Context: an optimization exercise on an open-source flow, tuned for small area, a short achievable clock period and few clock cycles. The choices shown serve that exercise and are no tape-out recipe.
RTL that was checked went through simulation tests only; none was proved equivalent to the original.
The series may have gaps, and a smaller design here may also do less where the tests do not look.
Only the layout flow was run in run 2; the RTL was not checked for function there.

**flow/config.mk**
```make
export PLATFORM = sky130hd
export DESIGN_NAME = dct_top
export DESIGN_NICKNAME = dct_top
export VERILOG_FILES = /design/flow/design.v
export SDC_FILE = /design/flow/constraint.sdc
export NUM_CORES = 8
export LEC_CHECK = 0
export CAP_MARGIN = 20
export CORE_MARGIN = 2
export CORE_UTILIZATION = 45
export SLEW_MARGIN = 20
```
**flow/constraint.sdc**
```tcl
create_clock -name core_clock -period 15.0 [get_ports {clk}]
set_input_delay 3.0000 -clock core_clock [delete_from_list [all_inputs] [get_ports {clk}]]
set_output_delay 3.0000 -clock core_clock [all_outputs]
set_load 0.01 [all_outputs]
```
**flow/design.v**
```verilog
module dct_top(data_in, clk, rst, dct_en, approx_en, data_out, dct_done);
parameter SIZE = 8, APPROX_BITS_ST1 = 6, APPROX_BITS_ST2 = 8, SIZE_MULT = SIZE+6, SIZE_OUT = SIZE+2, SIZE_FINAL = SIZE+4;
input [8*SIZE-1:0] data_in;
input clk, rst, dct_en;
input [1:0] approx_en;
output [64*(SIZE_FINAL-1)-1:0] data_out;
output dct_done;
	reg  [3:0] phase;      
	reg  [3:0] nrows;      
	reg  [2:0] row;        
	reg  [1:0] apx;
	wire       pulse = dct_en & ~nrows[3];
	always @(posedge clk) begin
		apx <= approx_en;
		if (rst) begin
			phase <= 4'd0;
			nrows <= 4'd0;
			row   <= 3'd0;
		end else begin
			if (pulse) begin
				phase <= 4'd1;
				row   <= nrows[2:0];
				nrows <= nrows + 4'd1;
			end else if (phase != 4'd0 && phase != 4'd8)
				phase <= phase + 4'd1;
			else
				phase <= 4'd0;
		end
	end
	reg [63:0] xa;
	reg        va;
	reg [2:0]  ta, ra;
	always @(posedge clk) begin
		xa <= data_in;
		va <= ~rst & (phase != 4'd0);
		ta <= phase[2:0] - 3'd1;
		ra <= row;
	end
	wire [9:0] y1;
	dctn_pass1 p1 (.x(xa), .j(ta), .apx(apx[0]), .y(y1));
	reg [9:0] yb;
	reg       vb;
	reg [2:0] tb, rb;
	reg       done_r;
	always @(posedge clk) begin
		yb <= y1;
		vb <= ~rst & va;
		tb <= ta;
		rb <= ra;
		done_r <= ~rst & va & (ta == 3'd7) & (ra == 3'd7);
	end
	assign dct_done = done_r;
	wire [8*18-1:0] add2;
	dctn_pass2 p2 (.y(yb), .r(rb), .apx(apx[1]), .addend(add2));
	genvar gi, gp;
	generate
		for (gi = 0; gi < 8; gi = gi + 1) begin : g_ring
			reg  [8*18-1:0] rg;
			wire [17:0] base = (rb == 3'd0) ? 18'd0 : rg[7*18 +: 18];
			wire [17:0] nxt  = base + add2[18*gi +: 18];
			always @(posedge clk) begin
				if (vb) rg <= {rg[0 +: 7*18], nxt};
			end
			for (gp = 0; gp < 8; gp = gp + 1) begin : g_out
				assign data_out[11*(8*gi+gp) +: 11] = rg[18*(7-gp) + 7 +: 11];
			end
		end
	endgenerate
endmodule
module dctn_coef(input [2:0] j, input [2:0] k, output reg [2:0] c, output reg s);
	always @* begin
		c = 3'd0; s = 1'b0;
		case (j)
			3'd0: begin c = 3'd0; s = 1'b0; end
			3'd1: begin case (k) 3'd0,3'd7: c = 3'd1; 3'd1,3'd6: c = 3'd3; 3'd2,3'd5: c = 3'd4; default: c = 3'd6; endcase
			            s = (k >= 3'd4); end
			3'd2: begin case (k) 3'd0,3'd3,3'd4,3'd7: c = 3'd2; default: c = 3'd5; endcase
			            s = (k >= 3'd2) & (k <= 3'd5); end
			3'd3: begin case (k) 3'd0,3'd7: c = 3'd3; 3'd1,3'd6: c = 3'd6; 3'd2,3'd5: c = 3'd1; default: c = 3'd4; endcase
			            s = (k == 3'd1) | (k == 3'd2) | (k == 3'd3) | (k == 3'd7); end
			3'd4: begin c = 3'd0; s = (k == 3'd1) | (k == 3'd2) | (k == 3'd5) | (k == 3'd6); end
			3'd5: begin case (k) 3'd0,3'd7: c = 3'd4; 3'd1,3'd6: c = 3'd1; 3'd2,3'd5: c = 3'd6; default: c = 3'd3; endcase
			            s = (k == 3'd1) | (k == 3'd4) | (k == 3'd5) | (k == 3'd7); end
			3'd6: begin case (k) 3'd0,3'd3,3'd4,3'd7: c = 3'd5; default: c = 3'd2; endcase
			            s = (k == 3'd1) | (k == 3'd3) | (k == 3'd4) | (k == 3'd6); end
			default: begin case (k) 3'd0,3'd7: c = 3'd6; 3'd1,3'd6: c = 3'd4; 3'd2,3'd5: c = 3'd3; default: c = 3'd1; endcase
			            s = k[0]; end
		endcase
	end
endmodule
module dctn_mult #(parameter W = 8, A = 6, OW = 20)(
	input  [W-1:0] x,
	input  [2:0]   c,
	input          apx,
	output signed [OW-1:0] m);
	wire signed [OW-1:0] X = {{(OW-W){x[W-1]}}, x};
	wire signed [OW-1:0] H = apx ? ~((1 << A) - 1) : {OW{1'b1}};   
	reg  signed [OW-1:0] a, b, e, f, ci;
	always @* begin
		a = 0; b = 0; e = 0; f = 0; ci = 0;
		case (c)
			3'd0: begin a = X & H; b = X <<< 2; e = (X <<< 3) & H; f = (X <<< 5) & H;
			            ci = apx ? ((x[A-1] + x[A-2] + x[A-3]) << A) : 0; end
			3'd1: begin a = X <<< 6; end
			3'd2: begin a = (X <<< 6) & H; b = ~(X <<< 2); ci = apx ? (((X <<< 6) >> (A-1)) & 1) << A : 1; end
			3'd3: begin a = (X <<< 6) & H; b = ~(X <<< 3); ci = apx ? (((X <<< 6) >> (A-1)) & 1) << A : 1; end
			3'd4: begin a = (X <<< 2) & H; b = X <<< 5; ci = apx ? (((X <<< 2) >> (A-1)) & 1) << A : 0; end
			3'd5: begin a = (X <<< 3) & H; b = X <<< 4; ci = apx ? (((X <<< 3) >> (A-1)) & 1) << A : 0; end
			default: begin a = (X <<< 2) & H; b = X <<< 3; ci = apx ? (((X <<< 2) >> (A-1)) & 1) << A : 0; end
		endcase
	end
	assign m = a + b + e + f + ci;
endmodule
module dctn_pass1(input [63:0] x, input [2:0] j, input apx, output [9:0] y);
	wire signed [18:0] t [0:7];
	genvar k;
	generate
		for (k = 0; k < 8; k = k + 1) begin : g_k
			wire [2:0] c; wire s;
			dctn_coef cf (.j(j), .k(k[2:0]), .c(c), .s(s));
			wire signed [18:0] m;
			dctn_mult #(.W(8), .A(6), .OW(19)) mu (.x(x[8*k +: 8]), .c(c), .apx(apx), .m(m));
			wire signed [18:0] op = s ? ~m : m;
			wire [5:0] L = op[5:0];
			wire [2:0] lk = (k == 0) ? (L[1] + L[2] + L[3] + L[4] + L[5]) :
			                (k == 3 || k == 4 || k == 6) ? {2'b0, L[5]} : 3'd0;
			assign t[k] = apx ? ((op & ~19'sd63) + ({16'd0, lk} << 6)) : (op + s);
		end
	endgenerate
	wire signed [18:0] sum = t[0] + t[1] + t[2] + t[3] + t[4] + t[5] + t[6] + t[7];
	assign y = sum[16:7];
endmodule
module dctn_pass2(input [9:0] y, input [2:0] r, input apx, output [8*18-1:0] addend);
	genvar i;
	generate
		for (i = 0; i < 8; i = i + 1) begin : g_i
			wire [2:0] c; wire s;
			dctn_coef cf (.j(i[2:0]), .k(r), .c(c), .s(s));
			wire signed [19:0] m;
			dctn_mult #(.W(10), .A(8), .OW(20)) mu (.x(y), .c(c), .apx(apx), .m(m));
			wire signed [19:0] op = s ? ~m : m;
			wire [7:0] L = op[7:0];
			wire [2:0] lk = (r == 3'd0) ? (L[3] + L[4] + L[5] + L[6] + L[7]) :
			                (r == 3'd3 || r == 3'd4 || r == 3'd6) ? {2'b0, L[7]} : 3'd0;
			wire b7 = (r == 3'd1) & L[7];
			wire signed [19:0] t = apx ? ((op & ~20'sd255) + ({17'd0, lk} << 8) + ({19'd0, b7} << 7)) : (op + s);
			assign addend[18*i +: 18] = t[17:0];
		end
	endgenerate
endmodule
```
**flow/run.sh**
```bash
#!/bin/bash
# synth_recipe.tcl (not shown) runs the flow's synth.tcl, then flattens the netlist and writes it again
# the make line also repeats each setting of config.mk as NAME=value (left out here)
make -C /OpenROAD-flow-scripts/flow DESIGN_CONFIG=/design/flow/config.mk WORK_HOME=/design/flow/orfs CLKGATE_MAP_FILE= SYNTH_SCRIPT=/design/flow/synth_recipe.tcl finish
```
Figure 1. Routing congestion (run 1).
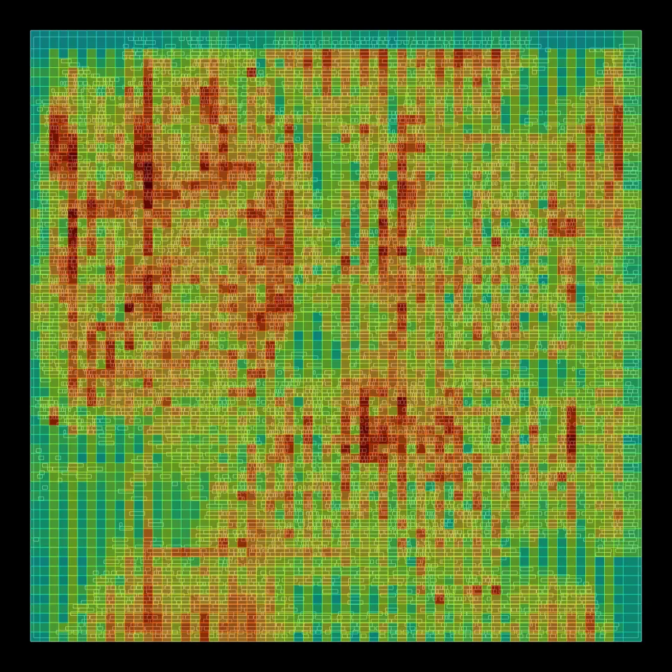
core occupancy in the finished layout: 50.7%
met3 Use GR: 3.95%
GR Layer Usage met1: 29.6%

Figure 2. Signal wires on met3 (run 1).
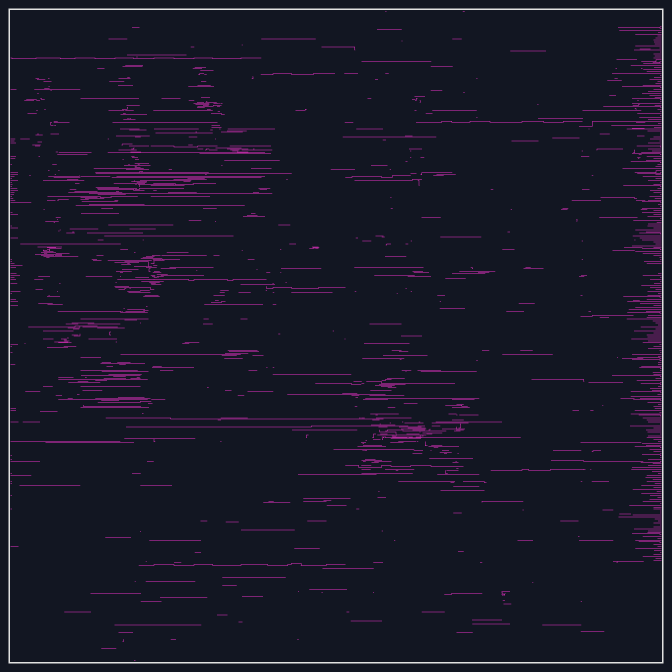
main direction: horizontal
wire length on this layer: 14000 um

Figure 3. Wire density map (run 1).
Bar = 100 um. The die is cut into 22 by 22 equal tiles; white is low, dark blue is high, scaled to the fullest tile. Values are wire area over tile area, all layers added.
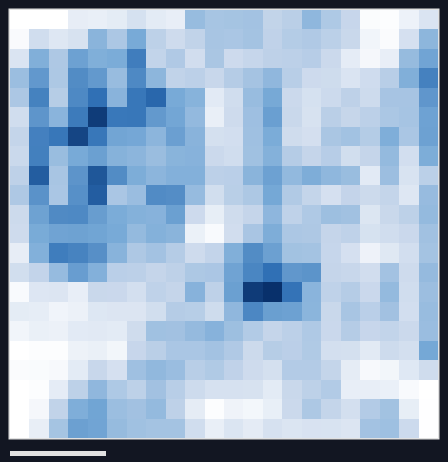
mean over tiles: 0.18
fullest tile: 0.56
tiles over half the peak: 16%
nearly empty tiles: 3.1%
emptiest ninth of the die: bottom left

## run 1: area by class of cell
cell class	count	area share, %
clock buffer	176	3.75
clock inverter	86	1.05
inverter	538	2.04
multi-input combinational	5459	44.5
sequential	1251	36.9
tap	2624	3.31
timing repair buffer	849	8.45
## run 1: critical path, delay by kind of cell, from the launching register on
family / cells / cell delay [ns]
compound gates: 4 / 0.80
xor+xnor: 13 / 2.65
fa+ha+maj: 8 / 3.64
buf+inv: 3 / 1.36
flops: 1 / 0.57
simple gates: 7 / 1.97
## run 1: cell usage in the layout, fill, tap and decap left out, drive strengths merged, types with 20 or more instances in the layout
master,synthesis,routed
a211oi,44,44
a21boi,39,39
a21o,85,85
a21oi,415,415
a221oi,20,20
a22oi,24,24
a31oi,53,53
and2,58,58
and3,54,54
buf,766,76
clkbuf,239,176
clkdlybuf4s50,0,773
clkinv,5,64
conb,2,103
dfxtp,99,99
edfxtp,1152,1152
fa,438,438
ha,744,744
inv,533,541
mux2i,37,37
nand2,592,592
nand2b,81,81
nand3,113,113
nand4,21,21
nor2,539,539
nor2b,217,217
nor3,107,107
nor3b,22,22
nor4,20,20
o211ai,31,31
o21a,49,49
o21ai,360,360
o21bai,30,30
o221ai,21,21
o22ai,56,56
o31ai,21,21
or2,28,28
or3,38,38
xnor2,580,580
xor2,201,201
## run 1: cell families after synthesis
| logic type | Yosys count |
|---|---|
| buffers and inverters | 1543 |
| AND/OR/NAND/NOR | 1949 |
| other | 2 |
| flip-flops | 1251 |
| AO/OA/AOI/OAI | 1389 |
| XOR/XNOR | 785 |
| adder cells (fa/ha/maj) | 1182 |
| multiplexers | 51 |
## run 1: metal layers
| metal | up-vias | GRT usage, % | wire length, um |
|---|---|---|---|
| li1 | 27700 | - | - |
| met5 | - | 0 | 0 |
| met4 | 0 | 6.53 | 6280 |
| met1 | 28700 | 29.6 | 99000 |
| met2 | 1769 | 35.9 | 107000 |
| met3 | 337 | 3.95 | 14000 |
## run 1: state kept, by name, indices dropped and copies added, names as in the netlist, 2 cells and up
register	flops
ta	3
row	3
nrows	4
xa	64
g_ring.rg	1152
rb	3
phase	4
ra	3
apx	2
yb	10
==> run notes, run 1 <==
Run status:
- The flow ran to the end and the layout has no timing, DRC or antenna violations.

STA:
- The share of the clock period used by the worst path is 74.6%.
- Setup repair after global routing left no endpoint under its margin.
- The number of failing hold endpoints at the final stage was 0.

Worst setup path:
- STA classifies the critical path endpoint as a flop.
- The worst setup path is of the flop to flop kind.
- The cell with the largest stage delay on the worst path is sky130_fd_sc_hd__dfxtp_4.
- The maximum net fanout on the critical path is 59.
- Following the worst setup path forward leads to its endpoint at yb[9]$_DFF_P_.
- The data required time at the worst endpoint is 15.65 ns.
- The worst setup path is launched from a flop.

Placement:
- The placed instances occupy a cell area of 94400 um2.
- The final HPWL from detailed placement is 170000 um.
- The post-placement setup slack is 3.85 ns.

Logic synthesis:
- The synthesized netlist devotes 10.5% of its cell area to simple gates.
- The library cell occupying the most area in the post-synthesis netlist is sky130_fd_sc_hd__edfxtp_1.
- The area share of the leading cell type in the synthesized netlist is 39.0%.
- The number of enable-type register cells in the synthesized netlist is between 1k and 1.5k.
- The main combinational cell family by area after synthesis is adder cells.
- After synthesis the cells add up to 88700 um2.
- Summing the areas of all fa, ha and maj instances in the mapped netlist gives about a fifth of the synthesized area.
- Sequential elements use 41.2% of the synthesized area.
- Synthesis produced 8152 cells.

Floorplan:
- The standard-cell row count is 162.
- The region available for standard cell placement spans 195000 um2.

Hold path:
- The instance count along the most critical hold path is 0.
- In this run the most critical hold path is launched from ra[2]$_DFF_P_.

Clocking:
- Buffers inserted to repair hold after CTS numbered 0.
- TritonCTS built the clock tree.
- The clock-pin slew on the worst setup and hold paths is 0.06 ns.
- The number of levels in the clock H-tree is 4.
- The longest clock path from root to sink contains 3 buffers.
- Counting the buffers created by CTS gives 142.
- For the worst-skew pair, the clock arrives at the later sink with an insertion delay of around 0.8 ns.

Finish:
- The post-layout instance area is 99100 um2.
- The register area is 36600 um2.

Global routing:
- The number of antenna violations at the first check in global routing was 1.
- The total overflow reported by the global router is 0.

Route:
- The via density per instance is 5.33.

Flow run:
- Across the run, the number of max-cap violations was 0.
Testbench counts for the RTL of run 1, summed over its fixed seeds: cycles 6,532.
Figure 4. Selected gate families (run 1).
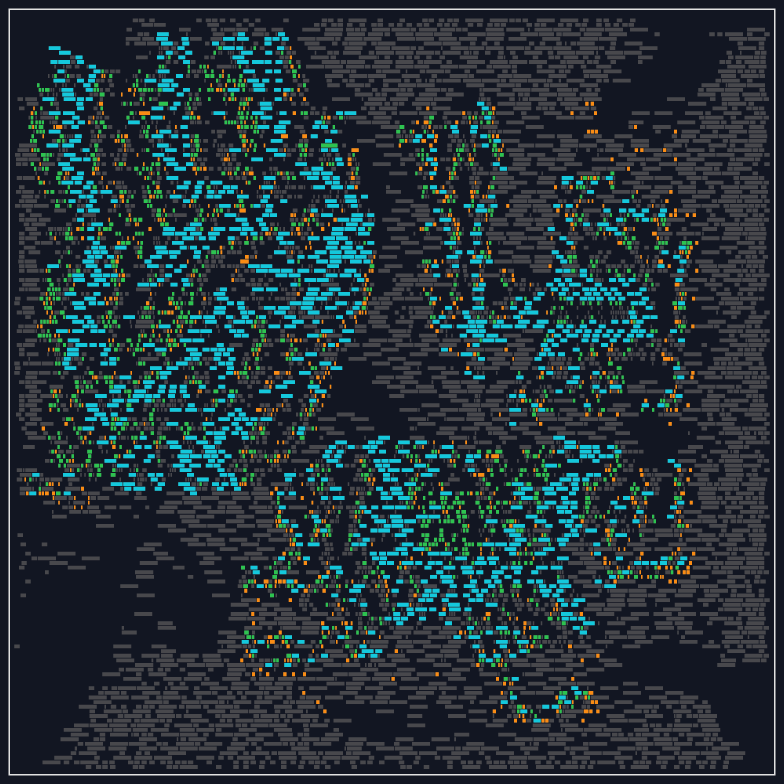

## Run 2: large edit since run 1, in outline
flow/design.v: 150 -> 2698 lines; modules unchanged: 0
  dct_top: edited, 69 -> 102 lines
  dctn_sign1: new, 14 lines
  dctn_pass1: edited, 19 -> 1170 lines
  dctn_pass2: edited, 18 -> 1257 lines
  dctn_bk17: new, 75 lines
  dctn_bk18: new, 80 lines
  removed: dctn_coef, dctn_mult
==> module dct_top as of run 2 <==
module dct_top(data_in, clk, rst, dct_en, approx_en, data_out, dct_done);
parameter SIZE = 8, APPROX_BITS_ST1 = 6, APPROX_BITS_ST2 = 8, SIZE_MULT = SIZE+6, SIZE_OUT = SIZE+2, SIZE_FINAL = SIZE+4;
input [8*SIZE-1:0] data_in;
input clk, rst, dct_en;
input [1:0] approx_en;
output [64*(SIZE_FINAL-1)-1:0] data_out;
output dct_done;
	reg        en_r;
	reg  [2:0] cnt;        
	reg  [3:0] nrows;      
	reg  [2:0] row;        
	reg  [1:0] ap_r;
	always @(posedge clk) begin
		en_r <= dct_en & ~rst & ~nrows[3];
		ap_r <= approx_en;
		if (rst) begin
			cnt   <= 3'd0;
			nrows <= 4'd0;
			row   <= 3'd0;
		end else if (en_r) begin
			cnt   <= 3'd7;
			row   <= nrows[2:0];
			nrows <= nrows + 4'd1;
		end else if (cnt != 3'd0)
			cnt <= cnt - 3'd1;
	end
	wire       dv   = en_r | (cnt != 3'd0);             
	wire [2:0] t    = en_r ? 3'd0 : 3'd0 - cnt;          
	wire [2:0] rcur = en_r ? nrows[2:0] : row;
	reg [2:0] ph;
	reg       running, fin;
	reg [63:0] xa;
	reg        va;
	reg [2:0]  ta, ra;
	wire [7:0] sg;
	dctn_sign1 sg1 (.j(ph + 3'd3), .s(sg));
	always @(posedge clk) begin
		xa  <= data_in ^ {{8{sg[7]}}, {8{sg[6]}}, {8{sg[5]}}, {8{sg[4]}}, {8{sg[3]}}, {8{sg[2]}}, {8{sg[1]}}, {8{sg[0]}}};
		va  <= ~rst & dv;
		ta  <= t;
		ra  <= rcur;
	end
	wire [9:0] y1;
	dctn_pass1 p1 (.clk(clk), .x(xa), .s1n(16'd1 << {ap_r[0], ph + 3'd3}), .y(y1));
	reg        v1;
	reg [2:0]  t1, r1;
	always @(posedge clk) begin
		v1 <= ~rst & va;
		t1 <= ta;
		r1 <= ra;
	end
	reg [9:0]  yb;
	reg        vb;
	reg [2:0]  tb, rb;
	reg        done_r;
	wire last_c = vb & (tb == 3'd7) & (rb == 3'd7);    
	always @(posedge clk) begin
		yb  <= y1;
		vb  <= ~rst & v1;
		tb  <= t1;
		rb  <= r1;
		if (rst) begin
			ph      <= 3'd3;
			running <= 1'b1;
			fin     <= 1'b0;
			done_r  <= 1'b0;
		end else begin
			ph      <= ph + 3'd1;
			running <= running & ~done_r;
			fin     <= fin | last_c;
			done_r  <= running & ~done_r & (ph == 3'd6) & (fin | last_c);
		end
	end
	assign dct_done = done_r;
	wire [8*18-1:0] tail, nxa, nxb;
	wire [15:0] s2n = v1 ? (16'd1 << {ap_r[1], r1}) : 16'd0;
	dctn_pass2 p2 (.clk(clk), .y(yb), .s2n(s2n), .tail(tail), .nxa(nxa), .nxb(nxb));
	genvar gi, gp;
	generate
		for (gi = 0; gi < 8; gi = gi + 1) begin : g_ring
			reg [17:0]     ca, cb;      
			reg [7*11-1:0] hi;          
			reg [7*7-1:0]  lo;          
			wire [17:0] e0;
			dctn_bk18 ad (.a(ca), .b(cb), .s(e0));
			assign tail[18*gi +: 18] = {hi[6*11 +: 11], lo[6*7 +: 7]};
			always @(posedge clk) begin
				ca[6:0] <= nxa[18*gi +: 7];
				cb      <= nxb[18*gi +: 18];
				lo      <= {lo[0 +: 6*7], e0[6:0]};
				if (running) begin
					ca[17:7] <= nxa[18*gi + 7 +: 11];
					hi       <= {hi[0 +: 6*11], e0[17:7]};
				end
			end
			assign data_out[11*(8*gi+7) +: 11] = ca[17:7];
			for (gp = 0; gp < 7; gp = gp + 1) begin : g_out
				assign data_out[11*(8*gi+gp) +: 11] = hi[11*(6-gp) +: 11];
			end
		end
	endgenerate
endmodule
==> module dctn_bk18 as of run 2 <==
module dctn_bk18(input [17:0] a, input [17:0] b, output [17:0] s);
	wire [17:0] p = a ^ b;
	wire [17:0] g = a & b;
	wire w0 = g[1] | (p[1] & g[0]);
	wire w1 = p[1] & p[0];
	wire w2 = g[3] | (p[3] & g[2]);
	wire w3 = p[3] & p[2];
	wire w4 = g[5] | (p[5] & g[4]);
	wire w5 = p[5] & p[4];
	wire w6 = g[7] | (p[7] & g[6]);
	wire w7 = p[7] & p[6];
	wire w8 = g[9] | (p[9] & g[8]);
	wire w9 = p[9] & p[8];
	wire w10 = g[11] | (p[11] & g[10]);
	wire w11 = p[11] & p[10];
	wire w12 = g[13] | (p[13] & g[12]);
	wire w13 = p[13] & p[12];
	wire w14 = g[15] | (p[15] & g[14]);
	wire w15 = p[15] & p[14];
	wire w16 = g[17] | (p[17] & g[16]);
	wire w17 = p[17] & p[16];
	wire w18 = w2 | (w3 & w0);
	wire w19 = w3 & w1;
	wire w20 = w6 | (w7 & w4);
	wire w21 = w7 & w5;
	wire w22 = w10 | (w11 & w8);
	wire w23 = w11 & w9;
	wire w24 = w14 | (w15 & w12);
	wire w25 = w15 & w13;
	wire w26 = w20 | (w21 & w18);
	wire w27 = w21 & w19;
	wire w28 = w24 | (w25 & w22);
	wire w29 = w25 & w23;
	wire w30 = w28 | (w29 & w26);
	wire w31 = w29 & w27;
	wire w32 = w22 | (w23 & w26);
	wire w33 = w23 & w27;
	wire w34 = w4 | (w5 & w18);
	wire w35 = w5 & w19;
	wire w36 = w8 | (w9 & w26);
	wire w37 = w9 & w27;
	wire w38 = w12 | (w13 & w32);
	wire w39 = w13 & w33;
	wire w40 = w16 | (w17 & w30);
	wire w41 = w17 & w31;
	wire w42 = g[2] | (p[2] & w0);
	wire w43 = p[2] & w1;
	wire w44 = g[4] | (p[4] & w18);
	wire w45 = p[4] & w19;
	wire w46 = g[6] | (p[6] & w34);
	wire w47 = p[6] & w35;
	wire w48 = g[8] | (p[8] & w26);
	wire w49 = p[8] & w27;
	wire w50 = g[10] | (p[10] & w36);
	wire w51 = p[10] & w37;
	wire w52 = g[12] | (p[12] & w32);
	wire w53 = p[12] & w33;
	wire w54 = g[14] | (p[14] & w38);
	wire w55 = p[14] & w39;
	wire w56 = g[16] | (p[16] & w30);
	wire w57 = p[16] & w31;
	assign s[0] = p[0];
	assign s[1] = p[1] ^ g[0];
	assign s[2] = p[2] ^ w0;
	assign s[3] = p[3] ^ w42;
	assign s[4] = p[4] ^ w18;
	assign s[5] = p[5] ^ w44;
	assign s[6] = p[6] ^ w34;
	assign s[7] = p[7] ^ w46;
	assign s[8] = p[8] ^ w26;
	assign s[9] = p[9] ^ w48;
	assign s[10] = p[10] ^ w36;
	assign s[11] = p[11] ^ w50;
	assign s[12] = p[12] ^ w32;
	assign s[13] = p[13] ^ w52;
	assign s[14] = p[14] ^ w38;
	assign s[15] = p[15] ^ w54;
	assign s[16] = p[16] ^ w30;
	assign s[17] = p[17] ^ w56;
endmodule
==> module dctn_bk17 as of run 2 <==
module dctn_bk17(input [16:0] a, input [16:0] b, output [16:0] s);
	wire [16:0] p = a ^ b;
	wire [16:0] g = a & b;
	wire w0 = g[1] | (p[1] & g[0]);
	wire w1 = p[1] & p[0];
	wire w2 = g[3] | (p[3] & g[2]);
	wire w3 = p[3] & p[2];
	wire w4 = g[5] | (p[5] & g[4]);
	wire w5 = p[5] & p[4];
	wire w6 = g[7] | (p[7] & g[6]);
	wire w7 = p[7] & p[6];
	wire w8 = g[9] | (p[9] & g[8]);
	wire w9 = p[9] & p[8];
	wire w10 = g[11] | (p[11] & g[10]);
	wire w11 = p[11] & p[10];
	wire w12 = g[13] | (p[13] & g[12]);
	wire w13 = p[13] & p[12];
	wire w14 = g[15] | (p[15] & g[14]);
	wire w15 = p[15] & p[14];
	wire w16 = w2 | (w3 & w0);
	wire w17 = w3 & w1;
	wire w18 = w6 | (w7 & w4);
	wire w19 = w7 & w5;
	wire w20 = w10 | (w11 & w8);
	wire w21 = w11 & w9;
	wire w22 = w14 | (w15 & w12);
	wire w23 = w15 & w13;
	wire w24 = w18 | (w19 & w16);
	wire w25 = w19 & w17;
	wire w26 = w22 | (w23 & w20);
	wire w27 = w23 & w21;
	wire w28 = w26 | (w27 & w24);
	wire w29 = w27 & w25;
	wire w30 = w20 | (w21 & w24);
	wire w31 = w21 & w25;
	wire w32 = w4 | (w5 & w16);
	wire w33 = w5 & w17;
	wire w34 = w8 | (w9 & w24);
	wire w35 = w9 & w25;
	wire w36 = w12 | (w13 & w30);
	wire w37 = w13 & w31;
	wire w38 = g[2] | (p[2] & w0);
	wire w39 = p[2] & w1;
	wire w40 = g[4] | (p[4] & w16);
	wire w41 = p[4] & w17;
	wire w42 = g[6] | (p[6] & w32);
	wire w43 = p[6] & w33;
	wire w44 = g[8] | (p[8] & w24);
	wire w45 = p[8] & w25;
	wire w46 = g[10] | (p[10] & w34);
	wire w47 = p[10] & w35;
	wire w48 = g[12] | (p[12] & w30);
	wire w49 = p[12] & w31;
	wire w50 = g[14] | (p[14] & w36);
	wire w51 = p[14] & w37;
	wire w52 = g[16] | (p[16] & w28);
	wire w53 = p[16] & w29;
	assign s[0] = p[0];
	assign s[1] = p[1] ^ g[0];
	assign s[2] = p[2] ^ w0;
	assign s[3] = p[3] ^ w38;
	assign s[4] = p[4] ^ w16;
	assign s[5] = p[5] ^ w40;
	assign s[6] = p[6] ^ w32;
	assign s[7] = p[7] ^ w42;
	assign s[8] = p[8] ^ w24;
	assign s[9] = p[9] ^ w44;
	assign s[10] = p[10] ^ w34;
	assign s[11] = p[11] ^ w46;
	assign s[12] = p[12] ^ w30;
	assign s[13] = p[13] ^ w48;
	assign s[14] = p[14] ^ w36;
	assign s[15] = p[15] ^ w50;
	assign s[16] = p[16] ^ w28;
endmodule
==> module dctn_sign1 as of run 2 <==
module dctn_sign1(input [2:0] j, output reg [7:0] s);
	always @* begin
		case (j)
			3'd0: s = 8'b00000000;
			3'd1: s = 8'b11110000;
			3'd2: s = 8'b00111100;
			3'd3: s = 8'b10001110;
			3'd4: s = 8'b01100110;
			3'd5: s = 8'b10110010;
			3'd6: s = 8'b01011010;
			3'd7: s = 8'b10101010;
		endcase
	end
endmodule
==> flow/flow/run.sh (new file) <==
#!/bin/bash
# The standard layout (standard.sh), except that the port buffers
# are buf_2 cells instead of the delay buffers buffer_ports picks itself.
export BUFFER_PORTS_ARGS="-buffer_cell sky130_fd_sc_hd__buf_2"
bash standard.sh > standard.log 2>&1
==> flow/standard.sh (new file) <==
#!/bin/bash
# synth_recipe.tcl (not shown) runs the flow's synth.tcl, then flattens the netlist and writes it again
# the make line also repeats each setting of config.mk as NAME=value (left out here)
make -C /OpenROAD-flow-scripts/flow DESIGN_CONFIG=/design/flow/config.mk WORK_HOME=/design/flow/orfs CLKGATE_MAP_FILE= SYNTH_SCRIPT=/design/flow/synth_recipe.tcl "${@:-finish}"
--- a/flow/config.mk
+++ b/flow/config.mk
@@ -6,6 +6,9 @@
 export NUM_CORES = 8
 export LEC_CHECK = 0
+export ABC_CLOCK_PERIOD_IN_PS = 4500
 export CAP_MARGIN = 20
 export CORE_MARGIN = 2
-export CORE_UTILIZATION = 45
+export CORE_UTILIZATION = 60
+export CTS_CLUSTER_DIAMETER = 60
+export CTS_CLUSTER_SIZE = 30
 export SLEW_MARGIN = 20
removed: flow/run.sh
Figure 5. Selected gate families (run 2).
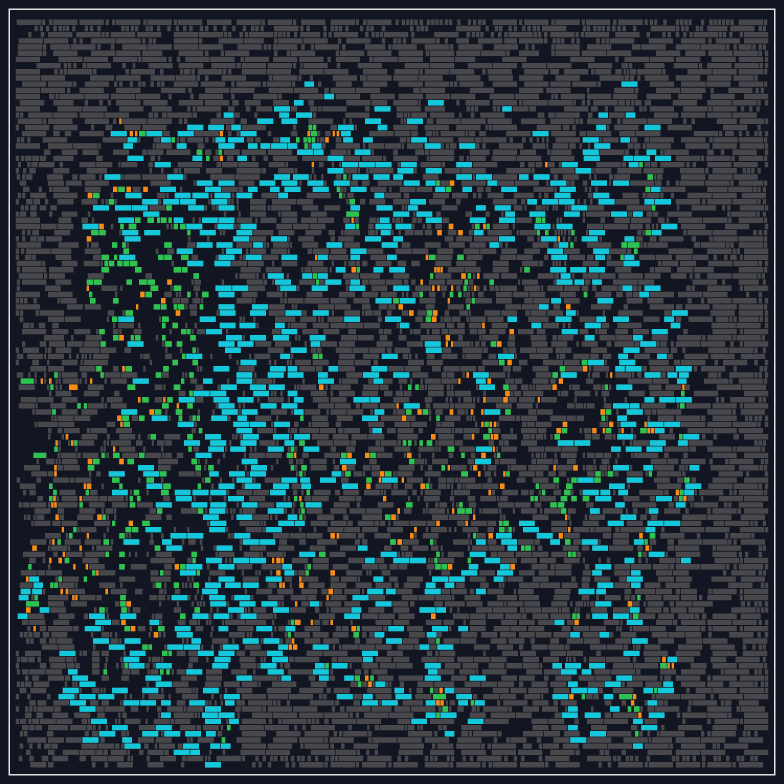
| color | family | cells |
|---|---|---|
| cyan | fa/ha/maj cells | 703 |
| green | aoi and oai cells | 373 |
| orange | nor cells | 222 |

Figure 6. Routing congestion (run 2).
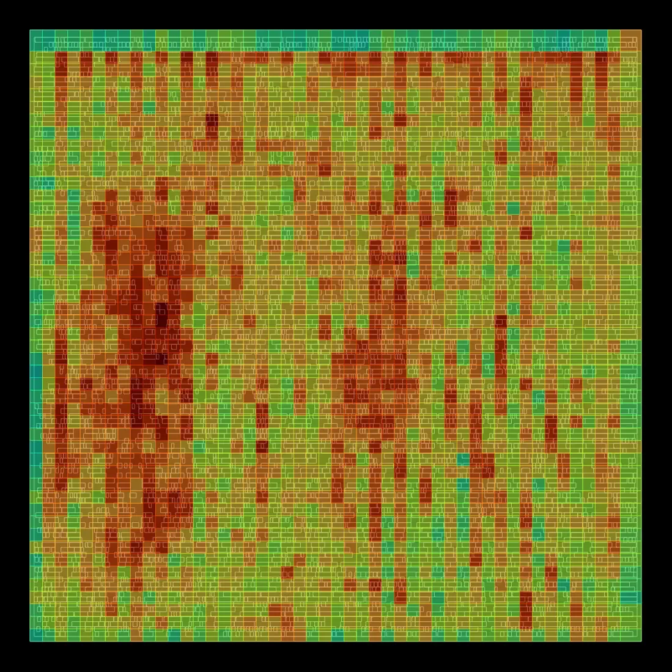
GR Layer Usage met1: 38.2%
met3 Use GR: 5.01%

==> run 2 against run 1 <==
Core utilization rose by 18 points. Wire length is 24% lower. Clock skew shrank 0.023 ns. Still clean on timing, DRC and antenna. Worst hold slack worse by 0.057 ns. Critical endpoint is now data_out[478]. Synthesized cell count shrank 41%. First-iteration DRC count down 25%. Cell count down 37%. Cell area shrank 25%. Worst setup slack gained 6.8 ns.
==> run notes, run 2 <==
Finish:
- The final net count was 6191 (was 9492).
- The post-layout instance area is 74600 um2 (was 99100 um2).
- The growth of design area from synthesis to finish is 12.8% (was 11.7%).
- The register with the most flip-flops is g_ring.hi (was g_ring.rg).
- The most common cell after layout, fill and taps aside was sky130_fd_sc_hd__dfxtp_1 (was sky130_fd_sc_hd__edfxtp_1).
- The flip-flop count of the largest register, all copies and words added came to 616 (was 1152).
- The share of cells above drive strength 1 came to 20.4% (was 4.52%).
- Top library cells by usage in the layout, fill and taps aside: 897 x sky130_fd_sc_hd__dfxtp_1, 773 x sky130_fd_sc_hd__buf_2, 704 x sky130_fd_sc_hd__edfxtp_1 (was 1152 x sky130_fd_sc_hd__edfxtp_1, 773 x sky130_fd_sc_hd__clkdlybuf4s50_1, 743 x sky130_fd_sc_hd__ha_1).
- The final core utilization is 68.4% (was 50.7%).
- The filler cell count was 7939 (was 17.4k).
- Leading registers by flop count: g_ring.hi x616, g_ring.lo x308 (was g_ring.rg x1152, xa x64, yb x10).

Worst setup path:
- The delay of the slowest cell on the worst path is 0.50 ns (was 0.57 ns).
- The cell with the largest stage delay on the worst path is sky130_fd_sc_hd__edfxtp_1 (was sky130_fd_sc_hd__dfxtp_4).
- The startpoint kind of the worst setup timing path is a flop (unchanged).
- The kind of end point of the critical path is an output port (was flop).
- The arrival time of data at the critical path endpoint is 1.43 ns (was 11.84 ns).
- The critical register-to-register path startpoint is p1.p1_r8$_DFF_P_ (was ta[1]$_DFF_P_).
- The path length in cells of the critical path came to 1 (was 35).
- The data required time at the worst endpoint is 12.00 ns (was 15.65 ns).
- The critical path goes through buf_2.
- The startpoint-to-endpoint class of the critical path was flop to output port (was flop to flop).
- The buffer and inverter count on the worst path is 1 (was 3).
- The maximum net fanout on the critical path was 2 (was 59).
- The cell count of the worst reg-to-reg path is 13 (was 35).
- The slack of the worst reg-to-reg path is 10.68 ns (was 3.80 ns).
- The top cell family by delay on the critical path was flip-flops (was adder cells).

Route:
- The average detailed-routed wire length per instance came to 24.8 um (was 20.6 um).
- The via density per instance came to 5.46 (was 5.33).
- The number of search-and-repair iterations in the first detailed-routing pass was 9 (was 6).
- The met3 wire length is 10500 um (was 14000 um).
- The final wirelength is 171000 um (was 226000 um).
- The number of nets with antenna violations after detailed routing is 0 (unchanged).
- The number of DRC markers after the initial detailed-route iteration was 3259 (was 4348).
- The met2 wire length is 85400 um (was 107000 um).
- The total number of vias was 37.8k (was 58.5k).
- The length of routed wiring on met1 is 67200 um (was 99000 um).
- The top metal layer carrying routed signals is met4 (unchanged).

STA:
- The worst path setup slack after routing is 10.57 ns (was 3.80 ns).
- The relative slew slack is 17.7% (was 23.2%).
- The minimum clock period is 4.43 ns (was 11.20 ns).
- The worst hold slack is 0.296 ns (was 0.353 ns).
- The count of final max-slew check failures is 0 (unchanged).
- The number of failing hold endpoints at the final stage is 0 (unchanged).
- The share of the clock period used by the worst path was 29.6% (was 74.6%).
- RSZ-0062 raised after global routing: no (unchanged).
- The slew at the pin with the worst max-slew slack is 1.23 ns (was 1.15 ns).
- The worst setup skew after layout is 0.0419 ns (was 0.0652 ns).
- The sum of negative setup slack is 0 ns (unchanged).

Floorplan:
- The die area is 113000 um2 (was 201000 um2).
- The vertical extent of the die is 336 um (was 448 um).
- The number of I/O pins came to 774 (unchanged).
- The area of the core was 109000 um2 (was 195000 um2).
- The width of the die was 336 um (was 448 um).
- The standard-cell row count was 121 (was 162).
- The initial core utilization is 60.6% (was 45.4%).

Logic synthesis:
- The gate count of the mapped netlist is 4773 (was 8152).
- The post-synthesis async set-or-reset flop share is 0% (unchanged).
- The number of flip-flops and latches in the synthesized netlist was 1612 (was 1251).
- The library cell occupying the most area in the post-synthesis netlist is sky130_fd_sc_hd__edfxtp_1 (unchanged).
- The predominant post-synthesis flop cell is sky130_fd_sc_hd__dfxtp_1 (was sky130_fd_sc_hd__edfxtp_1).
- The synthesis warning total is 4 (was 5).
- The number of enable-type register cells in the synthesized netlist came to 704 (was 1152).
- Top cells by count, synth: 908 x sky130_fd_sc_hd__dfxtp_1, 704 x sky130_fd_sc_hd__edfxtp_1, 557 x sky130_fd_sc_hd__inv_1, 487 x sky130_fd_sc_hd__fa_1, 313 x sky130_fd_sc_hd__nand2_1 (was 1152 x sky130_fd_sc_hd__edfxtp_1, 744 x sky130_fd_sc_hd__ha_1, 706 x sky130_fd_sc_hd__buf_4, 592 x sky130_fd_sc_hd__nand2_1, 578 x sky130_fd_sc_hd__xnor2_1).
- The count of distinct cell types in the synthesized netlist is 76 (was 103).
- The netlist area before placement is 66100 um2 (was 88700 um2).
- Most area-consuming cells after synthesis: sky130_fd_sc_hd__edfxtp_1 32%, sky130_fd_sc_hd__dfxtp_1 28%, sky130_fd_sc_hd__fa_1 15% (was sky130_fd_sc_hd__edfxtp_1 39%, sky130_fd_sc_hd__ha_1 10%, sky130_fd_sc_hd__fa_1 9.9%).
- The post-synthesis average cell area was 13.8 um2 (was 10.9 um2).
- The area share of the leading cell type in the synthesized netlist is 32.0% (was 39.0%).
- The part of the Yosys area used for sequential elements is 59.5% (was 41.2%).

Clocking:
- The number of buffers inserted by hold repair at cts is 0 (unchanged).
- The number of buffers created by CTS is 107 (was 142).
- The count of clock tree sinks is 1612 (was 1251).
- The clock insertion delay at the later pin of the skew report is 0.75 ns (was 0.82 ns).
- The TritonCTS clock tree is built (unchanged).
- The maximum count of clock buffers along a single path is 3 (unchanged).
- The setup fix buffers added after clock tree synthesis was 0 (unchanged).
- The number of levels in the clock H-tree is 3 (was 4).
- The clock root buffer is sky130_fd_sc_hd__clkbuf_16 (unchanged).
- The total of cells resized after clock tree synthesis is 0 (unchanged).
- The clock-pin slew on the worst setup and hold paths is 0.09 ns (was 0.06 ns).

Hold path:
- The hold path startpoint is g_ring[3].lo[27]$_DFF_P_ (was ra[2]$_DFF_P_).
- The classification of the worst-slack hold path is flop to flop (unchanged).
- The instance count along the most critical hold path came to 0 (unchanged).

Placement:
- The final HPWL from detailed placement came to 131000 um (was 170000 um).
- The final weighted congestion in routability-driven placement came to 1.00 (was 0.890).
- The post-placement setup slack is 10.77 ns (was 3.85 ns).
- The instance area after placement is 70700 um2 (was 94400 um2).
- The number of buffer cells added on primary ports is 773 (unchanged).

Global routing:
- The number of antenna violations at the first check in global routing is 3 (was 1).
- The total routing resource utilization after global routing is 30.2% (was 21.9%).
- The total overflow reported by the global router was 0 (unchanged).
- The first-pass GRT wire length was 250000 um (was 341000 um).
- The pin count of the biggest net entering global routing was 200 (was 201).

Run status:
- Outcome: timing/DRC/antenna clean (unchanged).

Flow run:
- The max-capacitance violation count is 0 (unchanged).
Figure 7. Sequential cells colored by instance or generate block (run 2).
Other sequential cells in the stronger gray, the rest of the logic in the fainter gray.
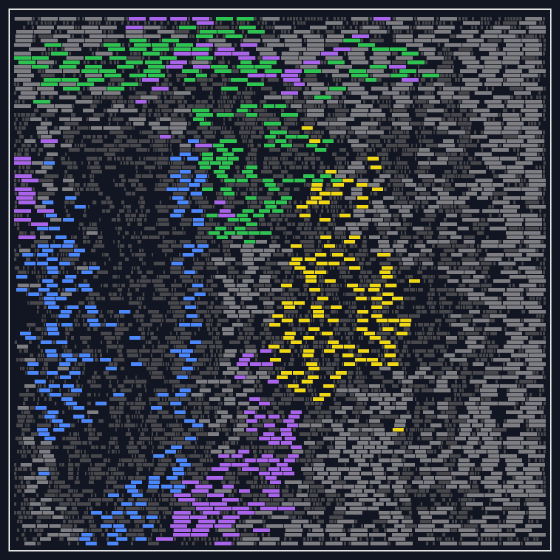
| color | scope | placed flops |
|---|---|---|
| green | g_ring[4] | 162 |
| purple | g_ring[3] | 144 |
| blue | p1 | 185 |
| yellow | p2 | 125 |
not colored: 996

-- run 2: layout make-up --
| class | instances | area [um2] | share of cell area [%] |
|---|---|---|---|
| clock inverters | 82 | 1060 | 1.42 |
| flip-flops and latches | 1612 | 39300 | 52.7 |
| clock buffers | 121 | 2850 | 3.82 |
| multi-input cells | 2330 | 23300 | 31.2 |
| repair buffers | 809 | 4180 | 5.60 |
| well taps | 1414 | 1770 | 2.37 |
| inverters | 559 | 2100 | 2.81 |
-- run 2: logic make-up after synthesis --
group / after synthesis / synth area share [%]
AND/OR/NAND/NOR: 785 / 5.80
flip-flops: 1612 / 59.5
multiplexers: 205 / 3.24
adder cells (fa/ha/maj): 703 / 18.8
XOR/XNOR: 150 / 2.03
AO/OA/AOI/OAI: 487 / 5.31
buffers and inverters: 831 / 5.28
-- run 2: per-stage QoR --
stage | std cells
CTS | 6927
global placement | 6724
finish | 6927
floorplan | 4773
global route | 6927
detailed placement | 6724
-- run 2: routing by layer --
layer / GRT usage [%] / vias to the layer above
li1: - / 17100
met1: 38.2 / 18900
met2: 51.6 / 1440
met3: 5.01 / 396
met4: 13.3 / 0
met5: 0 / -
-- run 2: worst paths after layout --
| path | to |
|---|---|
| worst max register to register | yb[7]$_DFF_P_ |
| worst max-delay path | data_out[478] |
| worst min register to register | g_ring[3].lo[34]$_DFF_P_ |
| worst min-delay path | g_ring[3].lo[34]$_DFF_P_ |
Figure 8. Wire density map (run 2).
Bar = 100 um. The die is cut into 34 by 34 equal tiles; white is low, dark blue is high, scaled to the fullest tile. Values are wire area over tile area, all layers added.
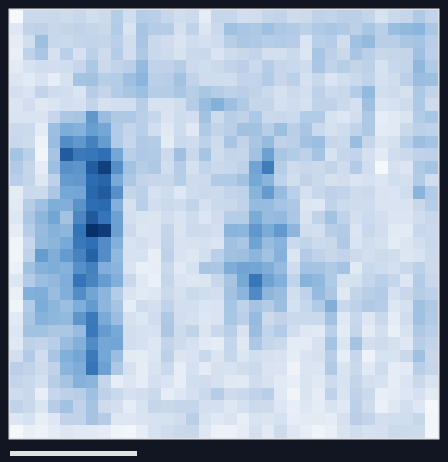

--- run 3 (diff from run 2) ---
--- a/flow/design.v
+++ b/flow/design.v
@@ -83,2 +83,4 @@
 			reg [7*7-1:0]  lo;          
+			reg            run;         
+			always @(posedge clk) run <= rst | (run & ~done_r);
 			wire [17:0] e0;
@@ -90,3 +92,3 @@
 				lo      <= {lo[0 +: 6*7], e0[6:0]};
-				if (running) begin
+				if (run) begin
 					ca[17:7] <= nxa[18*gi + 7 +: 11];
==> flow/flow/run.sh (replaced) <==
#!/bin/bash
# The standard layout (standard.sh), except that the port buffers
# are buf_1 cells instead of the delay buffers buffer_ports picks itself.
export BUFFER_PORTS_ARGS="-buffer_cell sky130_fd_sc_hd__buf_1"
bash standard.sh > standard.log 2>&1
Figure 9. Wire density map (run 3).
Bar = 100 um. The die is cut into 34 by 34 equal tiles; white is low, dark blue is high, scaled to the fullest tile. Values are wire area over tile area, all layers added.
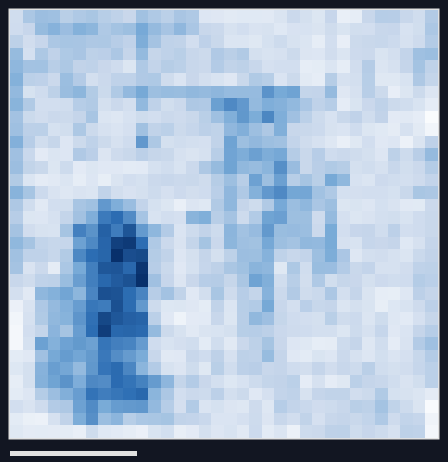
routed via count: 38.1k
total wire length after detailed routing: 170000 um
combined global-route utilization of all metal layers: 29.8%
average wire per cell in the routed design: 24.2 um

Figure 10. Routing congestion (run 3).
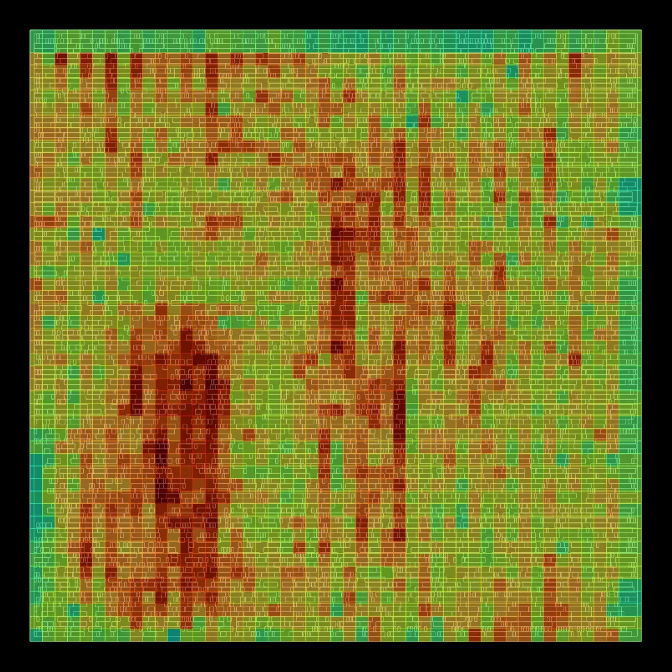
core occupancy in the finished layout: 67.2%
met2 Use GR: 46.0%
GR Layer Usage met1: 41.4%
met3 Use GR: 7.99%
global-route layer with the greatest usage: met2

==> run 3 against run 2 <==
Flip-flop and latch count up 8. Core utilization down 1.2 points. Worst setup slack worse by 0.078 ns.
==> run notes, run 3 <==
STA:
- The worst hold slack is 0.288 ns (was 0.296 ns).
- The sum of negative setup slack came to 0 ns (unchanged).
- The highest clock rate is 0.222 GHz (was 0.226 GHz).
- The number of failing setup endpoints in the final timing report was 0 (unchanged).
- The share of the clock period used by the worst path is 30.1% (was 29.6%).
- The minimum clock period was 4.51 ns (was 4.43 ns).
- RSZ-0062 raised after global routing: no (unchanged).
- The worst setup skew after layout came to 0.0496 ns (was 0.0419 ns).
- The worst path setup slack after routing was 10.49 ns (was 10.57 ns).
- The slew at the pin with the worst max-slew slack is 1.05 ns (was 1.23 ns).
- The number of failing hold endpoints at the final stage is 0 (unchanged).
- The count of final max-slew check failures came to 0 (unchanged).
- The relative slew slack is 29.7% (was 17.7%).

Finish:
- Top library cells by usage in the layout, fill and taps aside: 896 x sky130_fd_sc_hd__dfxtp_1, 772 x sky130_fd_sc_hd__buf_1, 704 x sky130_fd_sc_hd__edfxtp_1 (was 897 x sky130_fd_sc_hd__dfxtp_1, 773 x sky130_fd_sc_hd__buf_2, 704 x sky130_fd_sc_hd__edfxtp_1).
- The most common cell after layout, fill and taps aside was sky130_fd_sc_hd__dfxtp_1 (unchanged).
- The post-layout instance area is 74100 um2 (was 74600 um2).
- The final net count is 6197 (was 6191).
- The flip-flop count of the largest register, all copies and words added is 616 (unchanged).
- Leading registers by flop count: g_ring.hi x616, g_ring.lo x308 (unchanged).
- The share of cells above drive strength 1 is 6.95% (was 20.4%).
- The register with the most flip-flops is g_ring.hi (unchanged).
- The growth of design area from synthesis to finish was 11.6% (was 12.8%).

Worst setup path:
- Cell-by-cell listing of the critical path: buf_1 (was buf_2).
- The kind of end point of the critical path is an output port (unchanged).
- The delay of the slowest cell on the worst path is 0.57 ns (was 0.50 ns).
- The buffer and inverter count on the worst path is 1 (unchanged).
- The maximum net fanout on the critical path is 2 (unchanged).
- The worst setup path endpoint is data_out[542] (was data_out[478]).
- The critical register-to-register path startpoint was p1.p1_r8$_DFF_P_ (unchanged).
- The path length in cells of the critical path is 1 (unchanged).
- The slack of the worst reg-to-reg path was 10.65 ns (was 10.68 ns).
- The cell count of the worst reg-to-reg path is 13 (unchanged).
- The startpoint kind of the worst setup timing path is a flop (unchanged).
- The beginning of the critical path is g_ring[6].hi[58]$_DFFE_PP_ (was g_ring[5].hi[38]$_DFFE_PP_).
- The startpoint-to-endpoint class of the critical path is flop to output port (unchanged).
- The arrival time of data at the critical path endpoint was 1.51 ns (was 1.43 ns).
- The data required time at the worst endpoint came to 12.00 ns (about the same).
- The top cell family by delay on the critical path is flip-flops (unchanged).
- The cell with the largest stage delay on the worst path is sky130_fd_sc_hd__edfxtp_1 (unchanged).
- The worst flop-to-flop path endpoint was yb[7]$_DFF_P_ (unchanged).

Run status:
- Outcome: timing/DRC/antenna clean (unchanged).

Global routing:
- The number of antenna violations at the first check in global routing is 5 (was 3).
- The pin count of the biggest net entering global routing came to 89 (was 200).
- The total overflow reported by the global router is 0 (unchanged).
- The number of global-route vias before repair is 38.2k (was 38.8k).
- The first-pass GRT wire length is 248000 um (was 250000 um).

Clocking:
- The count of clock tree sinks is 1620 (was 1612).
- The clock insertion delay at the later pin of the skew report is 0.75 ns (about the same).
- The setup fix buffers added after clock tree synthesis is 0 (unchanged).
- The number of levels in the clock H-tree is 3 (unchanged).
- The number of buffers created by CTS is 111 (was 107).
- The total of cells resized after clock tree synthesis is 0 (unchanged).
- The clock root buffer is sky130_fd_sc_hd__clkbuf_16 (unchanged).
- The clock-pin slew on the worst setup and hold paths is 0.08 ns (was 0.09 ns).
- The TritonCTS clock tree was built (unchanged).
- The maximum count of clock buffers along a single path is 3 (unchanged).
- The number of buffers inserted by hold repair at cts is 0 (unchanged).

Logic synthesis:
- The count of distinct cell types in the synthesized netlist is 77 (was 76).
- The library cell occupying the most area in the post-synthesis netlist is sky130_fd_sc_hd__edfxtp_1 (unchanged).
- The netlist area before placement is 66400 um2 (was 66100 um2).
- The post-synthesis async set-or-reset flop share is 0% (unchanged).
- Most area-consuming cells after synthesis: sky130_fd_sc_hd__edfxtp_1 32%, sky130_fd_sc_hd__dfxtp_1 28%, sky130_fd_sc_hd__fa_1 15% (unchanged).
- The predominant post-synthesis flop cell is sky130_fd_sc_hd__dfxtp_1 (unchanged).
- The part of the Yosys area used for sequential elements is 59.5% (about the same).
- The post-synthesis average cell area is 13.9 um2 (was 13.8 um2).
- Top cells by count, synth: 916 x sky130_fd_sc_hd__dfxtp_1, 704 x sky130_fd_sc_hd__edfxtp_1, 548 x sky130_fd_sc_hd__inv_1, 487 x sky130_fd_sc_hd__fa_1, 295 x sky130_fd_sc_hd__nand2_1 (was 908 x sky130_fd_sc_hd__dfxtp_1, 704 x sky130_fd_sc_hd__edfxtp_1, 557 x sky130_fd_sc_hd__inv_1, 487 x sky130_fd_sc_hd__fa_1, 313 x sky130_fd_sc_hd__nand2_1).
- The number of enable-type register cells in the synthesized netlist is 704 (unchanged).
- The area share of the leading cell type in the synthesized netlist is 31.8% (was 32.0%).
- The cell with the most instances after synthesis is sky130_fd_sc_hd__dfxtp_1 (unchanged).
- The number of flip-flops and latches in the synthesized netlist came to 1620 (was 1612).
- The synthesis warning total is 4 (unchanged).
- The gate count of the mapped netlist is 4782 (was 4773).

Placement:
- The final HPWL from detailed placement is 128000 um (was 131000 um).
- The number of buffer cells added on primary ports was 773 (unchanged).
- The instance area after placement was 70000 um2 (was 70700 um2).
- The final weighted congestion in routability-driven placement was 1.01 (was 1.00).
- The post-placement setup slack was 10.62 ns (was 10.77 ns).

Route:
- The number of DRC markers after the initial detailed-route iteration is 3511 (was 3259).
- The number of search-and-repair iterations in the first detailed-routing pass is 8 (was 9).
- The via density per instance is 5.44 (was 5.46).
- The number of nets with antenna violations after detailed routing came to 0 (unchanged).
- The DRC violation count after routing was 0 (unchanged).

Floorplan:
- The area of the core is 110000 um2 (was 109000 um2).
- The die area came to 113000 um2 (about the same).
- The initial core utilization is 60.2% (was 60.6%).
- The number of I/O pins was 774 (unchanged).
- The vertical extent of the die is 337 um (was 336 um).
- The width of the die is 337 um (was 336 um).
- The standard-cell row count was 122 (was 121).

Hold path:
- The classification of the worst-slack hold path is flop to flop (unchanged).
- The instance count along the most critical hold path came to 0 (unchanged).

Flow run:
- The max-capacitance violation count came to 0 (unchanged).
Testbench counts for the RTL of run 3, summed over its fixed seeds: cycles 6,724.
Figure 11. Selected gate families (run 3).
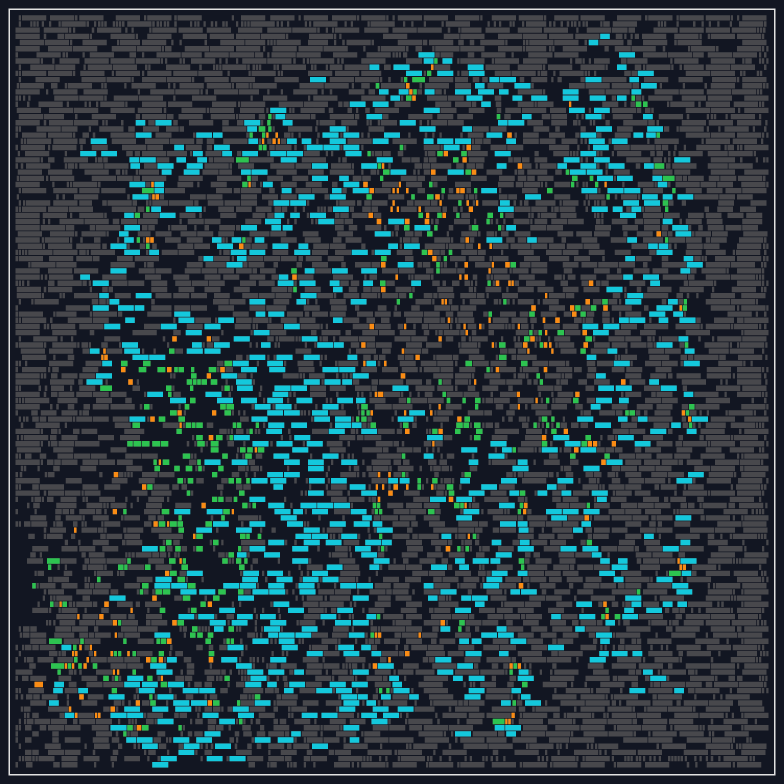
| color | family | cells |
|---|---|---|
| orange | nor cells | 232 |
| green | aoi and oai cells | 365 |
| cyan | fa/ha/maj cells | 703 |

## run 3: worst min-delay path by stage
stage | end | slack (ns) | startpoint
floorplan | g_ring[0].lo[10]$_DFF_P_ | 0.31 | g_ring[0].lo[3]$_DFF_P_
global placement | g_ring[1].lo[9]$_DFF_P_ | 0.31 | g_ring[1].lo[2]$_DFF_P_
detailed placement | g_ring[0].lo[9]$_DFF_P_ | 0.31 | g_ring[0].lo[2]$_DFF_P_
CTS | g_ring[2].lo[17]$_DFF_P_ | 0.28 | g_ring[2].lo[10]$_DFF_P_
global route | g_ring[2].lo[17]$_DFF_P_ | 0.29 | g_ring[2].lo[10]$_DFF_P_
finish | g_ring[2].lo[17]$_DFF_P_ | 0.29 | g_ring[2].lo[10]$_DFF_P_
## run 3: cell families after synthesis
group / count (synthesis) / synth area share [%]
DFF: 1620 / 59.5
muxes: 205 / 3.23
adders and majority gates: 703 / 18.8
AOI/OAI and AO/OA: 491 / 5.41
xor gates and xnor gates: 148 / 1.99
and+or+nand+nor: 790 / 5.89
buffers and inverters: 825 / 5.27
## run 3: cell type report
class | instances | area, um2
clock inverters | 91 | 1120
inverters | 551 | 2070
clock buffers | 121 | 2960
diodes | 2 | 5.00
fillers | 8106 | 36100
repair buffers | 804 | 3140
well taps | 1488 | 1860
multi-input cells | 2337 | 23400
flip-flops and latches | 1620 | 39500
## run 3: per-layer routing
metal  GRT usage, %  vias up  part of all wire (%)
li1               -    17100                     -
met1           41.4    18900                    42
met2           46.0     1702                    45
met3           7.99      384                   8.9
met4           9.69        6                   3.6
met5              0        -                 0.026
## run 3: per-stage QoR
| step | std cells | utilization [%] |
|---|---|---|
| detailed placement | 6800 | 63.5 |
| finish | 7014 | 67.2 |
| CTS | 7012 | 67.2 |
| global route | 7012 | 67.2 |
| global placement | 6800 | 63.5 |
| floorplan | 4782 | - |
Figure 12. Sequential cells colored by instance or generate block (run 3).
Other sequential cells in the stronger gray, the rest of the logic in the fainter gray.
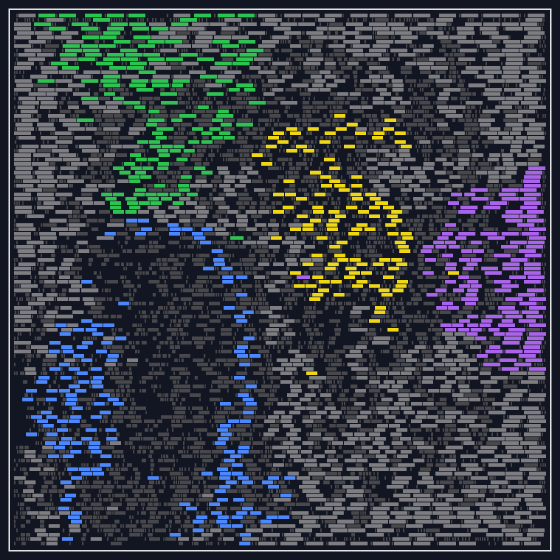

--- run 4 (diff from run 3) ---
==> flow/flow/run.sh (replaced) <==
#!/bin/bash
# The standard layout (standard.sh) with two changes:
#  - the port buffers are buf_2 cells instead of the delay buffers that
#    buffer_ports picks itself;
#  - after the standard synthesis, flow/fixinv.py removes inverters between
#    full adders by choosing each full adder's polarity (a full adder is
#    self-dual); registers and all other cells stay as synthesized.
set -euo pipefail
export BUFFER_PORTS_ARGS="-buffer_cell sky130_fd_sc_hd__buf_2"
NET=$PWD/orfs/results/sky130hd/dct_top/base/1_2_yosys.v
bash standard.sh "$NET" > synth.log 2>&1
python3 flow/fixinv.py "$NET" "$NET.fixed" > fixinv.log 2>&1
cp "$NET" "$NET.orig"
mv "$NET.fixed" "$NET"
bash standard.sh > standard.log 2>&1
==> flow/flow/fixinv.py (new file) <==
#!/usr/bin/env python3
"""Polarity optimisation of a sky130 gate netlist written by Yosys.

A full adder is self-dual: fa(~a, ~b, ~c) = (~sum, ~cout). The adder
extraction of the synthesis leaves inverters between many full adders; this
script chooses, for each full adder, whether it computes its function on
complemented inputs and outputs, so that as few nets as possible need an
inverter, then rebuilds the inverters. Registers and all other cells are left
as they are.

Usage: fixinv.py IN.v OUT.v
"""
import re
import sys
import random
from collections import defaultdict

OUTPINS = {'X', 'Y', 'Q', 'Q_N', 'SUM', 'COUT', 'HI', 'LO'}
INV_RE = re.compile(r'^sky130_fd_sc_hd__(inv|clkinv)_\d+$')
FA_RE = re.compile(r'^sky130_fd_sc_hd__fa_\d+$')


def parse(text):
    m = re.search(r'^module\s+(\w+)\s*\((.*?)\);', text, re.S | re.M)
    start = m.start()
    body_start = m.end()
    end = text.rindex('endmodule')
    body = text[body_start:end]
    cell_re = re.compile(r'^\s*(sky130_fd_sc_hd__\w+)\s+(\S+)\s*\((.*?)\);\s*$', re.S | re.M)
    cells = []
    for cm in cell_re.finditer(body):
        typ, name, pins = cm.group(1), cm.group(2), cm.group(3)
        conns = []
        for pm in re.finditer(r'\.(\w+)\(\s*((?:\\\S+\s)|[^()]*?)\s*\)', pins):
            conns.append([pm.group(1), pm.group(2).strip()])
        cells.append([typ, name, conns])
    decl = cell_re.sub('', body)
    ports = set()
    for line in decl.split('\n'):
        mm = re.match(r'\s*(input|output)\s+(\[(\d+):(\d+)\]\s+)?(\S+);', line)
        if mm:
            nm = mm.group(5)
            if mm.group(2):
                hi, lo = int(mm.group(3)), int(mm.group(4))
                for b in range(min(hi, lo), max(hi, lo) + 1):
                    ports.add(('%s' % mm.group(1), '%s[%d]' % (nm, b)))
            else:
                ports.add((mm.group(1), nm))
    return text[:body_start], decl, cells, text[end:], ports


def main():
    text = open(sys.argv[1]).read()
    head, decl, cells, tail, ports = parse(text)
    inports = {n for d, n in ports if d == 'input'}
    outports = {n for d, n in ports if d == 'output'}

    driver = {}            # net -> (cell index, pin)
    sinks = defaultdict(list)  # net -> [(cell index, pin index)]
    for ci, (typ, name, conns) in enumerate(cells):
        for pi, (pin, net) in enumerate(conns):
            if pin in OUTPINS:
                driver[net] = (ci, pin)
            else:
                sinks[net].append((ci, pi))
    isinv = [bool(INV_RE.match(c[0])) for c in cells]
    isfa = [bool(FA_RE.match(c[0])) for c in cells]
    # inverters and adders that drive ports stay as they are
    for ci, (typ, name, conns) in enumerate(cells):
        for pin, net in conns:
            if pin in OUTPINS and net in outports:
                isinv[ci] = False
                isfa[ci] = False

    def inv_io(ci):
        d = dict(cells[ci][2])
        return d['A'], d['Y']

    roots = [n for n in set(list(driver) + list(inports)) if not (n in driver and isinv[driver[n][0]])]
    groups = {}
    removable = set()
    for r in roots:
        sl = []
        stack = [(r, 0)]
        seen = set()
        while stack:
            n, q = stack.pop()
            if n in seen:
                continue
            seen.add(n)
            for ci, pi in sinks.get(n, []):
                if isinv[ci]:
                    removable.add(ci)
                    a, y = inv_io(ci)
                    stack.append((y, q ^ 1))
                else:
                    sl.append((ci, pi, q))
        groups[r] = sl

    flip = [0] * len(cells)

    def drv_flip(r):
        if r in driver and isfa[driver[r][0]]:
            return flip[driver[r][0]]
        return 0

    def need_of(r):
        fd = drv_flip(r)
        return [(ci, pi) for ci, pi, q in groups[r] if q ^ fd ^ (flip[ci] if isfa[ci] else 0)]

    def cost_root(r):
        fd = drv_flip(r)
        for ci, pi, q in groups[r]:
            if q ^ fd ^ (flip[ci] if isfa[ci] else 0):
                return 1
        return 0

    touch = defaultdict(set)
    for r, sl in groups.items():
        if r in driver and isfa[driver[r][0]]:
            touch[driver[r][0]].add(r)
        for ci, pi, q in sl:
            if isfa[ci]:
                touch[ci].add(r)
    total = sum(cost_root(r) for r in groups)
    before = total
    fas = [ci for ci in range(len(cells)) if isfa[ci]]
    improved = True
    rounds = 0
    while improved and rounds < 50:
        improved = False
        rounds += 1
        random.shuffle(fas)
        for ci in fas:
            rs = touch[ci]
            c0 = sum(cost_root(r) for r in rs)
            flip[ci] ^= 1
            c1 = sum(cost_root(r) for r in rs)
            if c1 < c0:
                total += c1 - c0
                improved = True
            else:
                flip[ci] ^= 1
    # annealing
    import math
    T = 2.0
    for it in range(200000):
        ci = random.choice(fas)
        rs = touch[ci]
        c0 = sum(cost_root(r) for r in rs)
        flip[ci] ^= 1
        c1 = sum(cost_root(r) for r in rs)
        d = c1 - c0
        if d <= 0 or random.random() < math.exp(-d / T):
            total += d
        else:
            flip[ci] ^= 1
        T = max(0.05, 2.0 * (1 - it / 180000))
    sys.stderr.write('inverters: %d (removable %d) -> %d nets inverted, %d adders flipped\n'
                     % (sum(1 for c in cells if INV_RE.match(c[0])), len(removable), total, sum(flip)))
    if len(sys.argv) < 3:
        return
    keepcells = [ci for ci in range(len(cells)) if not (ci in removable)]

    extra = []
    ninv = 0
    needs = {r: set(need_of(r)) for r in groups}
    # the outputs of flipped adders carry the complement: give them new names
    rename = {}
    for ci in range(len(cells)):
        if isfa[ci] and flip[ci]:
            for pc in cells[ci][2]:
                if pc[0] in OUTPINS:
                    old = pc[1]
                    new = 'fixinv_c%d' % len(rename)
                    rename[old] = new
                    pc[1] = new
    extra_c = list(rename.values())
    for r0 in groups:
        need = needs[r0]
        r = rename.get(r0, r0)
        for ci, pi, q in groups[r0]:
            if (ci, pi) not in need:
                cells[ci][2][pi][1] = r
        if need:
            nn = 'fixinv_n%d' % ninv
            k = len(need)
            size = 1 if k <= 4 else (2 if k <= 8 else 4)
            cells.append(['sky130_fd_sc_hd__inv_%d' % size, 'fixinv_i%d' % ninv, [['A', r], ['Y', nn]]])
            keepcells.append(len(cells) - 1)
            extra.append(nn)
            ninv += 1
            for ci, pi in need:
                cells[ci][2][pi][1] = nn
    out = [head.rstrip('\n'), decl.rstrip()]
    for w in extra + extra_c:
        out.append('  wire %s;' % w)
    for ci in keepcells:
        typ, name, conns = cells[ci]
        pins = ',\n'.join('    .%s(%s%s)' % (p, n, ' ' if n.startswith('\\') else '') for p, n in conns)
        out.append('  %s %s (\n%s\n  );' % (typ, name, pins))
    out.append(tail)
    open(sys.argv[2], 'w').write('\n'.join(out))
    sys.stderr.write('inverters now %d\n' % sum(1 for ci in keepcells if INV_RE.match(cells[ci][0])))


if __name__ == '__main__':
    random.seed(1)
    main()
--- a/flow/config.mk
+++ b/flow/config.mk
@@ -7,2 +7,3 @@
 export LEC_CHECK = 0
+export ABC_AREA = 1
 export ABC_CLOCK_PERIOD_IN_PS = 4500
@@ -11,3 +12,3 @@
 export CORE_UTILIZATION = 60
-export CTS_CLUSTER_DIAMETER = 60
+export CTS_CLUSTER_DIAMETER = 80
 export CTS_CLUSTER_SIZE = 30
Figure 13. Sequential cells colored by instance or generate block (run 4).
Other sequential cells in the stronger gray, the rest of the logic in the fainter gray.
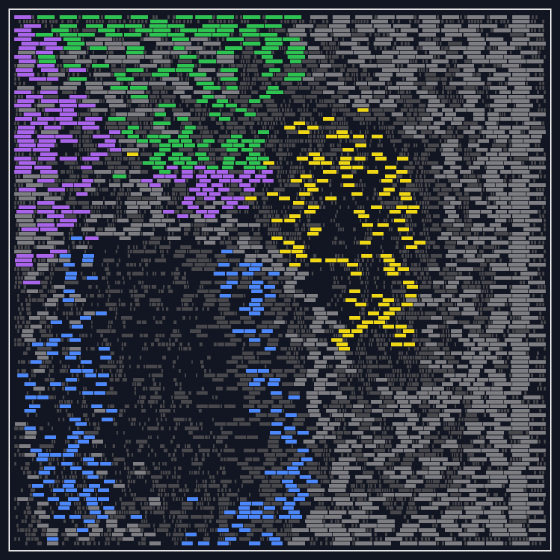
core occupancy in the finished layout: 66.9%
die outline area: 110000 um2
final non-filler cell total: 7079

Figure 14. Selected gate families (run 4).
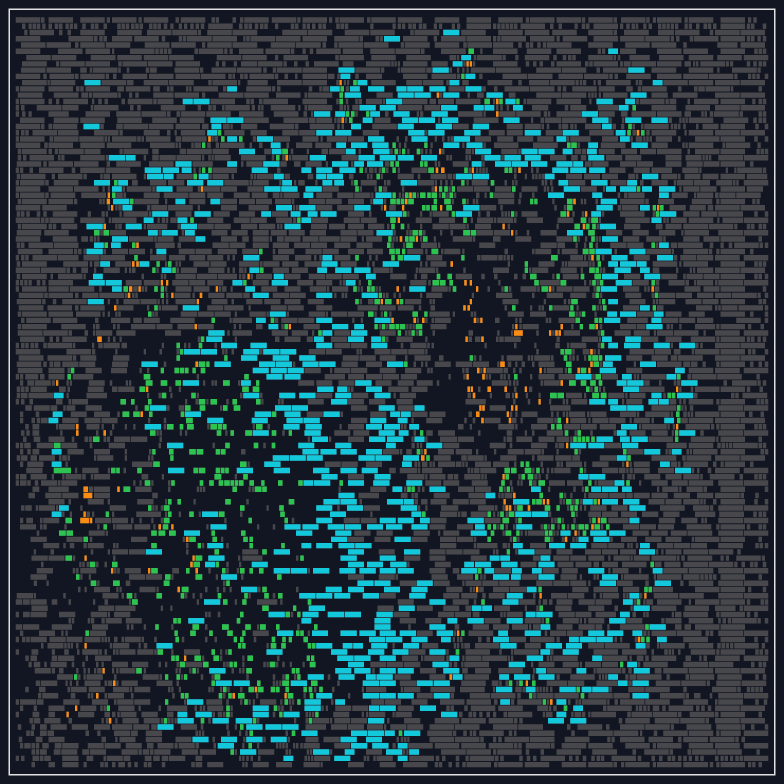
| color | family | cells |
|---|---|---|
| orange | nor cells | 169 |
| green | aoi and oai cells | 626 |
| cyan | fa/ha/maj cells | 703 |

Figure 15. Wire density map (run 4).
Bar = 100 um. The die is cut into 33 by 33 equal tiles; white is low, dark blue is high, scaled to the fullest tile. Values are wire area over tile area, all layers added.
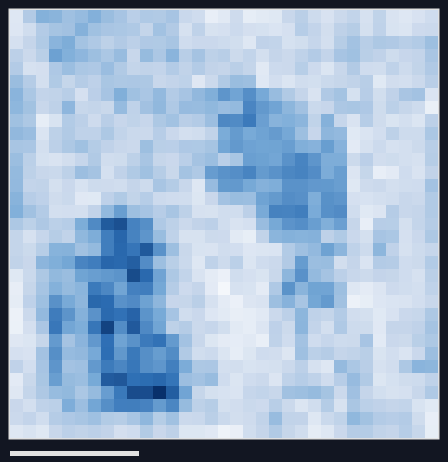
fullest tile: 0.81
mean over tiles: 0.27
tiles over half the peak: 16%
densest ninth of the die: bottom left

==> run 4 against run 3 <==
Critical path type unchanged. First-iteration DRC count rose by 12%. Die area shrank 2.7%. Highest routed layer unchanged. Cell area decreased by 3.5%. Still clean on timing, DRC and antenna.
==> run notes, run 4 <==
Run status:
- Outcome: timing/DRC/antenna clean (unchanged).

Finish:
- The register with the most flip-flops is g_ring.hi (unchanged).
- The final net count is 6395 (was 6197).
- Top library cells by usage in the layout, fill and taps aside: 899 x sky130_fd_sc_hd__dfxtp_1, 773 x sky130_fd_sc_hd__buf_2, 763 x sky130_fd_sc_hd__nand2_1 (was 896 x sky130_fd_sc_hd__dfxtp_1, 772 x sky130_fd_sc_hd__buf_1, 704 x sky130_fd_sc_hd__edfxtp_1).
- Leading registers by flop count: g_ring.hi x616, g_ring.lo x308 (unchanged).
- The most common cell after layout, fill and taps aside was sky130_fd_sc_hd__dfxtp_1 (unchanged).
- The flip-flop count of the largest register, all copies and words added is 616 (unchanged).
- The share of cells above drive strength 1 came to 18.1% (was 6.95%).
- The growth of design area from synthesis to finish is 10.7% (was 11.6%).
- The filler cell count is 7927 (was 8106).

Clocking:
- The clock insertion delay at the later pin of the skew report is 0.69 ns (was 0.75 ns).
- The clock-pin slew on the worst setup and hold paths is 0.11 ns (was 0.08 ns).
- The number of levels in the clock H-tree is 3 (unchanged).
- The number of buffers inserted by hold repair at cts is 0 (unchanged).
- The number of buffers created by CTS is 69 (was 111).
- The setup fix buffers added after clock tree synthesis is 0 (unchanged).
- The clock root buffer is sky130_fd_sc_hd__clkbuf_16 (unchanged).
- The maximum count of clock buffers along a single path is 3 (unchanged).
- The count of clock tree sinks came to 1620 (unchanged).
- The TritonCTS clock tree is built (unchanged).
- The total of cells resized after clock tree synthesis is 0 (unchanged).

Global routing:
- The total overflow reported by the global router was 0 (unchanged).
- The first-pass GRT wire length is 266000 um (was 248000 um).
- The total routing resource utilization after global routing is 32.9% (was 29.8%).
- The number of global-route vias before repair was 39.7k (was 38.2k).
- The number of antenna violations at the first check in global routing is 3 (was 5).
- The pin count of the biggest net entering global routing is 90 (was 89).

Logic synthesis:
- The synthesis warning total came to 4 (unchanged).
- The gate count of the mapped netlist was 4967 (was 4782).
- The netlist area before placement is 64600 um2 (was 66400 um2).
- The post-synthesis average cell area is 13.0 um2 (was 13.9 um2).

STA:
- The share of the clock period used by the worst path is 29.5% (was 30.1%).
- The count of final max-slew check failures is 0 (unchanged).
- The sum of negative setup slack is 0 ns (unchanged).
- The worst setup skew after layout is 0.0338 ns (was 0.0496 ns).
- RSZ-0062 raised after global routing: no (unchanged).
- The number of failing setup endpoints in the final timing report was 0 (unchanged).
- The minimum clock period is 4.42 ns (was 4.51 ns).
- The relative slew slack is 26.8% (was 29.7%).
- The number of failing hold endpoints at the final stage is 0 (unchanged).
- The highest clock rate was 0.226 GHz (was 0.222 GHz).
- The slew at the pin with the worst max-slew slack is 1.09 ns (was 1.05 ns).

Floorplan:
- The width of the die is 332 um (was 337 um).
- The vertical extent of the die was 332 um (was 337 um).
- The area of the core is 107000 um2 (was 110000 um2).
- The standard-cell row count is 120 (was 122).
- The number of I/O pins was 774 (unchanged).
- The initial core utilization is 60.4% (was 60.2%).

Worst setup path:
- Cell-by-cell listing of the critical path: buf_2 (was buf_1).
- The buffer and inverter count on the worst path was 1 (unchanged).
- The startpoint kind of the worst setup timing path is a flop (unchanged).
- The top cell family by delay on the critical path is flip-flops (unchanged).
- The arrival time of data at the critical path endpoint is 1.42 ns (was 1.51 ns).
- The cell with the largest stage delay on the worst path is sky130_fd_sc_hd__edfxtp_1 (unchanged).
- The data required time at the worst endpoint is 12.00 ns (about the same).
- The startpoint-to-endpoint class of the critical path is flop to output port (unchanged).
- The maximum net fanout on the critical path is 2 (unchanged).
- The kind of end point of the critical path is an output port (unchanged).
- The delay of the slowest cell on the worst path is 0.54 ns (was 0.57 ns).

Route:
- The via density per instance is 5.56 (was 5.44).
- The total number of vias is 39.3k (was 38.1k).
- The number of DRC markers after the initial detailed-route iteration is 3946 (was 3511).
- The final wirelength was 182000 um (was 170000 um).
- The average detailed-routed wire length per instance is 25.7 um (was 24.2 um).
- The number of nets with antenna violations after detailed routing is 0 (unchanged).
- The DRC violation count after routing is 0 (unchanged).
- The number of search-and-repair iterations in the first detailed-routing pass came to 6 (was 8).

Placement:
- The number of buffer cells added on primary ports is 773 (unchanged).
- The final HPWL from detailed placement is 142000 um (was 128000 um).
- The final weighted congestion in routability-driven placement is 1.02 (was 1.01).
- The cell total after placement was 6955 (was 6800).

Flow run:
- The max-capacitance violation count was 0 (unchanged).

Hold path:
- The classification of the worst-slack hold path is flop to flop (unchanged).
run 4: stage by stage:
stage	setup WS [ns]	hold WS, ns	instance area [um2]
floorplan	11.43	0.310	64600
CTS	10.55	0.325	71500
detailed placement	10.95	0.312	69300
global placement	11.02	0.310	69300
finish	10.58	0.325	71500
global route	10.56	0.334	71500
run 4: cell type report:
cell class | count | area [um2] | area share, %
diodes | 2 | 5.00 | 0.00700
flip-flops and latches | 1620 | 39500 | 55.3
clock inverters | 22 | 297 | 0.415
inverters | 608 | 2300 | 3.22
clock buffers | 100 | 1880 | 2.63
repair buffers | 801 | 4080 | 5.71
multi-input cells | 2523 | 21700 | 30.3
well taps | 1403 | 1760 | 2.45
run 4: worst paths after layout:
check | start | endpoint | slack (ns) | depth (start not counted)
hold / removal | g_ring[5].lo[12]$_DFF_P_ | g_ring[5].lo[19]$_DFF_P_ | 0.33 | 0
hold reg to reg | g_ring[5].lo[12]$_DFF_P_ | g_ring[5].lo[19]$_DFF_P_ | 0.33 | 0
setup / recovery | g_ring[7].ca[7]$_DFFE_PP_ | data_out[693] | 10.58 | 1
setup reg to reg | p1.p1_s2$_DFF_P_ | p1.p1_r35$_DFF_P_ | 10.86 | 7
run 4: per-layer routing:
metal  vias to the layer above  share of wire, %  GRT usage [%]
met5                         -            0.0066              0
met4                         2               3.6           11.3
met3                       332               8.5           6.26
met2                      1931                45           50.8
met1                     19500                43           47.4
li1                      17500                 -              -
run 4: worst reg2reg max path, stage by stage, from the launching register on:
cell                       delay (ns)
sky130_fd_sc_hd__dfxtp_1         0.77
sky130_fd_sc_hd__inv_1           0.38
sky130_fd_sc_hd__o221ai_1        0.33
sky130_fd_sc_hd__fa_1            0.50
sky130_fd_sc_hd__fa_1            0.57
sky130_fd_sc_hd__fa_1            0.45
sky130_fd_sc_hd__fa_1            0.52
sky130_fd_sc_hd__fa_1            0.49
Figure 16. Routing congestion (run 4).
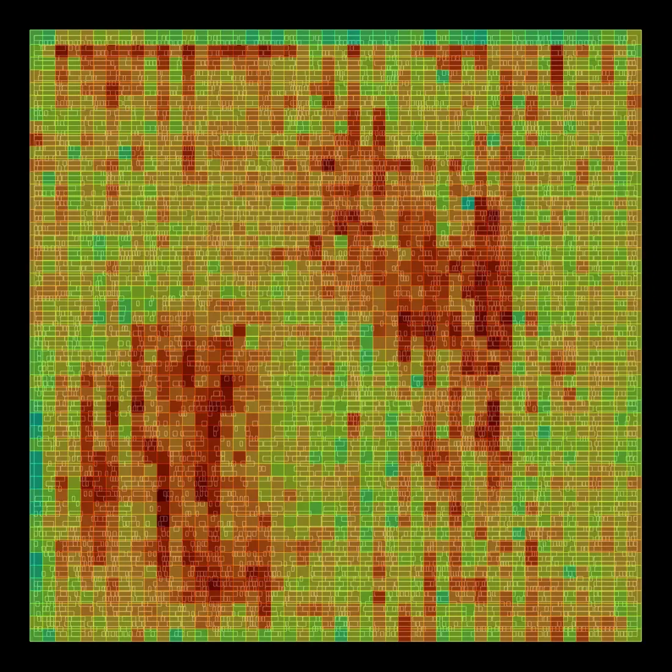

--- run 5 (diff from run 4) ---
--- a/flow/config.mk
+++ b/flow/config.mk
@@ -12,3 +12,3 @@
 export CORE_UTILIZATION = 60
-export CTS_CLUSTER_DIAMETER = 80
+export CTS_CLUSTER_DIAMETER = 70
 export CTS_CLUSTER_SIZE = 30
Figure 17. Routing congestion (run 5).
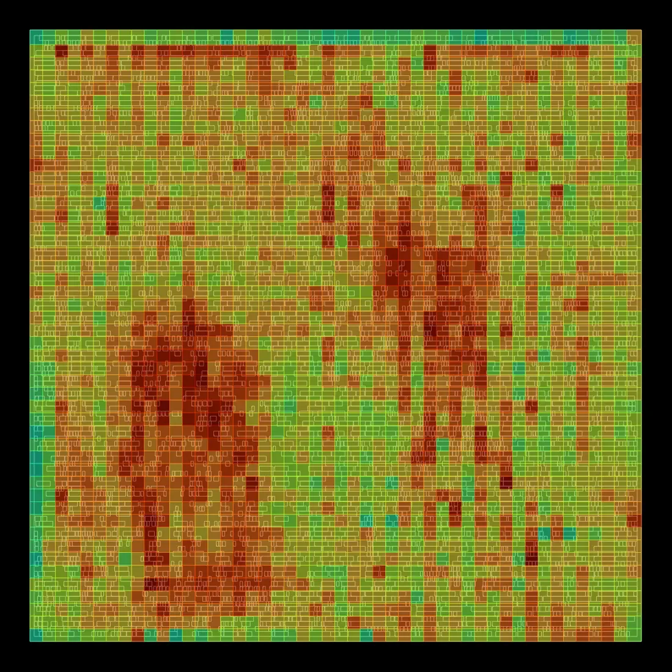
average wire per cell in the routed design: 25.0 um
combined global-route utilization of all metal layers: 32.1%
met3 Use GR: 6.25%

Figure 18. Wire density map (run 5).
Bar = 100 um. The die is cut into 33 by 33 equal tiles; white is low, dark blue is high, scaled to the fullest tile. Values are wire area over tile area, all layers added.
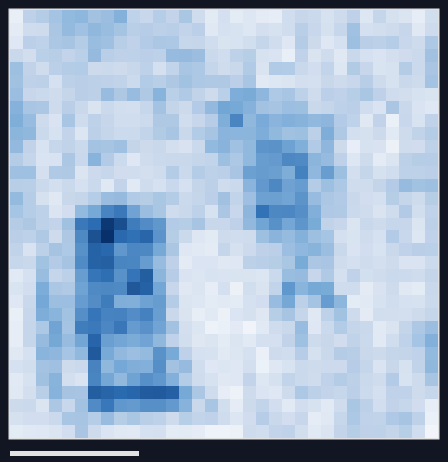
routed via count: 39.4k
total wire length after detailed routing: 178000 um

Figure 19. Selected gate families (run 5).
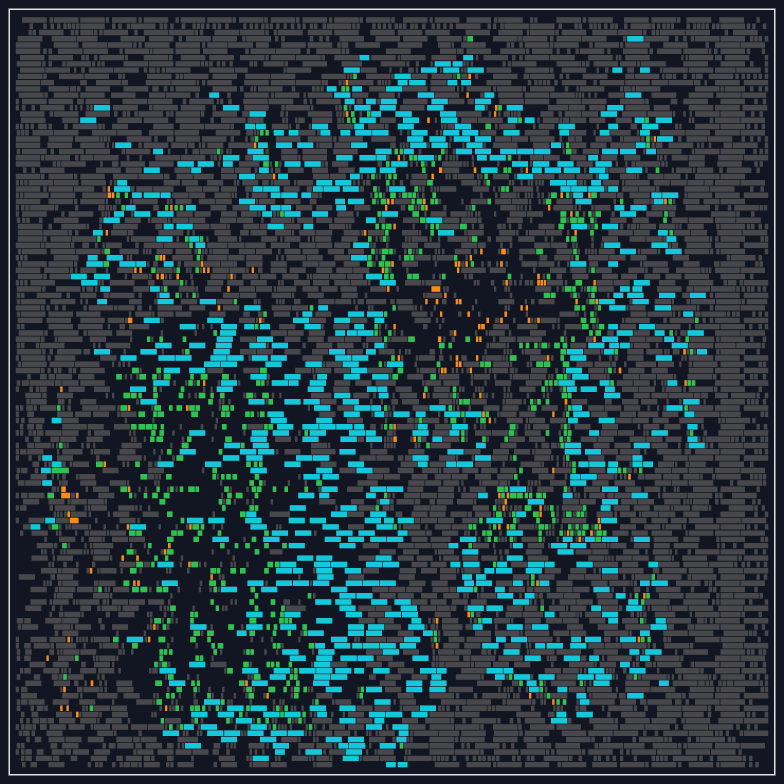
| color | family | cells |
|---|---|---|
| orange | nor cells | 169 |
| green | aoi and oai cells | 626 |
| cyan | fa/ha/maj cells | 703 |

==> run 5 against run 4 <==
Cell area up 1.3%. Flip-flop and latch count unchanged. Non-clock buffer count down 3. Core utilization up 0.85 points. Die area unchanged. Highest routed layer is now met4. Sequential share of layout area down 0.69 points. Largest cell class unchanged. Global-route usage down 0.82 points. First-iteration DRC count down 3.9%. Register-to-register slack worse by 0.23 ns. Synthesized area unchanged. Wire length down 2.2%.
==> run notes, run 5 <==
Logic synthesis:
- The netlist area before placement came to 64600 um2 (unchanged).
- The gate count of the mapped netlist is 4967 (unchanged).
- The post-synthesis average cell area is 13.0 um2 (unchanged).
- The synthesis warning total is 4 (unchanged).

STA:
- The highest clock rate came to 0.227 GHz (was 0.226 GHz).
- The count of final max-slew check failures is 0 (unchanged).
- The number of failing hold endpoints at the final stage came to 0 (unchanged).
- RSZ-0062 raised after global routing: no (unchanged).
- The share of the clock period used by the worst path is 29.3% (was 29.5%).
- The slew at the pin with the worst max-slew slack is 1.03 ns (was 1.09 ns).
- The minimum clock period is 4.40 ns (was 4.42 ns).
- The worst setup skew after layout is 0.0338 ns (about the same).
- The number of failing setup endpoints in the final timing report was 0 (unchanged).
- The worst path setup slack after routing is 10.60 ns (was 10.58 ns).

Hold path:
- The destination of the worst hold path is g_ring[6].lo[24]$_DFF_P_ (was g_ring[5].lo[19]$_DFF_P_).
- The instance count along the most critical hold path was 0 (unchanged).
- The classification of the worst-slack hold path is flop to flop (unchanged).
- The hold path startpoint is g_ring[6].lo[17]$_DFF_P_ (was g_ring[5].lo[12]$_DFF_P_).

Floorplan:
- The vertical extent of the die is 332 um (unchanged).
- The area of the core is 107000 um2 (unchanged).
- The width of the die is 332 um (unchanged).
- The standard-cell row count is 120 (unchanged).
- The die area is 110000 um2 (unchanged).
- The number of I/O pins was 774 (unchanged).

Worst setup path:
- The top cell family by delay on the critical path is flip-flops (unchanged).
- The data required time at the worst endpoint was 12.00 ns (about the same).
- The buffer and inverter count on the worst path is 1 (unchanged).
- Cell-by-cell listing of the critical path: buf_2 (unchanged).
- The startpoint-to-endpoint class of the critical path is flop to output port (unchanged).
- The cell count of the worst reg-to-reg path is 9 (was 7).
- The critical register-to-register path startpoint was p1.p1_s27$_DFF_P_ (was p1.p1_s2$_DFF_P_).
- The cell with the largest stage delay on the worst path is sky130_fd_sc_hd__edfxtp_1 (unchanged).
- The worst flop-to-flop path endpoint is p1.p1_r47$_DFF_P_ (was p1.p1_r35$_DFF_P_).
- The maximum net fanout on the critical path came to 2 (unchanged).
- The arrival time of data at the critical path endpoint is 1.40 ns (was 1.42 ns).
- The delay of the slowest cell on the worst path is 0.51 ns (was 0.54 ns).

Global routing:
- The pin count of the biggest net entering global routing was 89 (was 90).
- The number of global-route vias before repair came to 39.5k (was 39.7k).
- The first-pass GRT wire length is 261000 um (was 266000 um).
- The number of antenna violations at the first check in global routing is 5 (was 3).
- The total overflow reported by the global router is 0 (unchanged).

Placement:
- The post-placement setup slack is 10.72 ns (was 10.95 ns).
- The instance area after placement was 69300 um2 (about the same).
- The number of buffer cells added on primary ports is 773 (unchanged).
- The final weighted congestion in routability-driven placement is 1.02 (about the same).

Route:
- The number of search-and-repair iterations in the first detailed-routing pass is 6 (unchanged).
- The via density per instance is 5.54 (was 5.56).
- The number of nets with antenna violations after detailed routing is 0 (unchanged).
- The DRC violation count after routing is 0 (unchanged).

Flow run:
- The max-capacitance violation count came to 0 (unchanged).

Run status:
- Outcome: timing/DRC/antenna clean (unchanged).

Finish:
- The final core utilization came to 67.8% (was 66.9%).
- The post-layout instance area was 72400 um2 (was 71500 um2).
- The flip-flop count of the largest register, all copies and words added is 616 (unchanged).
- The most common cell after layout, fill and taps aside is sky130_fd_sc_hd__dfxtp_1 (unchanged).
- The final net count is 6406 (was 6395).
- Top library cells by usage in the layout, fill and taps aside: 899 x sky130_fd_sc_hd__dfxtp_1, 773 x sky130_fd_sc_hd__buf_2, 763 x sky130_fd_sc_hd__nand2_1 (unchanged).
- The share of cells above drive strength 1 is 18.8% (was 18.1%).
- The growth of design area from synthesis to finish is 12.1% (was 10.7%).

Clocking:
- The clock-pin slew on the worst setup and hold paths is 0.10 ns (was 0.11 ns).
- The number of buffers inserted by hold repair at cts is 0 (unchanged).
- The setup fix buffers added after clock tree synthesis is 0 (unchanged).
- The clock root buffer is sky130_fd_sc_hd__clkbuf_16 (unchanged).
- The maximum count of clock buffers along a single path came to 3 (unchanged).
- The clock insertion delay at the later pin of the skew report is 0.71 ns (was 0.69 ns).
- The TritonCTS clock tree was built (unchanged).
- The number of buffers created by CTS is 83 (was 69).
==> run 5: area by class of cell <==
| class | instances | area [um2] |
|---|---|---|
| inverters | 608 | 2300 |
| fillers | 7883 | 34500 |
| clock buffers | 101 | 2240 |
| flip-flops and latches | 1620 | 39500 |
| diodes | 1 | 2.50 |
| multi-input cells | 2523 | 21700 |
| well taps | 1403 | 1760 |
| repair buffers | 798 | 4060 |
| clock inverters | 53 | 868 |
==> run 5: per-stage QoR <==
stage	hold WS [ns]	std cells
global placement	0.310	6952
global route	0.314	7106
detailed placement	0.312	6952
CTS	0.310	7106
finish	0.315	7107
floorplan	0.310	4967
==> run 5: metal layers <==
layer	share of wire (%)	wire length (um)	global-route usage, %	vias to the layer above
met2	46	81000	49.9	1975
met3	8.6	15200	6.25	353
met1	42	75200	45.8	19500
met5	0	0	0	-
li1	-	-	-	17600
met4	3.6	6390	10.8	0
==> run 5: how the worst max path moves through the flow <==
stage	cells past startpoint	startpoint	end
floorplan	1	g_ring[1].ca[8]$_DFFE_PP_	data_out[166]
global placement	9	p1.p1_s27$_DFF_P_	p1.p1_r47$_DFF_P_
detailed placement	9	p1.p1_s27$_DFF_P_	p1.p1_r47$_DFF_P_
CTS	1	g_ring[7].ca[14]$_DFFE_PP_	data_out[700]
global route	9	p1.p1_s27$_DFF_P_	p1.p1_r47$_DFF_P_
finish	1	g_ring[3].ca[7]$_DFFE_PP_	data_out[341]
Figure 20. Sequential cells colored by instance or generate block (run 5).
Other sequential cells in the stronger gray, the rest of the logic in the fainter gray.
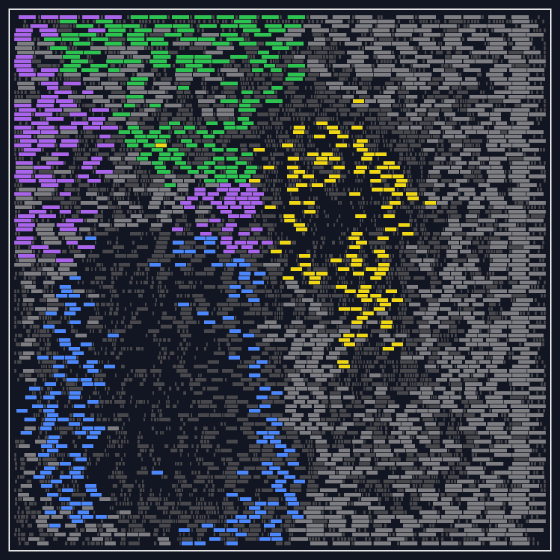

--- run 6 (diff from run 5) ---
--- a/flow/config.mk
+++ b/flow/config.mk
@@ -12,3 +12,3 @@
 export CORE_UTILIZATION = 60
-export CTS_CLUSTER_DIAMETER = 70
+export CTS_CLUSTER_DIAMETER = 60
 export CTS_CLUSTER_SIZE = 30
Figure 21. Sequential cells colored by instance or generate block (run 6).
Other sequential cells in the stronger gray, the rest of the logic in the fainter gray.
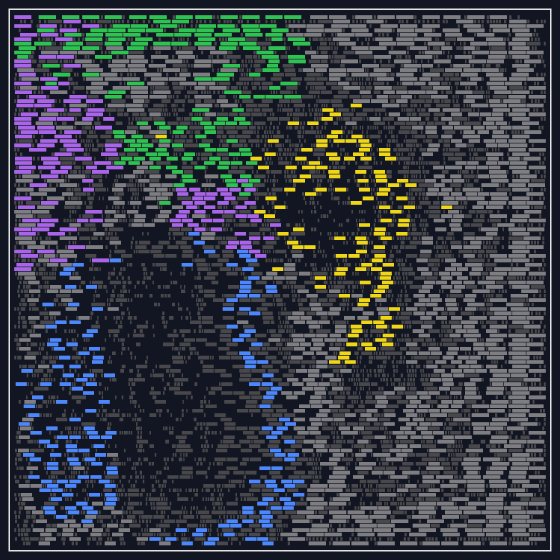
| color | scope | placed flops |
|---|---|---|
| yellow | p2 | 125 |
| green | g_ring[4] | 163 |
| blue | p1 | 185 |
| purple | g_ring[3] | 145 |

Figure 22. Wire density map (run 6).
Bar = 100 um. The die is cut into 33 by 33 equal tiles; white is low, dark blue is high, scaled to the fullest tile. Values are wire area over tile area, all layers added.
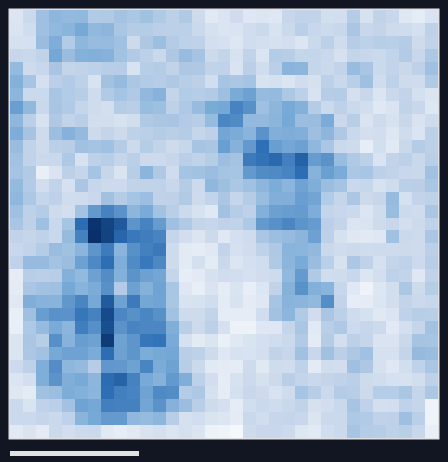
mean over tiles: 0.27
fullest tile: 0.82
tiles over half the peak: 14%
densest ninth of the die: bottom left

==> run 6 against run 5 <==
Still clean. First-iteration DRC count increased by 1.2%. Fmax decreased by 2.9%. Critical path depth unchanged. Non-clock buffer count increased by 1.
==> run notes, run 6 <==
Run status:
- Outcome: timing/DRC/antenna clean (unchanged).

Worst setup path:
- The slack of the worst reg-to-reg path was 10.91 ns (was 10.63 ns).
- The kind of end point of the critical path was an output port (unchanged).
- The startpoint-to-endpoint class of the critical path is flop to output port (unchanged).
- The path length in cells of the critical path came to 1 (unchanged).
- The top cell family by delay on the critical path was flip-flops (unchanged).
- The arrival time of data at the critical path endpoint was 1.53 ns (was 1.40 ns).
- The cell with the largest stage delay on the worst path is sky130_fd_sc_hd__edfxtp_1 (unchanged).
- The maximum net fanout on the critical path is 2 (unchanged).
- The data required time at the worst endpoint is 12.00 ns (about the same).
- Cell-by-cell listing of the critical path: buf_2 (unchanged).
- The worst flop-to-flop path endpoint is p1.p1_r47$_DFF_P_ (unchanged).
- The startpoint kind of the worst setup timing path is a flop (unchanged).
- The cell count of the worst reg-to-reg path is 10 (was 9).
- The critical register-to-register path startpoint is p1.p1_s27$_DFF_P_ (unchanged).
- The buffer and inverter count on the worst path is 1 (unchanged).

Floorplan:
- The die area came to 110000 um2 (unchanged).
- The number of I/O pins was 774 (unchanged).
- The width of the die was 332 um (unchanged).
- The standard-cell row count was 120 (unchanged).
- The initial core utilization was 60.4% (unchanged).
- The area of the core is 107000 um2 (unchanged).

Global routing:
- The number of antenna violations at the first check in global routing is 2 (was 5).
- The total overflow reported by the global router is 0 (unchanged).
- The pin count of the biggest net entering global routing is 88 (was 89).
- The number of global-route vias before repair is 39.6k (was 39.5k).
- The total routing resource utilization after global routing came to 32.6% (was 32.1%).

Logic synthesis:
- The synthesis warning total was 4 (unchanged).
- The post-synthesis average cell area is 13.0 um2 (unchanged).
- The gate count of the mapped netlist was 4967 (unchanged).
- The netlist area before placement came to 64600 um2 (unchanged).

Clocking:
- The maximum count of clock buffers along a single path was 3 (unchanged).
- The total of cells resized after clock tree synthesis is 0 (unchanged).
- The clock insertion delay at the later pin of the skew report is 0.74 ns (was 0.71 ns).
- The clock root buffer is sky130_fd_sc_hd__clkbuf_16 (unchanged).
- The number of buffers created by CTS is 105 (was 83).
- The clock-pin slew on the worst setup and hold paths is 0.10 ns (about the same).
- The TritonCTS clock tree is built (unchanged).
- The setup fix buffers added after clock tree synthesis is 0 (unchanged).
- The number of buffers inserted by hold repair at cts was 0 (unchanged).
- The count of clock tree sinks came to 1620 (unchanged).
- The number of levels in the clock H-tree came to 3 (unchanged).

Hold path:
- The destination of the worst hold path is g_ring[2].lo[26]$_DFF_P_ (was g_ring[6].lo[24]$_DFF_P_).
- The classification of the worst-slack hold path is flop to flop (unchanged).
- The instance count along the most critical hold path is 0 (unchanged).

Finish:
- The share of cells above drive strength 1 came to 19.6% (was 18.8%).
- The flip-flop count of the largest register, all copies and words added came to 616 (unchanged).
- The register with the most flip-flops is g_ring.hi (unchanged).
- The growth of design area from synthesis to finish is 13.5% (was 12.1%).
- Top library cells by usage in the layout, fill and taps aside: 898 x sky130_fd_sc_hd__dfxtp_1, 774 x sky130_fd_sc_hd__buf_2, 763 x sky130_fd_sc_hd__nand2_1 (was 899 x sky130_fd_sc_hd__dfxtp_1, 773 x sky130_fd_sc_hd__buf_2, 763 x sky130_fd_sc_hd__nand2_1).
- The area of combinational cells with multiple inputs is 21700 um2 (unchanged).
- The filler cell count came to 7724 (was 7883).
- Leading registers by flop count: g_ring.hi x616, g_ring.lo x308 (unchanged).
- The final net count is 6429 (was 6406).

STA:
- The worst path setup slack after routing is 10.47 ns (was 10.60 ns).
- The share of the clock period used by the worst path came to 30.2% (was 29.3%).
- The worst setup skew after layout is 0.0495 ns (was 0.0338 ns).
- RSZ-0062 raised after global routing: no (unchanged).
- The sum of negative setup slack came to 0 ns (unchanged).
- The relative slew slack is 31.1% (was 30.9%).
- The minimum clock period is 4.53 ns (was 4.40 ns).
- The highest clock rate came to 0.221 GHz (was 0.227 GHz).
- The slew at the pin with the worst max-slew slack is 1.03 ns (about the same).

Flow run:
- The max-capacitance violation count was 0 (unchanged).

Placement:
- The post-placement setup slack was 10.94 ns (was 10.72 ns).
- The number of buffer cells added on primary ports is 773 (unchanged).
- The final HPWL from detailed placement was 139000 um (was 138000 um).

Route:
- The via density per instance is 5.51 (was 5.54).
- The DRC violation count after routing is 0 (unchanged).
- The average detailed-routed wire length per instance came to 25.1 um (was 25.0 um).
- The number of nets with antenna violations after detailed routing was 0 (unchanged).
- The number of DRC markers after the initial detailed-route iteration is 3835 (was 3791).
Figure 23. Selected gate families (run 6).
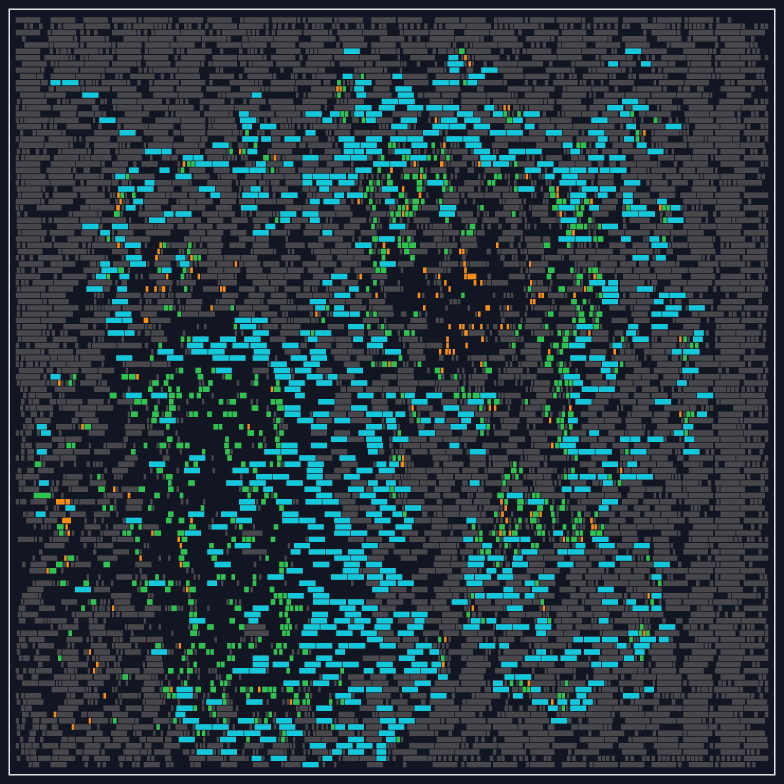
most frequent standard cell in the layout excluding fill and tap cells: sky130_fd_sc_hd__dfxtp_1
fraction of area in multi-input gates: 29.5%
final non-filler cell total: 7153

==> run 6: changes by cell type in the layout (fill, tap and decap cells not counted), sizes merged <==
| cell | before | now |
|---|---|---|
| bufinv | 4 | 7 |
| buf | 798 | 799 |
| clkbuf | 101 | 112 |
| clkinv | 19 | 29 |
| clkinvlp | 0 | 6 |
| inv | 638 | 653 |
==> run 6: area by class of cell <==
type	instances	share of cell area, %
Sequential cell	1620	53.9
Multi-Input combinational cell	2523	29.5
Timing Repair Buffer	799	5.55
Clock buffer	112	3.73
Inverter	608	3.14
Tap cell	1403	2.39
Clock inverter	87	1.74
Antenna cell	1	0.00341
==> run 6: stage by stage <==
step	hold WS (ns)	instance area, um2	cells	utilization (%)
3_3_place_gp	0.310	69300	6951	64.8
3_5_place_dp	0.312	69300	6952	64.8
5_1_grt	0.317	73300	7152	68.6
2_1_floorplan	0.310	64600	4967	-
6_report	0.314	73300	7153	68.6
4_1_cts	0.303	73300	7151	68.6
==> run 6: routing by layer <==
layer,GRT usage (%),vias up,wire length [um]
met4,10.4,2,5960
li1,-,17700,-
met1,46.5,19500,75600
met5,0,-,12
met2,51.0,1910,82200
met3,6.33,323,16000
==> run 6: worst max-delay path by stage <==
stage | slack [ns] | start | end
2_1_floorplan | 11.43 | g_ring[1].ca[8]$_DFFE_PP_ | data_out[166]
6_report | 10.47 | g_ring[7].ca[7]$_DFFE_PP_ | data_out[693]
3_5_place_dp | 10.94 | p1.p1_s27$_DFF_P_ | p1.p1_r47$_DFF_P_
5_1_grt | 10.44 | g_ring[7].ca[7]$_DFFE_PP_ | data_out[693]
4_1_cts | 10.45 | g_ring[7].ca[7]$_DFFE_PP_ | data_out[693]
3_3_place_gp | 10.44 | p1.p1_s0$_DFF_P_ | p1.p1_r47$_DFF_P_
Figure 24. Routing congestion (run 6).
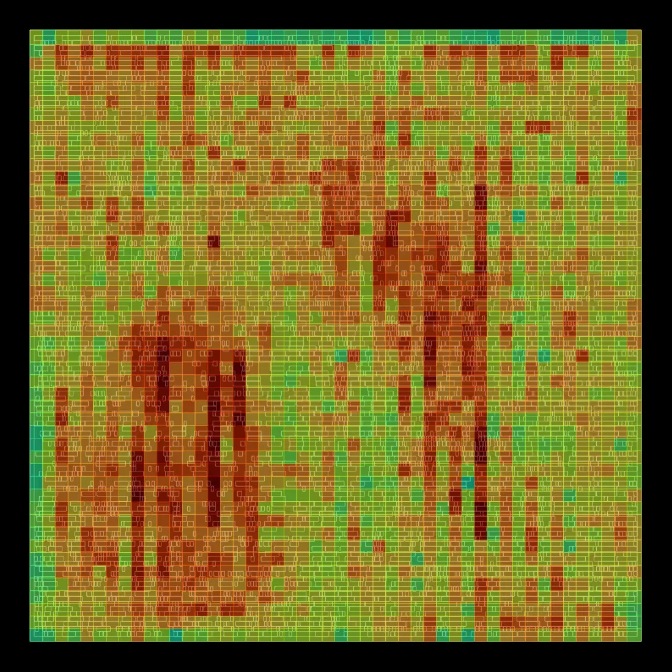

==> run 7: too many edits to list; what changed since run 6 <==
flow/design.v: 2700 -> 2576 lines; modules unchanged: 5
  dctn_pass2: edited, 1257 -> 1133 lines
--- a/flow/config.mk
+++ b/flow/config.mk
@@ -11,5 +11,5 @@
 export CORE_MARGIN = 2
 export CORE_UTILIZATION = 60
-export CTS_CLUSTER_DIAMETER = 60
+export CTS_CLUSTER_DIAMETER = 80
 export CTS_CLUSTER_SIZE = 30
 export SLEW_MARGIN = 20
Figure 25. Routing congestion (run 7).
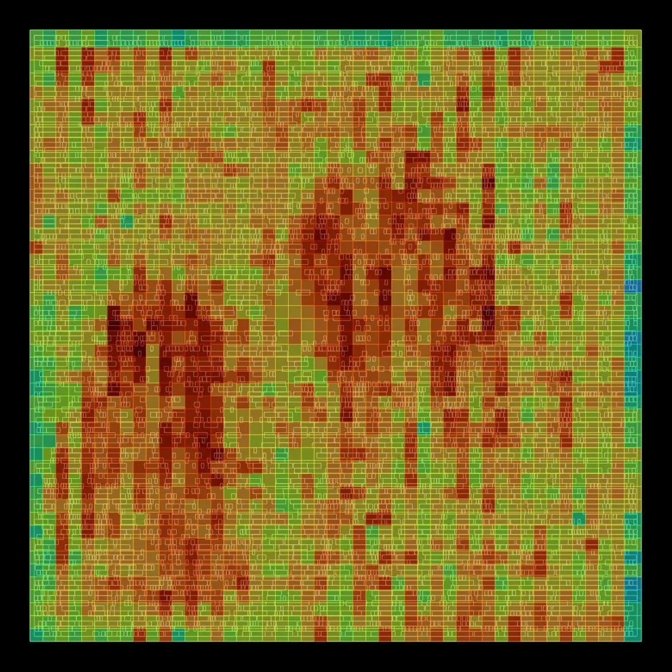
core occupancy in the finished layout: 67.0%
met3 Use GR: 5.40%
average wire per cell in the routed design: 25.7 um

Figure 26. Cells by drive strength (run 7).
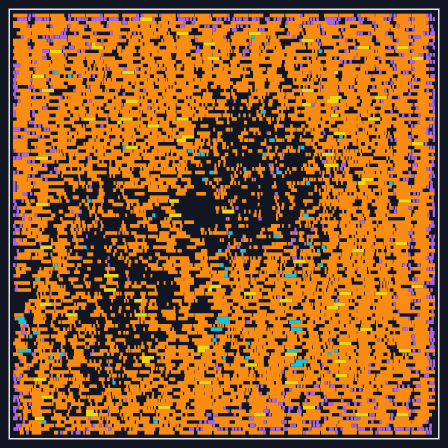
| color | size | cells |
|---|---|---|
| yellow | x6 and larger | 86 |
| orange | x1 and smaller | 4557 |
| cyan | x3 and x4 | 61 |
| purple | x2 | 861 |

==> run 7 against run 6 <==
Critical path depth is 6 higher. Largest cell class unchanged. Cell count is 2.9% lower. Critical endpoint is now g_ring[4].ca[11]$_DFFE_PP_. Wire length shrank 0.53%. Highest routed layer is now met4.
==> run notes, run 7 <==
Clocking:
- The count of clock tree sinks was 1512 (was 1620).
- The number of buffers inserted by hold repair at cts came to 0 (unchanged).
- The number of levels in the clock H-tree is 3 (unchanged).
- The total of cells resized after clock tree synthesis is 0 (unchanged).

STA:
- RSZ-0062 raised after global routing: no (unchanged).
- The sum of negative setup slack was 0 ns (unchanged).
- The number of failing setup endpoints in the final timing report came to 0 (unchanged).
- The number of failing hold endpoints at the final stage came to 0 (unchanged).
- The worst setup skew after layout is 0.0307 ns (was 0.0495 ns).
- The slew at the pin with the worst max-slew slack is 1.17 ns (was 1.03 ns).
- The count of final max-slew check failures is 0 (unchanged).

Worst setup path:
- The kind of end point of the critical path is a flop (was output port).
- The startpoint-to-endpoint class of the critical path was flop to flop (was flop to output port).
- The maximum net fanout on the critical path is 17 (was 2).

Finish:
- The final net count is 6281 (was 6429).
- Top library cells by usage in the layout, fill and taps aside: 799 x sky130_fd_sc_hd__dfxtp_1, 773 x sky130_fd_sc_hd__buf_2, 744 x sky130_fd_sc_hd__nand2_1 (was 898 x sky130_fd_sc_hd__dfxtp_1, 774 x sky130_fd_sc_hd__buf_2, 763 x sky130_fd_sc_hd__nand2_1).
- The most common cell after layout, fill and taps aside is sky130_fd_sc_hd__dfxtp_1 (unchanged).
- The growth of design area from synthesis to finish came to 10.9% (was 13.5%).
- The final antenna diode count is 0 (was 1).

Logic synthesis:
- The gate count of the mapped netlist was 4862 (was 4967).

Run status:
- Outcome: timing/DRC/antenna clean (unchanged).

Route:
- The number of DRC markers after the initial detailed-route iteration came to 3985 (was 3835).
- The number of nets with antenna violations after detailed routing is 0 (unchanged).
- The DRC violation count after routing is 0 (unchanged).

Placement:
- The final HPWL from detailed placement is 139000 um (about the same).
- The instance area after placement was 67100 um2 (was 69300 um2).
- The post-placement setup slack was 10.46 ns (was 10.94 ns).
- The final weighted congestion in routability-driven placement is 1.04 (was 1.03).
- The cell total after placement came to 6824 (was 6952).
- The number of buffer cells added on primary ports is 773 (unchanged).

Floorplan:
- The width of the die is 327 um (was 332 um).
- The standard-cell row count is 118 (was 120).
- The area of the core came to 103000 um2 (was 107000 um2).
- The die area is 107000 um2 (was 110000 um2).
- The initial core utilization is 60.4% (about the same).

Global routing:
- The number of antenna violations at the first check in global routing came to 1 (was 2).
- The number of global-route vias before repair was 38.9k (was 39.6k).

Hold path:
- The classification of the worst-slack hold path is flop to flop (unchanged).
Testbench counts for the RTL of run 7, summed over its fixed seeds: cycles 6,724.
Figure 27. Wire density map (run 7).
Bar = 100 um. The die is cut into 33 by 33 equal tiles; white is low, dark blue is high, scaled to the fullest tile. Values are wire area over tile area, all layers added.
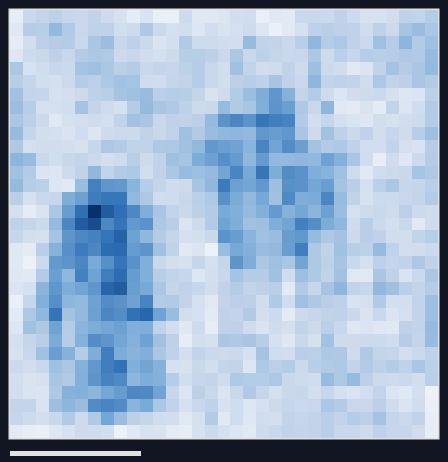
tiles over half the peak: 14%
densest ninth of the die: left middle
mean over tiles: 0.28
fullest tile: 0.86

[run 7: per-layer routing]
layer / wire length, um / vias up / part of all wire (%) / global-route usage (%)
li1: - / 17200 / - / -
met3: 14200 / 329 / 8.0 / 5.40
met2: 85200 / 1899 / 48 / 54.4
met1: 72200 / 19300 / 40 / 45.5
met4: 7190 / 0 / 4.0 / 12.7
met5: 0 / - / 0 / 0
[run 7: how the worst max path moves through the flow]
stage / endpoint / depth (start not counted) / slack, ns / startpoint
floorplan: p1.p1_r53$_DFF_P_ / 9 / 11.40 / p1.p1_s44$_DFF_P_
global placement: g_ring[4].ca[11]$_DFFE_PP_ / 7 / 10.63 / p2.p2_h[8]$_DFF_P_
detailed placement: g_ring[4].ca[11]$_DFFE_PP_ / 7 / 10.46 / p2.p2_h[8]$_DFF_P_
CTS: g_ring[4].ca[11]$_DFFE_PP_ / 7 / 10.44 / p2.p2_h[8]$_DFF_P_
global route: g_ring[4].ca[11]$_DFFE_PP_ / 7 / 10.19 / p2.p2_h[8]$_DFF_P_
finish: g_ring[4].ca[11]$_DFFE_PP_ / 7 / 10.38 / p2.p2_h[8]$_DFF_P_
[run 7: cell type report]
class / count / area share (%)
inverter: 604 / 3.32
timing repair buffer: 801 / 5.92
tap: 1380 / 2.49
clock inverter: 19 / 0.428
sequential: 1512 / 53.9
clock buffer: 101 / 2.67
multi-input combinational: 2528 / 31.2
[run 7: critical path, cell delays in order, from the launching register on]
cell                      delay [ns]
sky130_fd_sc_hd__dfxtp_1        0.79
sky130_fd_sc_hd__inv_1          0.49
sky130_fd_sc_hd__nand3_1        0.42
sky130_fd_sc_hd__nor2_1         0.25
sky130_fd_sc_hd__o21ai_0        0.85
sky130_fd_sc_hd__fa_1           0.59
sky130_fd_sc_hd__fa_1           0.53
sky130_fd_sc_hd__fa_1           0.43
Figure 28. Selected gate families (run 7).
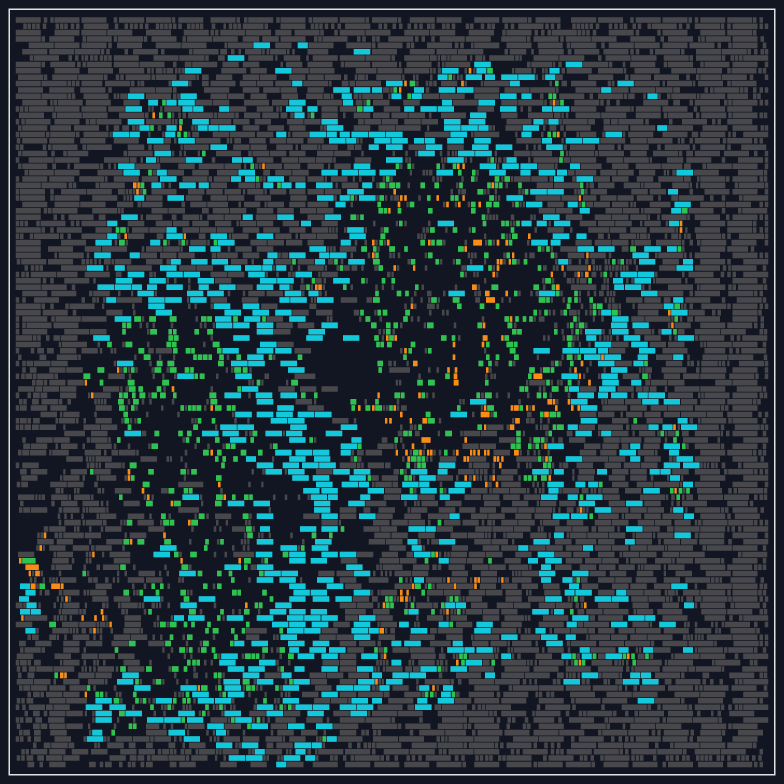

--- run 8 (diff from run 7) ---
--- a/flow/flow/fixinv.py
+++ b/flow/flow/fixinv.py
@@ -81,3 +81,5 @@
     removable = set()
+    invsize = {}
     for r in roots:
+        invsize[r] = 1
         sl = []
@@ -93,2 +95,3 @@
                     removable.add(ci)
+                    invsize[r] = max(invsize[r], int(cells[ci][0].rsplit('_', 1)[1]))
                     a, y = inv_io(ci)
@@ -187,3 +190,6 @@
             k = len(need)
-            size = 1 if k <= 4 else (2 if k <= 8 else 4)
+            size = 1 if k <= 3 else (2 if k <= 6 else (4 if k <= 12 else 8))
+            size = max(size, min(invsize[r0], 8))
+            if size not in (1, 2, 4, 6, 8):
+                size = 8
             cells.append(['sky130_fd_sc_hd__inv_%d' % size, 'fixinv_i%d' % ninv, [['A', r], ['Y', nn]]])
Figure 29. Selected gate families (run 8).
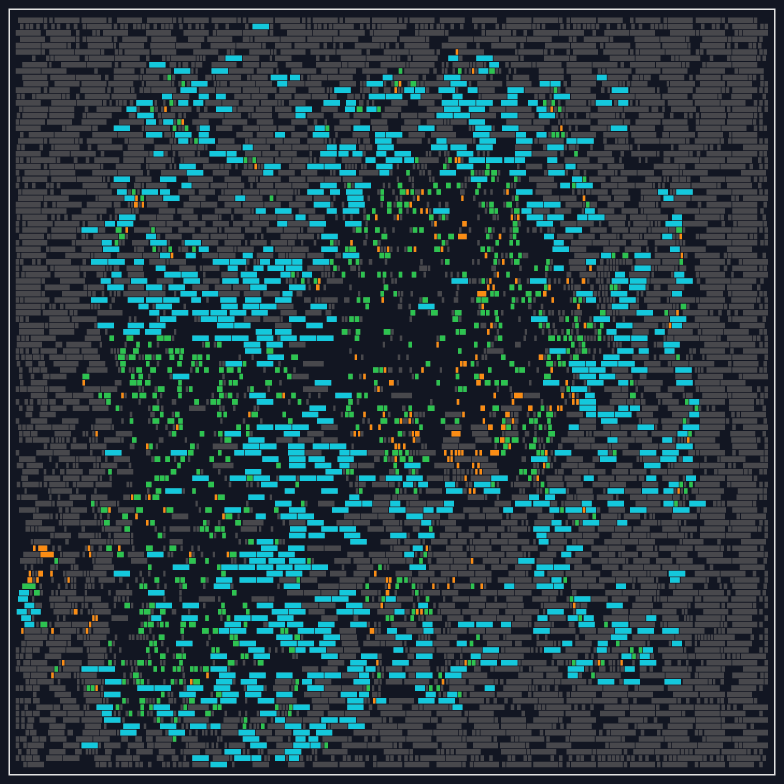
final non-filler cell total: 6941
fraction of area in multi-input gates: 31.2%

Figure 30. Sequential cells colored by instance or generate block (run 8).
Other sequential cells in the stronger gray, the rest of the logic in the fainter gray.
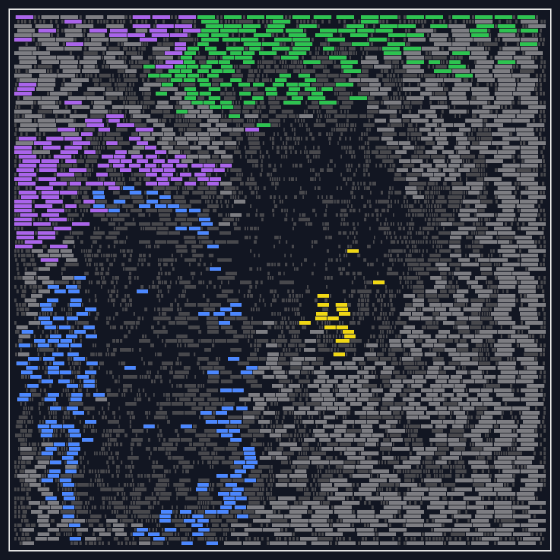
| color | scope | placed flops |
|---|---|---|
| yellow | p2 | 17 |
| blue | p1 | 185 |
| green | g_ring[4] | 163 |
| purple | g_ring[3] | 145 |
not colored: 1002

==> run 8 against run 7 <==
Clock skew grew 0.018 ns. Critical path depth up 2. Core utilization is essentially flat. Fmax rose by 3.7%. Cell area hardly changed. Register-to-register slack improved by 0.16 ns. Count of clock-buffer cells in the layout decreased by 5. Cell count about the same. First-iteration DRC count is 1.9% higher. Synthesized area is essentially flat. Critical path type unchanged.
==> run notes, run 8 <==
STA:
- The count of final max-slew check failures was 0 (unchanged).
- The sum of negative setup slack is 0 ns (unchanged).
- RSZ-0062 raised after global routing: no (unchanged).
- The number of failing setup endpoints in the final timing report is 0 (unchanged).
- The highest clock rate is 0.225 GHz (was 0.217 GHz).
- The share of the clock period used by the worst path came to 29.7% (was 30.8%).
- The relative slew slack came to 31.2% (was 21.2%).
- The worst setup skew after layout is 0.0489 ns (was 0.0307 ns).
- The slew at the pin with the worst max-slew slack is 1.03 ns (was 1.17 ns).

Flow run:
- The max-capacitance violation count came to 0 (unchanged).

Finish:
- The filler cell count is 7638 (was 7558).
- The register with the most flip-flops was g_ring.hi (unchanged).
- The share of cells above drive strength 1 is 19.0% (was 18.1%).
- The most common cell after layout, fill and taps aside is sky130_fd_sc_hd__dfxtp_1 (unchanged).
- The area of combinational cells with multiple inputs was 21600 um2 (unchanged).
- The final net count was 6278 (was 6281).

Clocking:
- The clock insertion delay at the later pin of the skew report is 0.69 ns (about the same).
- The clock root buffer is sky130_fd_sc_hd__clkbuf_16 (unchanged).
- The count of clock tree sinks came to 1512 (unchanged).
- The number of levels in the clock H-tree is 3 (unchanged).
- The TritonCTS clock tree is built (unchanged).
- The setup fix buffers added after clock tree synthesis is 0 (unchanged).
- The number of buffers inserted by hold repair at cts is 0 (unchanged).

Worst setup path:
- The kind of end point of the critical path was a flop (unchanged).
- The critical register-to-register path startpoint is p2.p2_h[8]$_DFF_P_ (unchanged).
- The arrival time of data at the critical path endpoint is 4.87 ns (was 5.05 ns).
- The delay of the slowest cell on the worst path came to 0.78 ns (was 0.85 ns).
- The beginning of the critical path is p2.p2_h[8]$_DFF_P_ (unchanged).
- The startpoint-to-endpoint class of the critical path is flop to flop (unchanged).
- The startpoint kind of the worst setup timing path is a flop (unchanged).

Placement:
- The final weighted congestion in routability-driven placement is 1.04 (about the same).
- The final HPWL from detailed placement is 139000 um (about the same).
- The number of buffer cells added on primary ports is 773 (unchanged).

Floorplan:
- The area of the core is 103000 um2 (unchanged).
- The width of the die is 327 um (about the same).
- The standard-cell row count is 118 (unchanged).
- The number of I/O pins is 774 (unchanged).

Hold path:
- The classification of the worst-slack hold path is flop to flop (unchanged).

Route:
- The via density per instance is 5.59 (was 5.58).
- The number of search-and-repair iterations in the first detailed-routing pass is 6 (unchanged).
- The number of DRC markers after the initial detailed-route iteration is 4062 (was 3985).

Global routing:
- The pin count of the biggest net entering global routing was 90 (unchanged).

Logic synthesis:
- The netlist area before placement came to 62500 um2 (was 62400 um2).

Run status:
- Outcome: timing/DRC/antenna clean (unchanged).
Figure 31. Wire density map (run 8).
Bar = 100 um. The die is cut into 33 by 33 equal tiles; white is low, dark blue is high, scaled to the fullest tile. Values are wire area over tile area, all layers added.
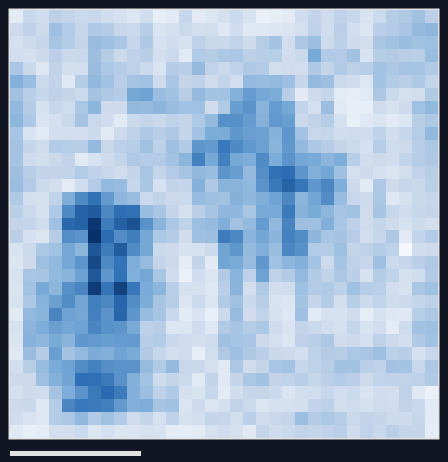
fullest tile: 0.82
mean over tiles: 0.27
tiles over half the peak: 15%

run 8: cell types whose count changed in the layout (fill, tap and decap cells not counted), sizes merged:
cell	delta
clkbuf	-5
inv	-4
buf	-3
clkinv	+3
diode	+3
bufinv	+1
clkinvlp	+1
run 8: critical path, delay by kind of cell (launching register included):
kind,cells,cell delay (ns)
adders and majority gates,3,1.46
buffers and inverters,2,0.38
and+or+nand+nor,4,1.54
DFF,1,0.78
run 8: per-stage QoR:
stage / area, um2 / utilization (%) / hold WS [ns]
final: 69300 / 67.1 / 0.311
after global routing: 69300 / 67.1 / 0.317
after CTS: 69300 / 67.0 / 0.309
after detailed placement: 67100 / 64.9 / 0.312
after global placement: 67100 / 64.9 / 0.309
after floorplan: 62500 / - / 0.310
run 8: path summary, 6_finish.rpt:
path	depth (start not counted)	slack (ns)	endpoint
worst max-delay path	9	10.55	g_ring[0].ca[10]$_DFFE_PP_
worst min-delay path	0	0.31	g_ring[1].lo[16]$_DFF_P_
worst max register to register	9	10.55	g_ring[0].ca[10]$_DFFE_PP_
worst min register to register	0	0.31	g_ring[1].lo[16]$_DFF_P_
run 8: per-layer routing:
metal	share of wire, %	track usage, %	vias up
met1	41	45.7	19400
met4	4.1	12.3	6
li1	-	-	17200
met3	7.8	5.54	343
met5	0.023	0	-
met2	47	53.4	1852
run 8: layout make-up:
| type | instances | area share, % |
|---|---|---|
| inverters | 604 | 3.38 |
| multi-input cells | 2528 | 31.2 |
| diodes | 3 | 0.0108 |
| clock inverters | 20 | 0.478 |
| flip-flops and latches | 1512 | 53.9 |
| repair buffers | 798 | 5.88 |
| clock buffers | 96 | 2.64 |
| well taps | 1380 | 2.49 |

static timing again, ports no longer ideal:
Ports are ideal in the flow. The routed layouts listed here were re-timed in OpenROAD.
Step 1 sets driving cells, clkbuf_16 on the clock port and buf_2 on the other inputs (assumed; they add their load-dependent delay and slew).
Step 2 also shifts input and output timing later by t, the mid clock arrival at the registers, as if the neighbouring blocks saw the same clock.
Three values: ideal, step 1, step 2; two values: the first two.
run	shift t [ns]	setup WS [ns]	worst setup path after step 2	pins driven straight from the clock port
run 1	0.873	3.804 / 3.804 / 3.804	register to register	1
run 2	0.805	10.567 / 10.491 / 10.681	register to register	1
run 3	0.805	10.489 / 10.406 / 10.652	register to register	1
run 4	0.754	10.580 / 10.503 / 10.860	register to register	1
run 5	0.772	10.601 / 10.522 / 10.628	register to register	1
run 6	0.791	10.470 / 10.392 / 10.905	register to register	1
run 7	0.753	10.383 / 10.383 / 10.383	register to register	1
run 8	0.748	10.547 / 10.539 / 10.547	register to register	1
After both steps every run listed still meets setup and hold.
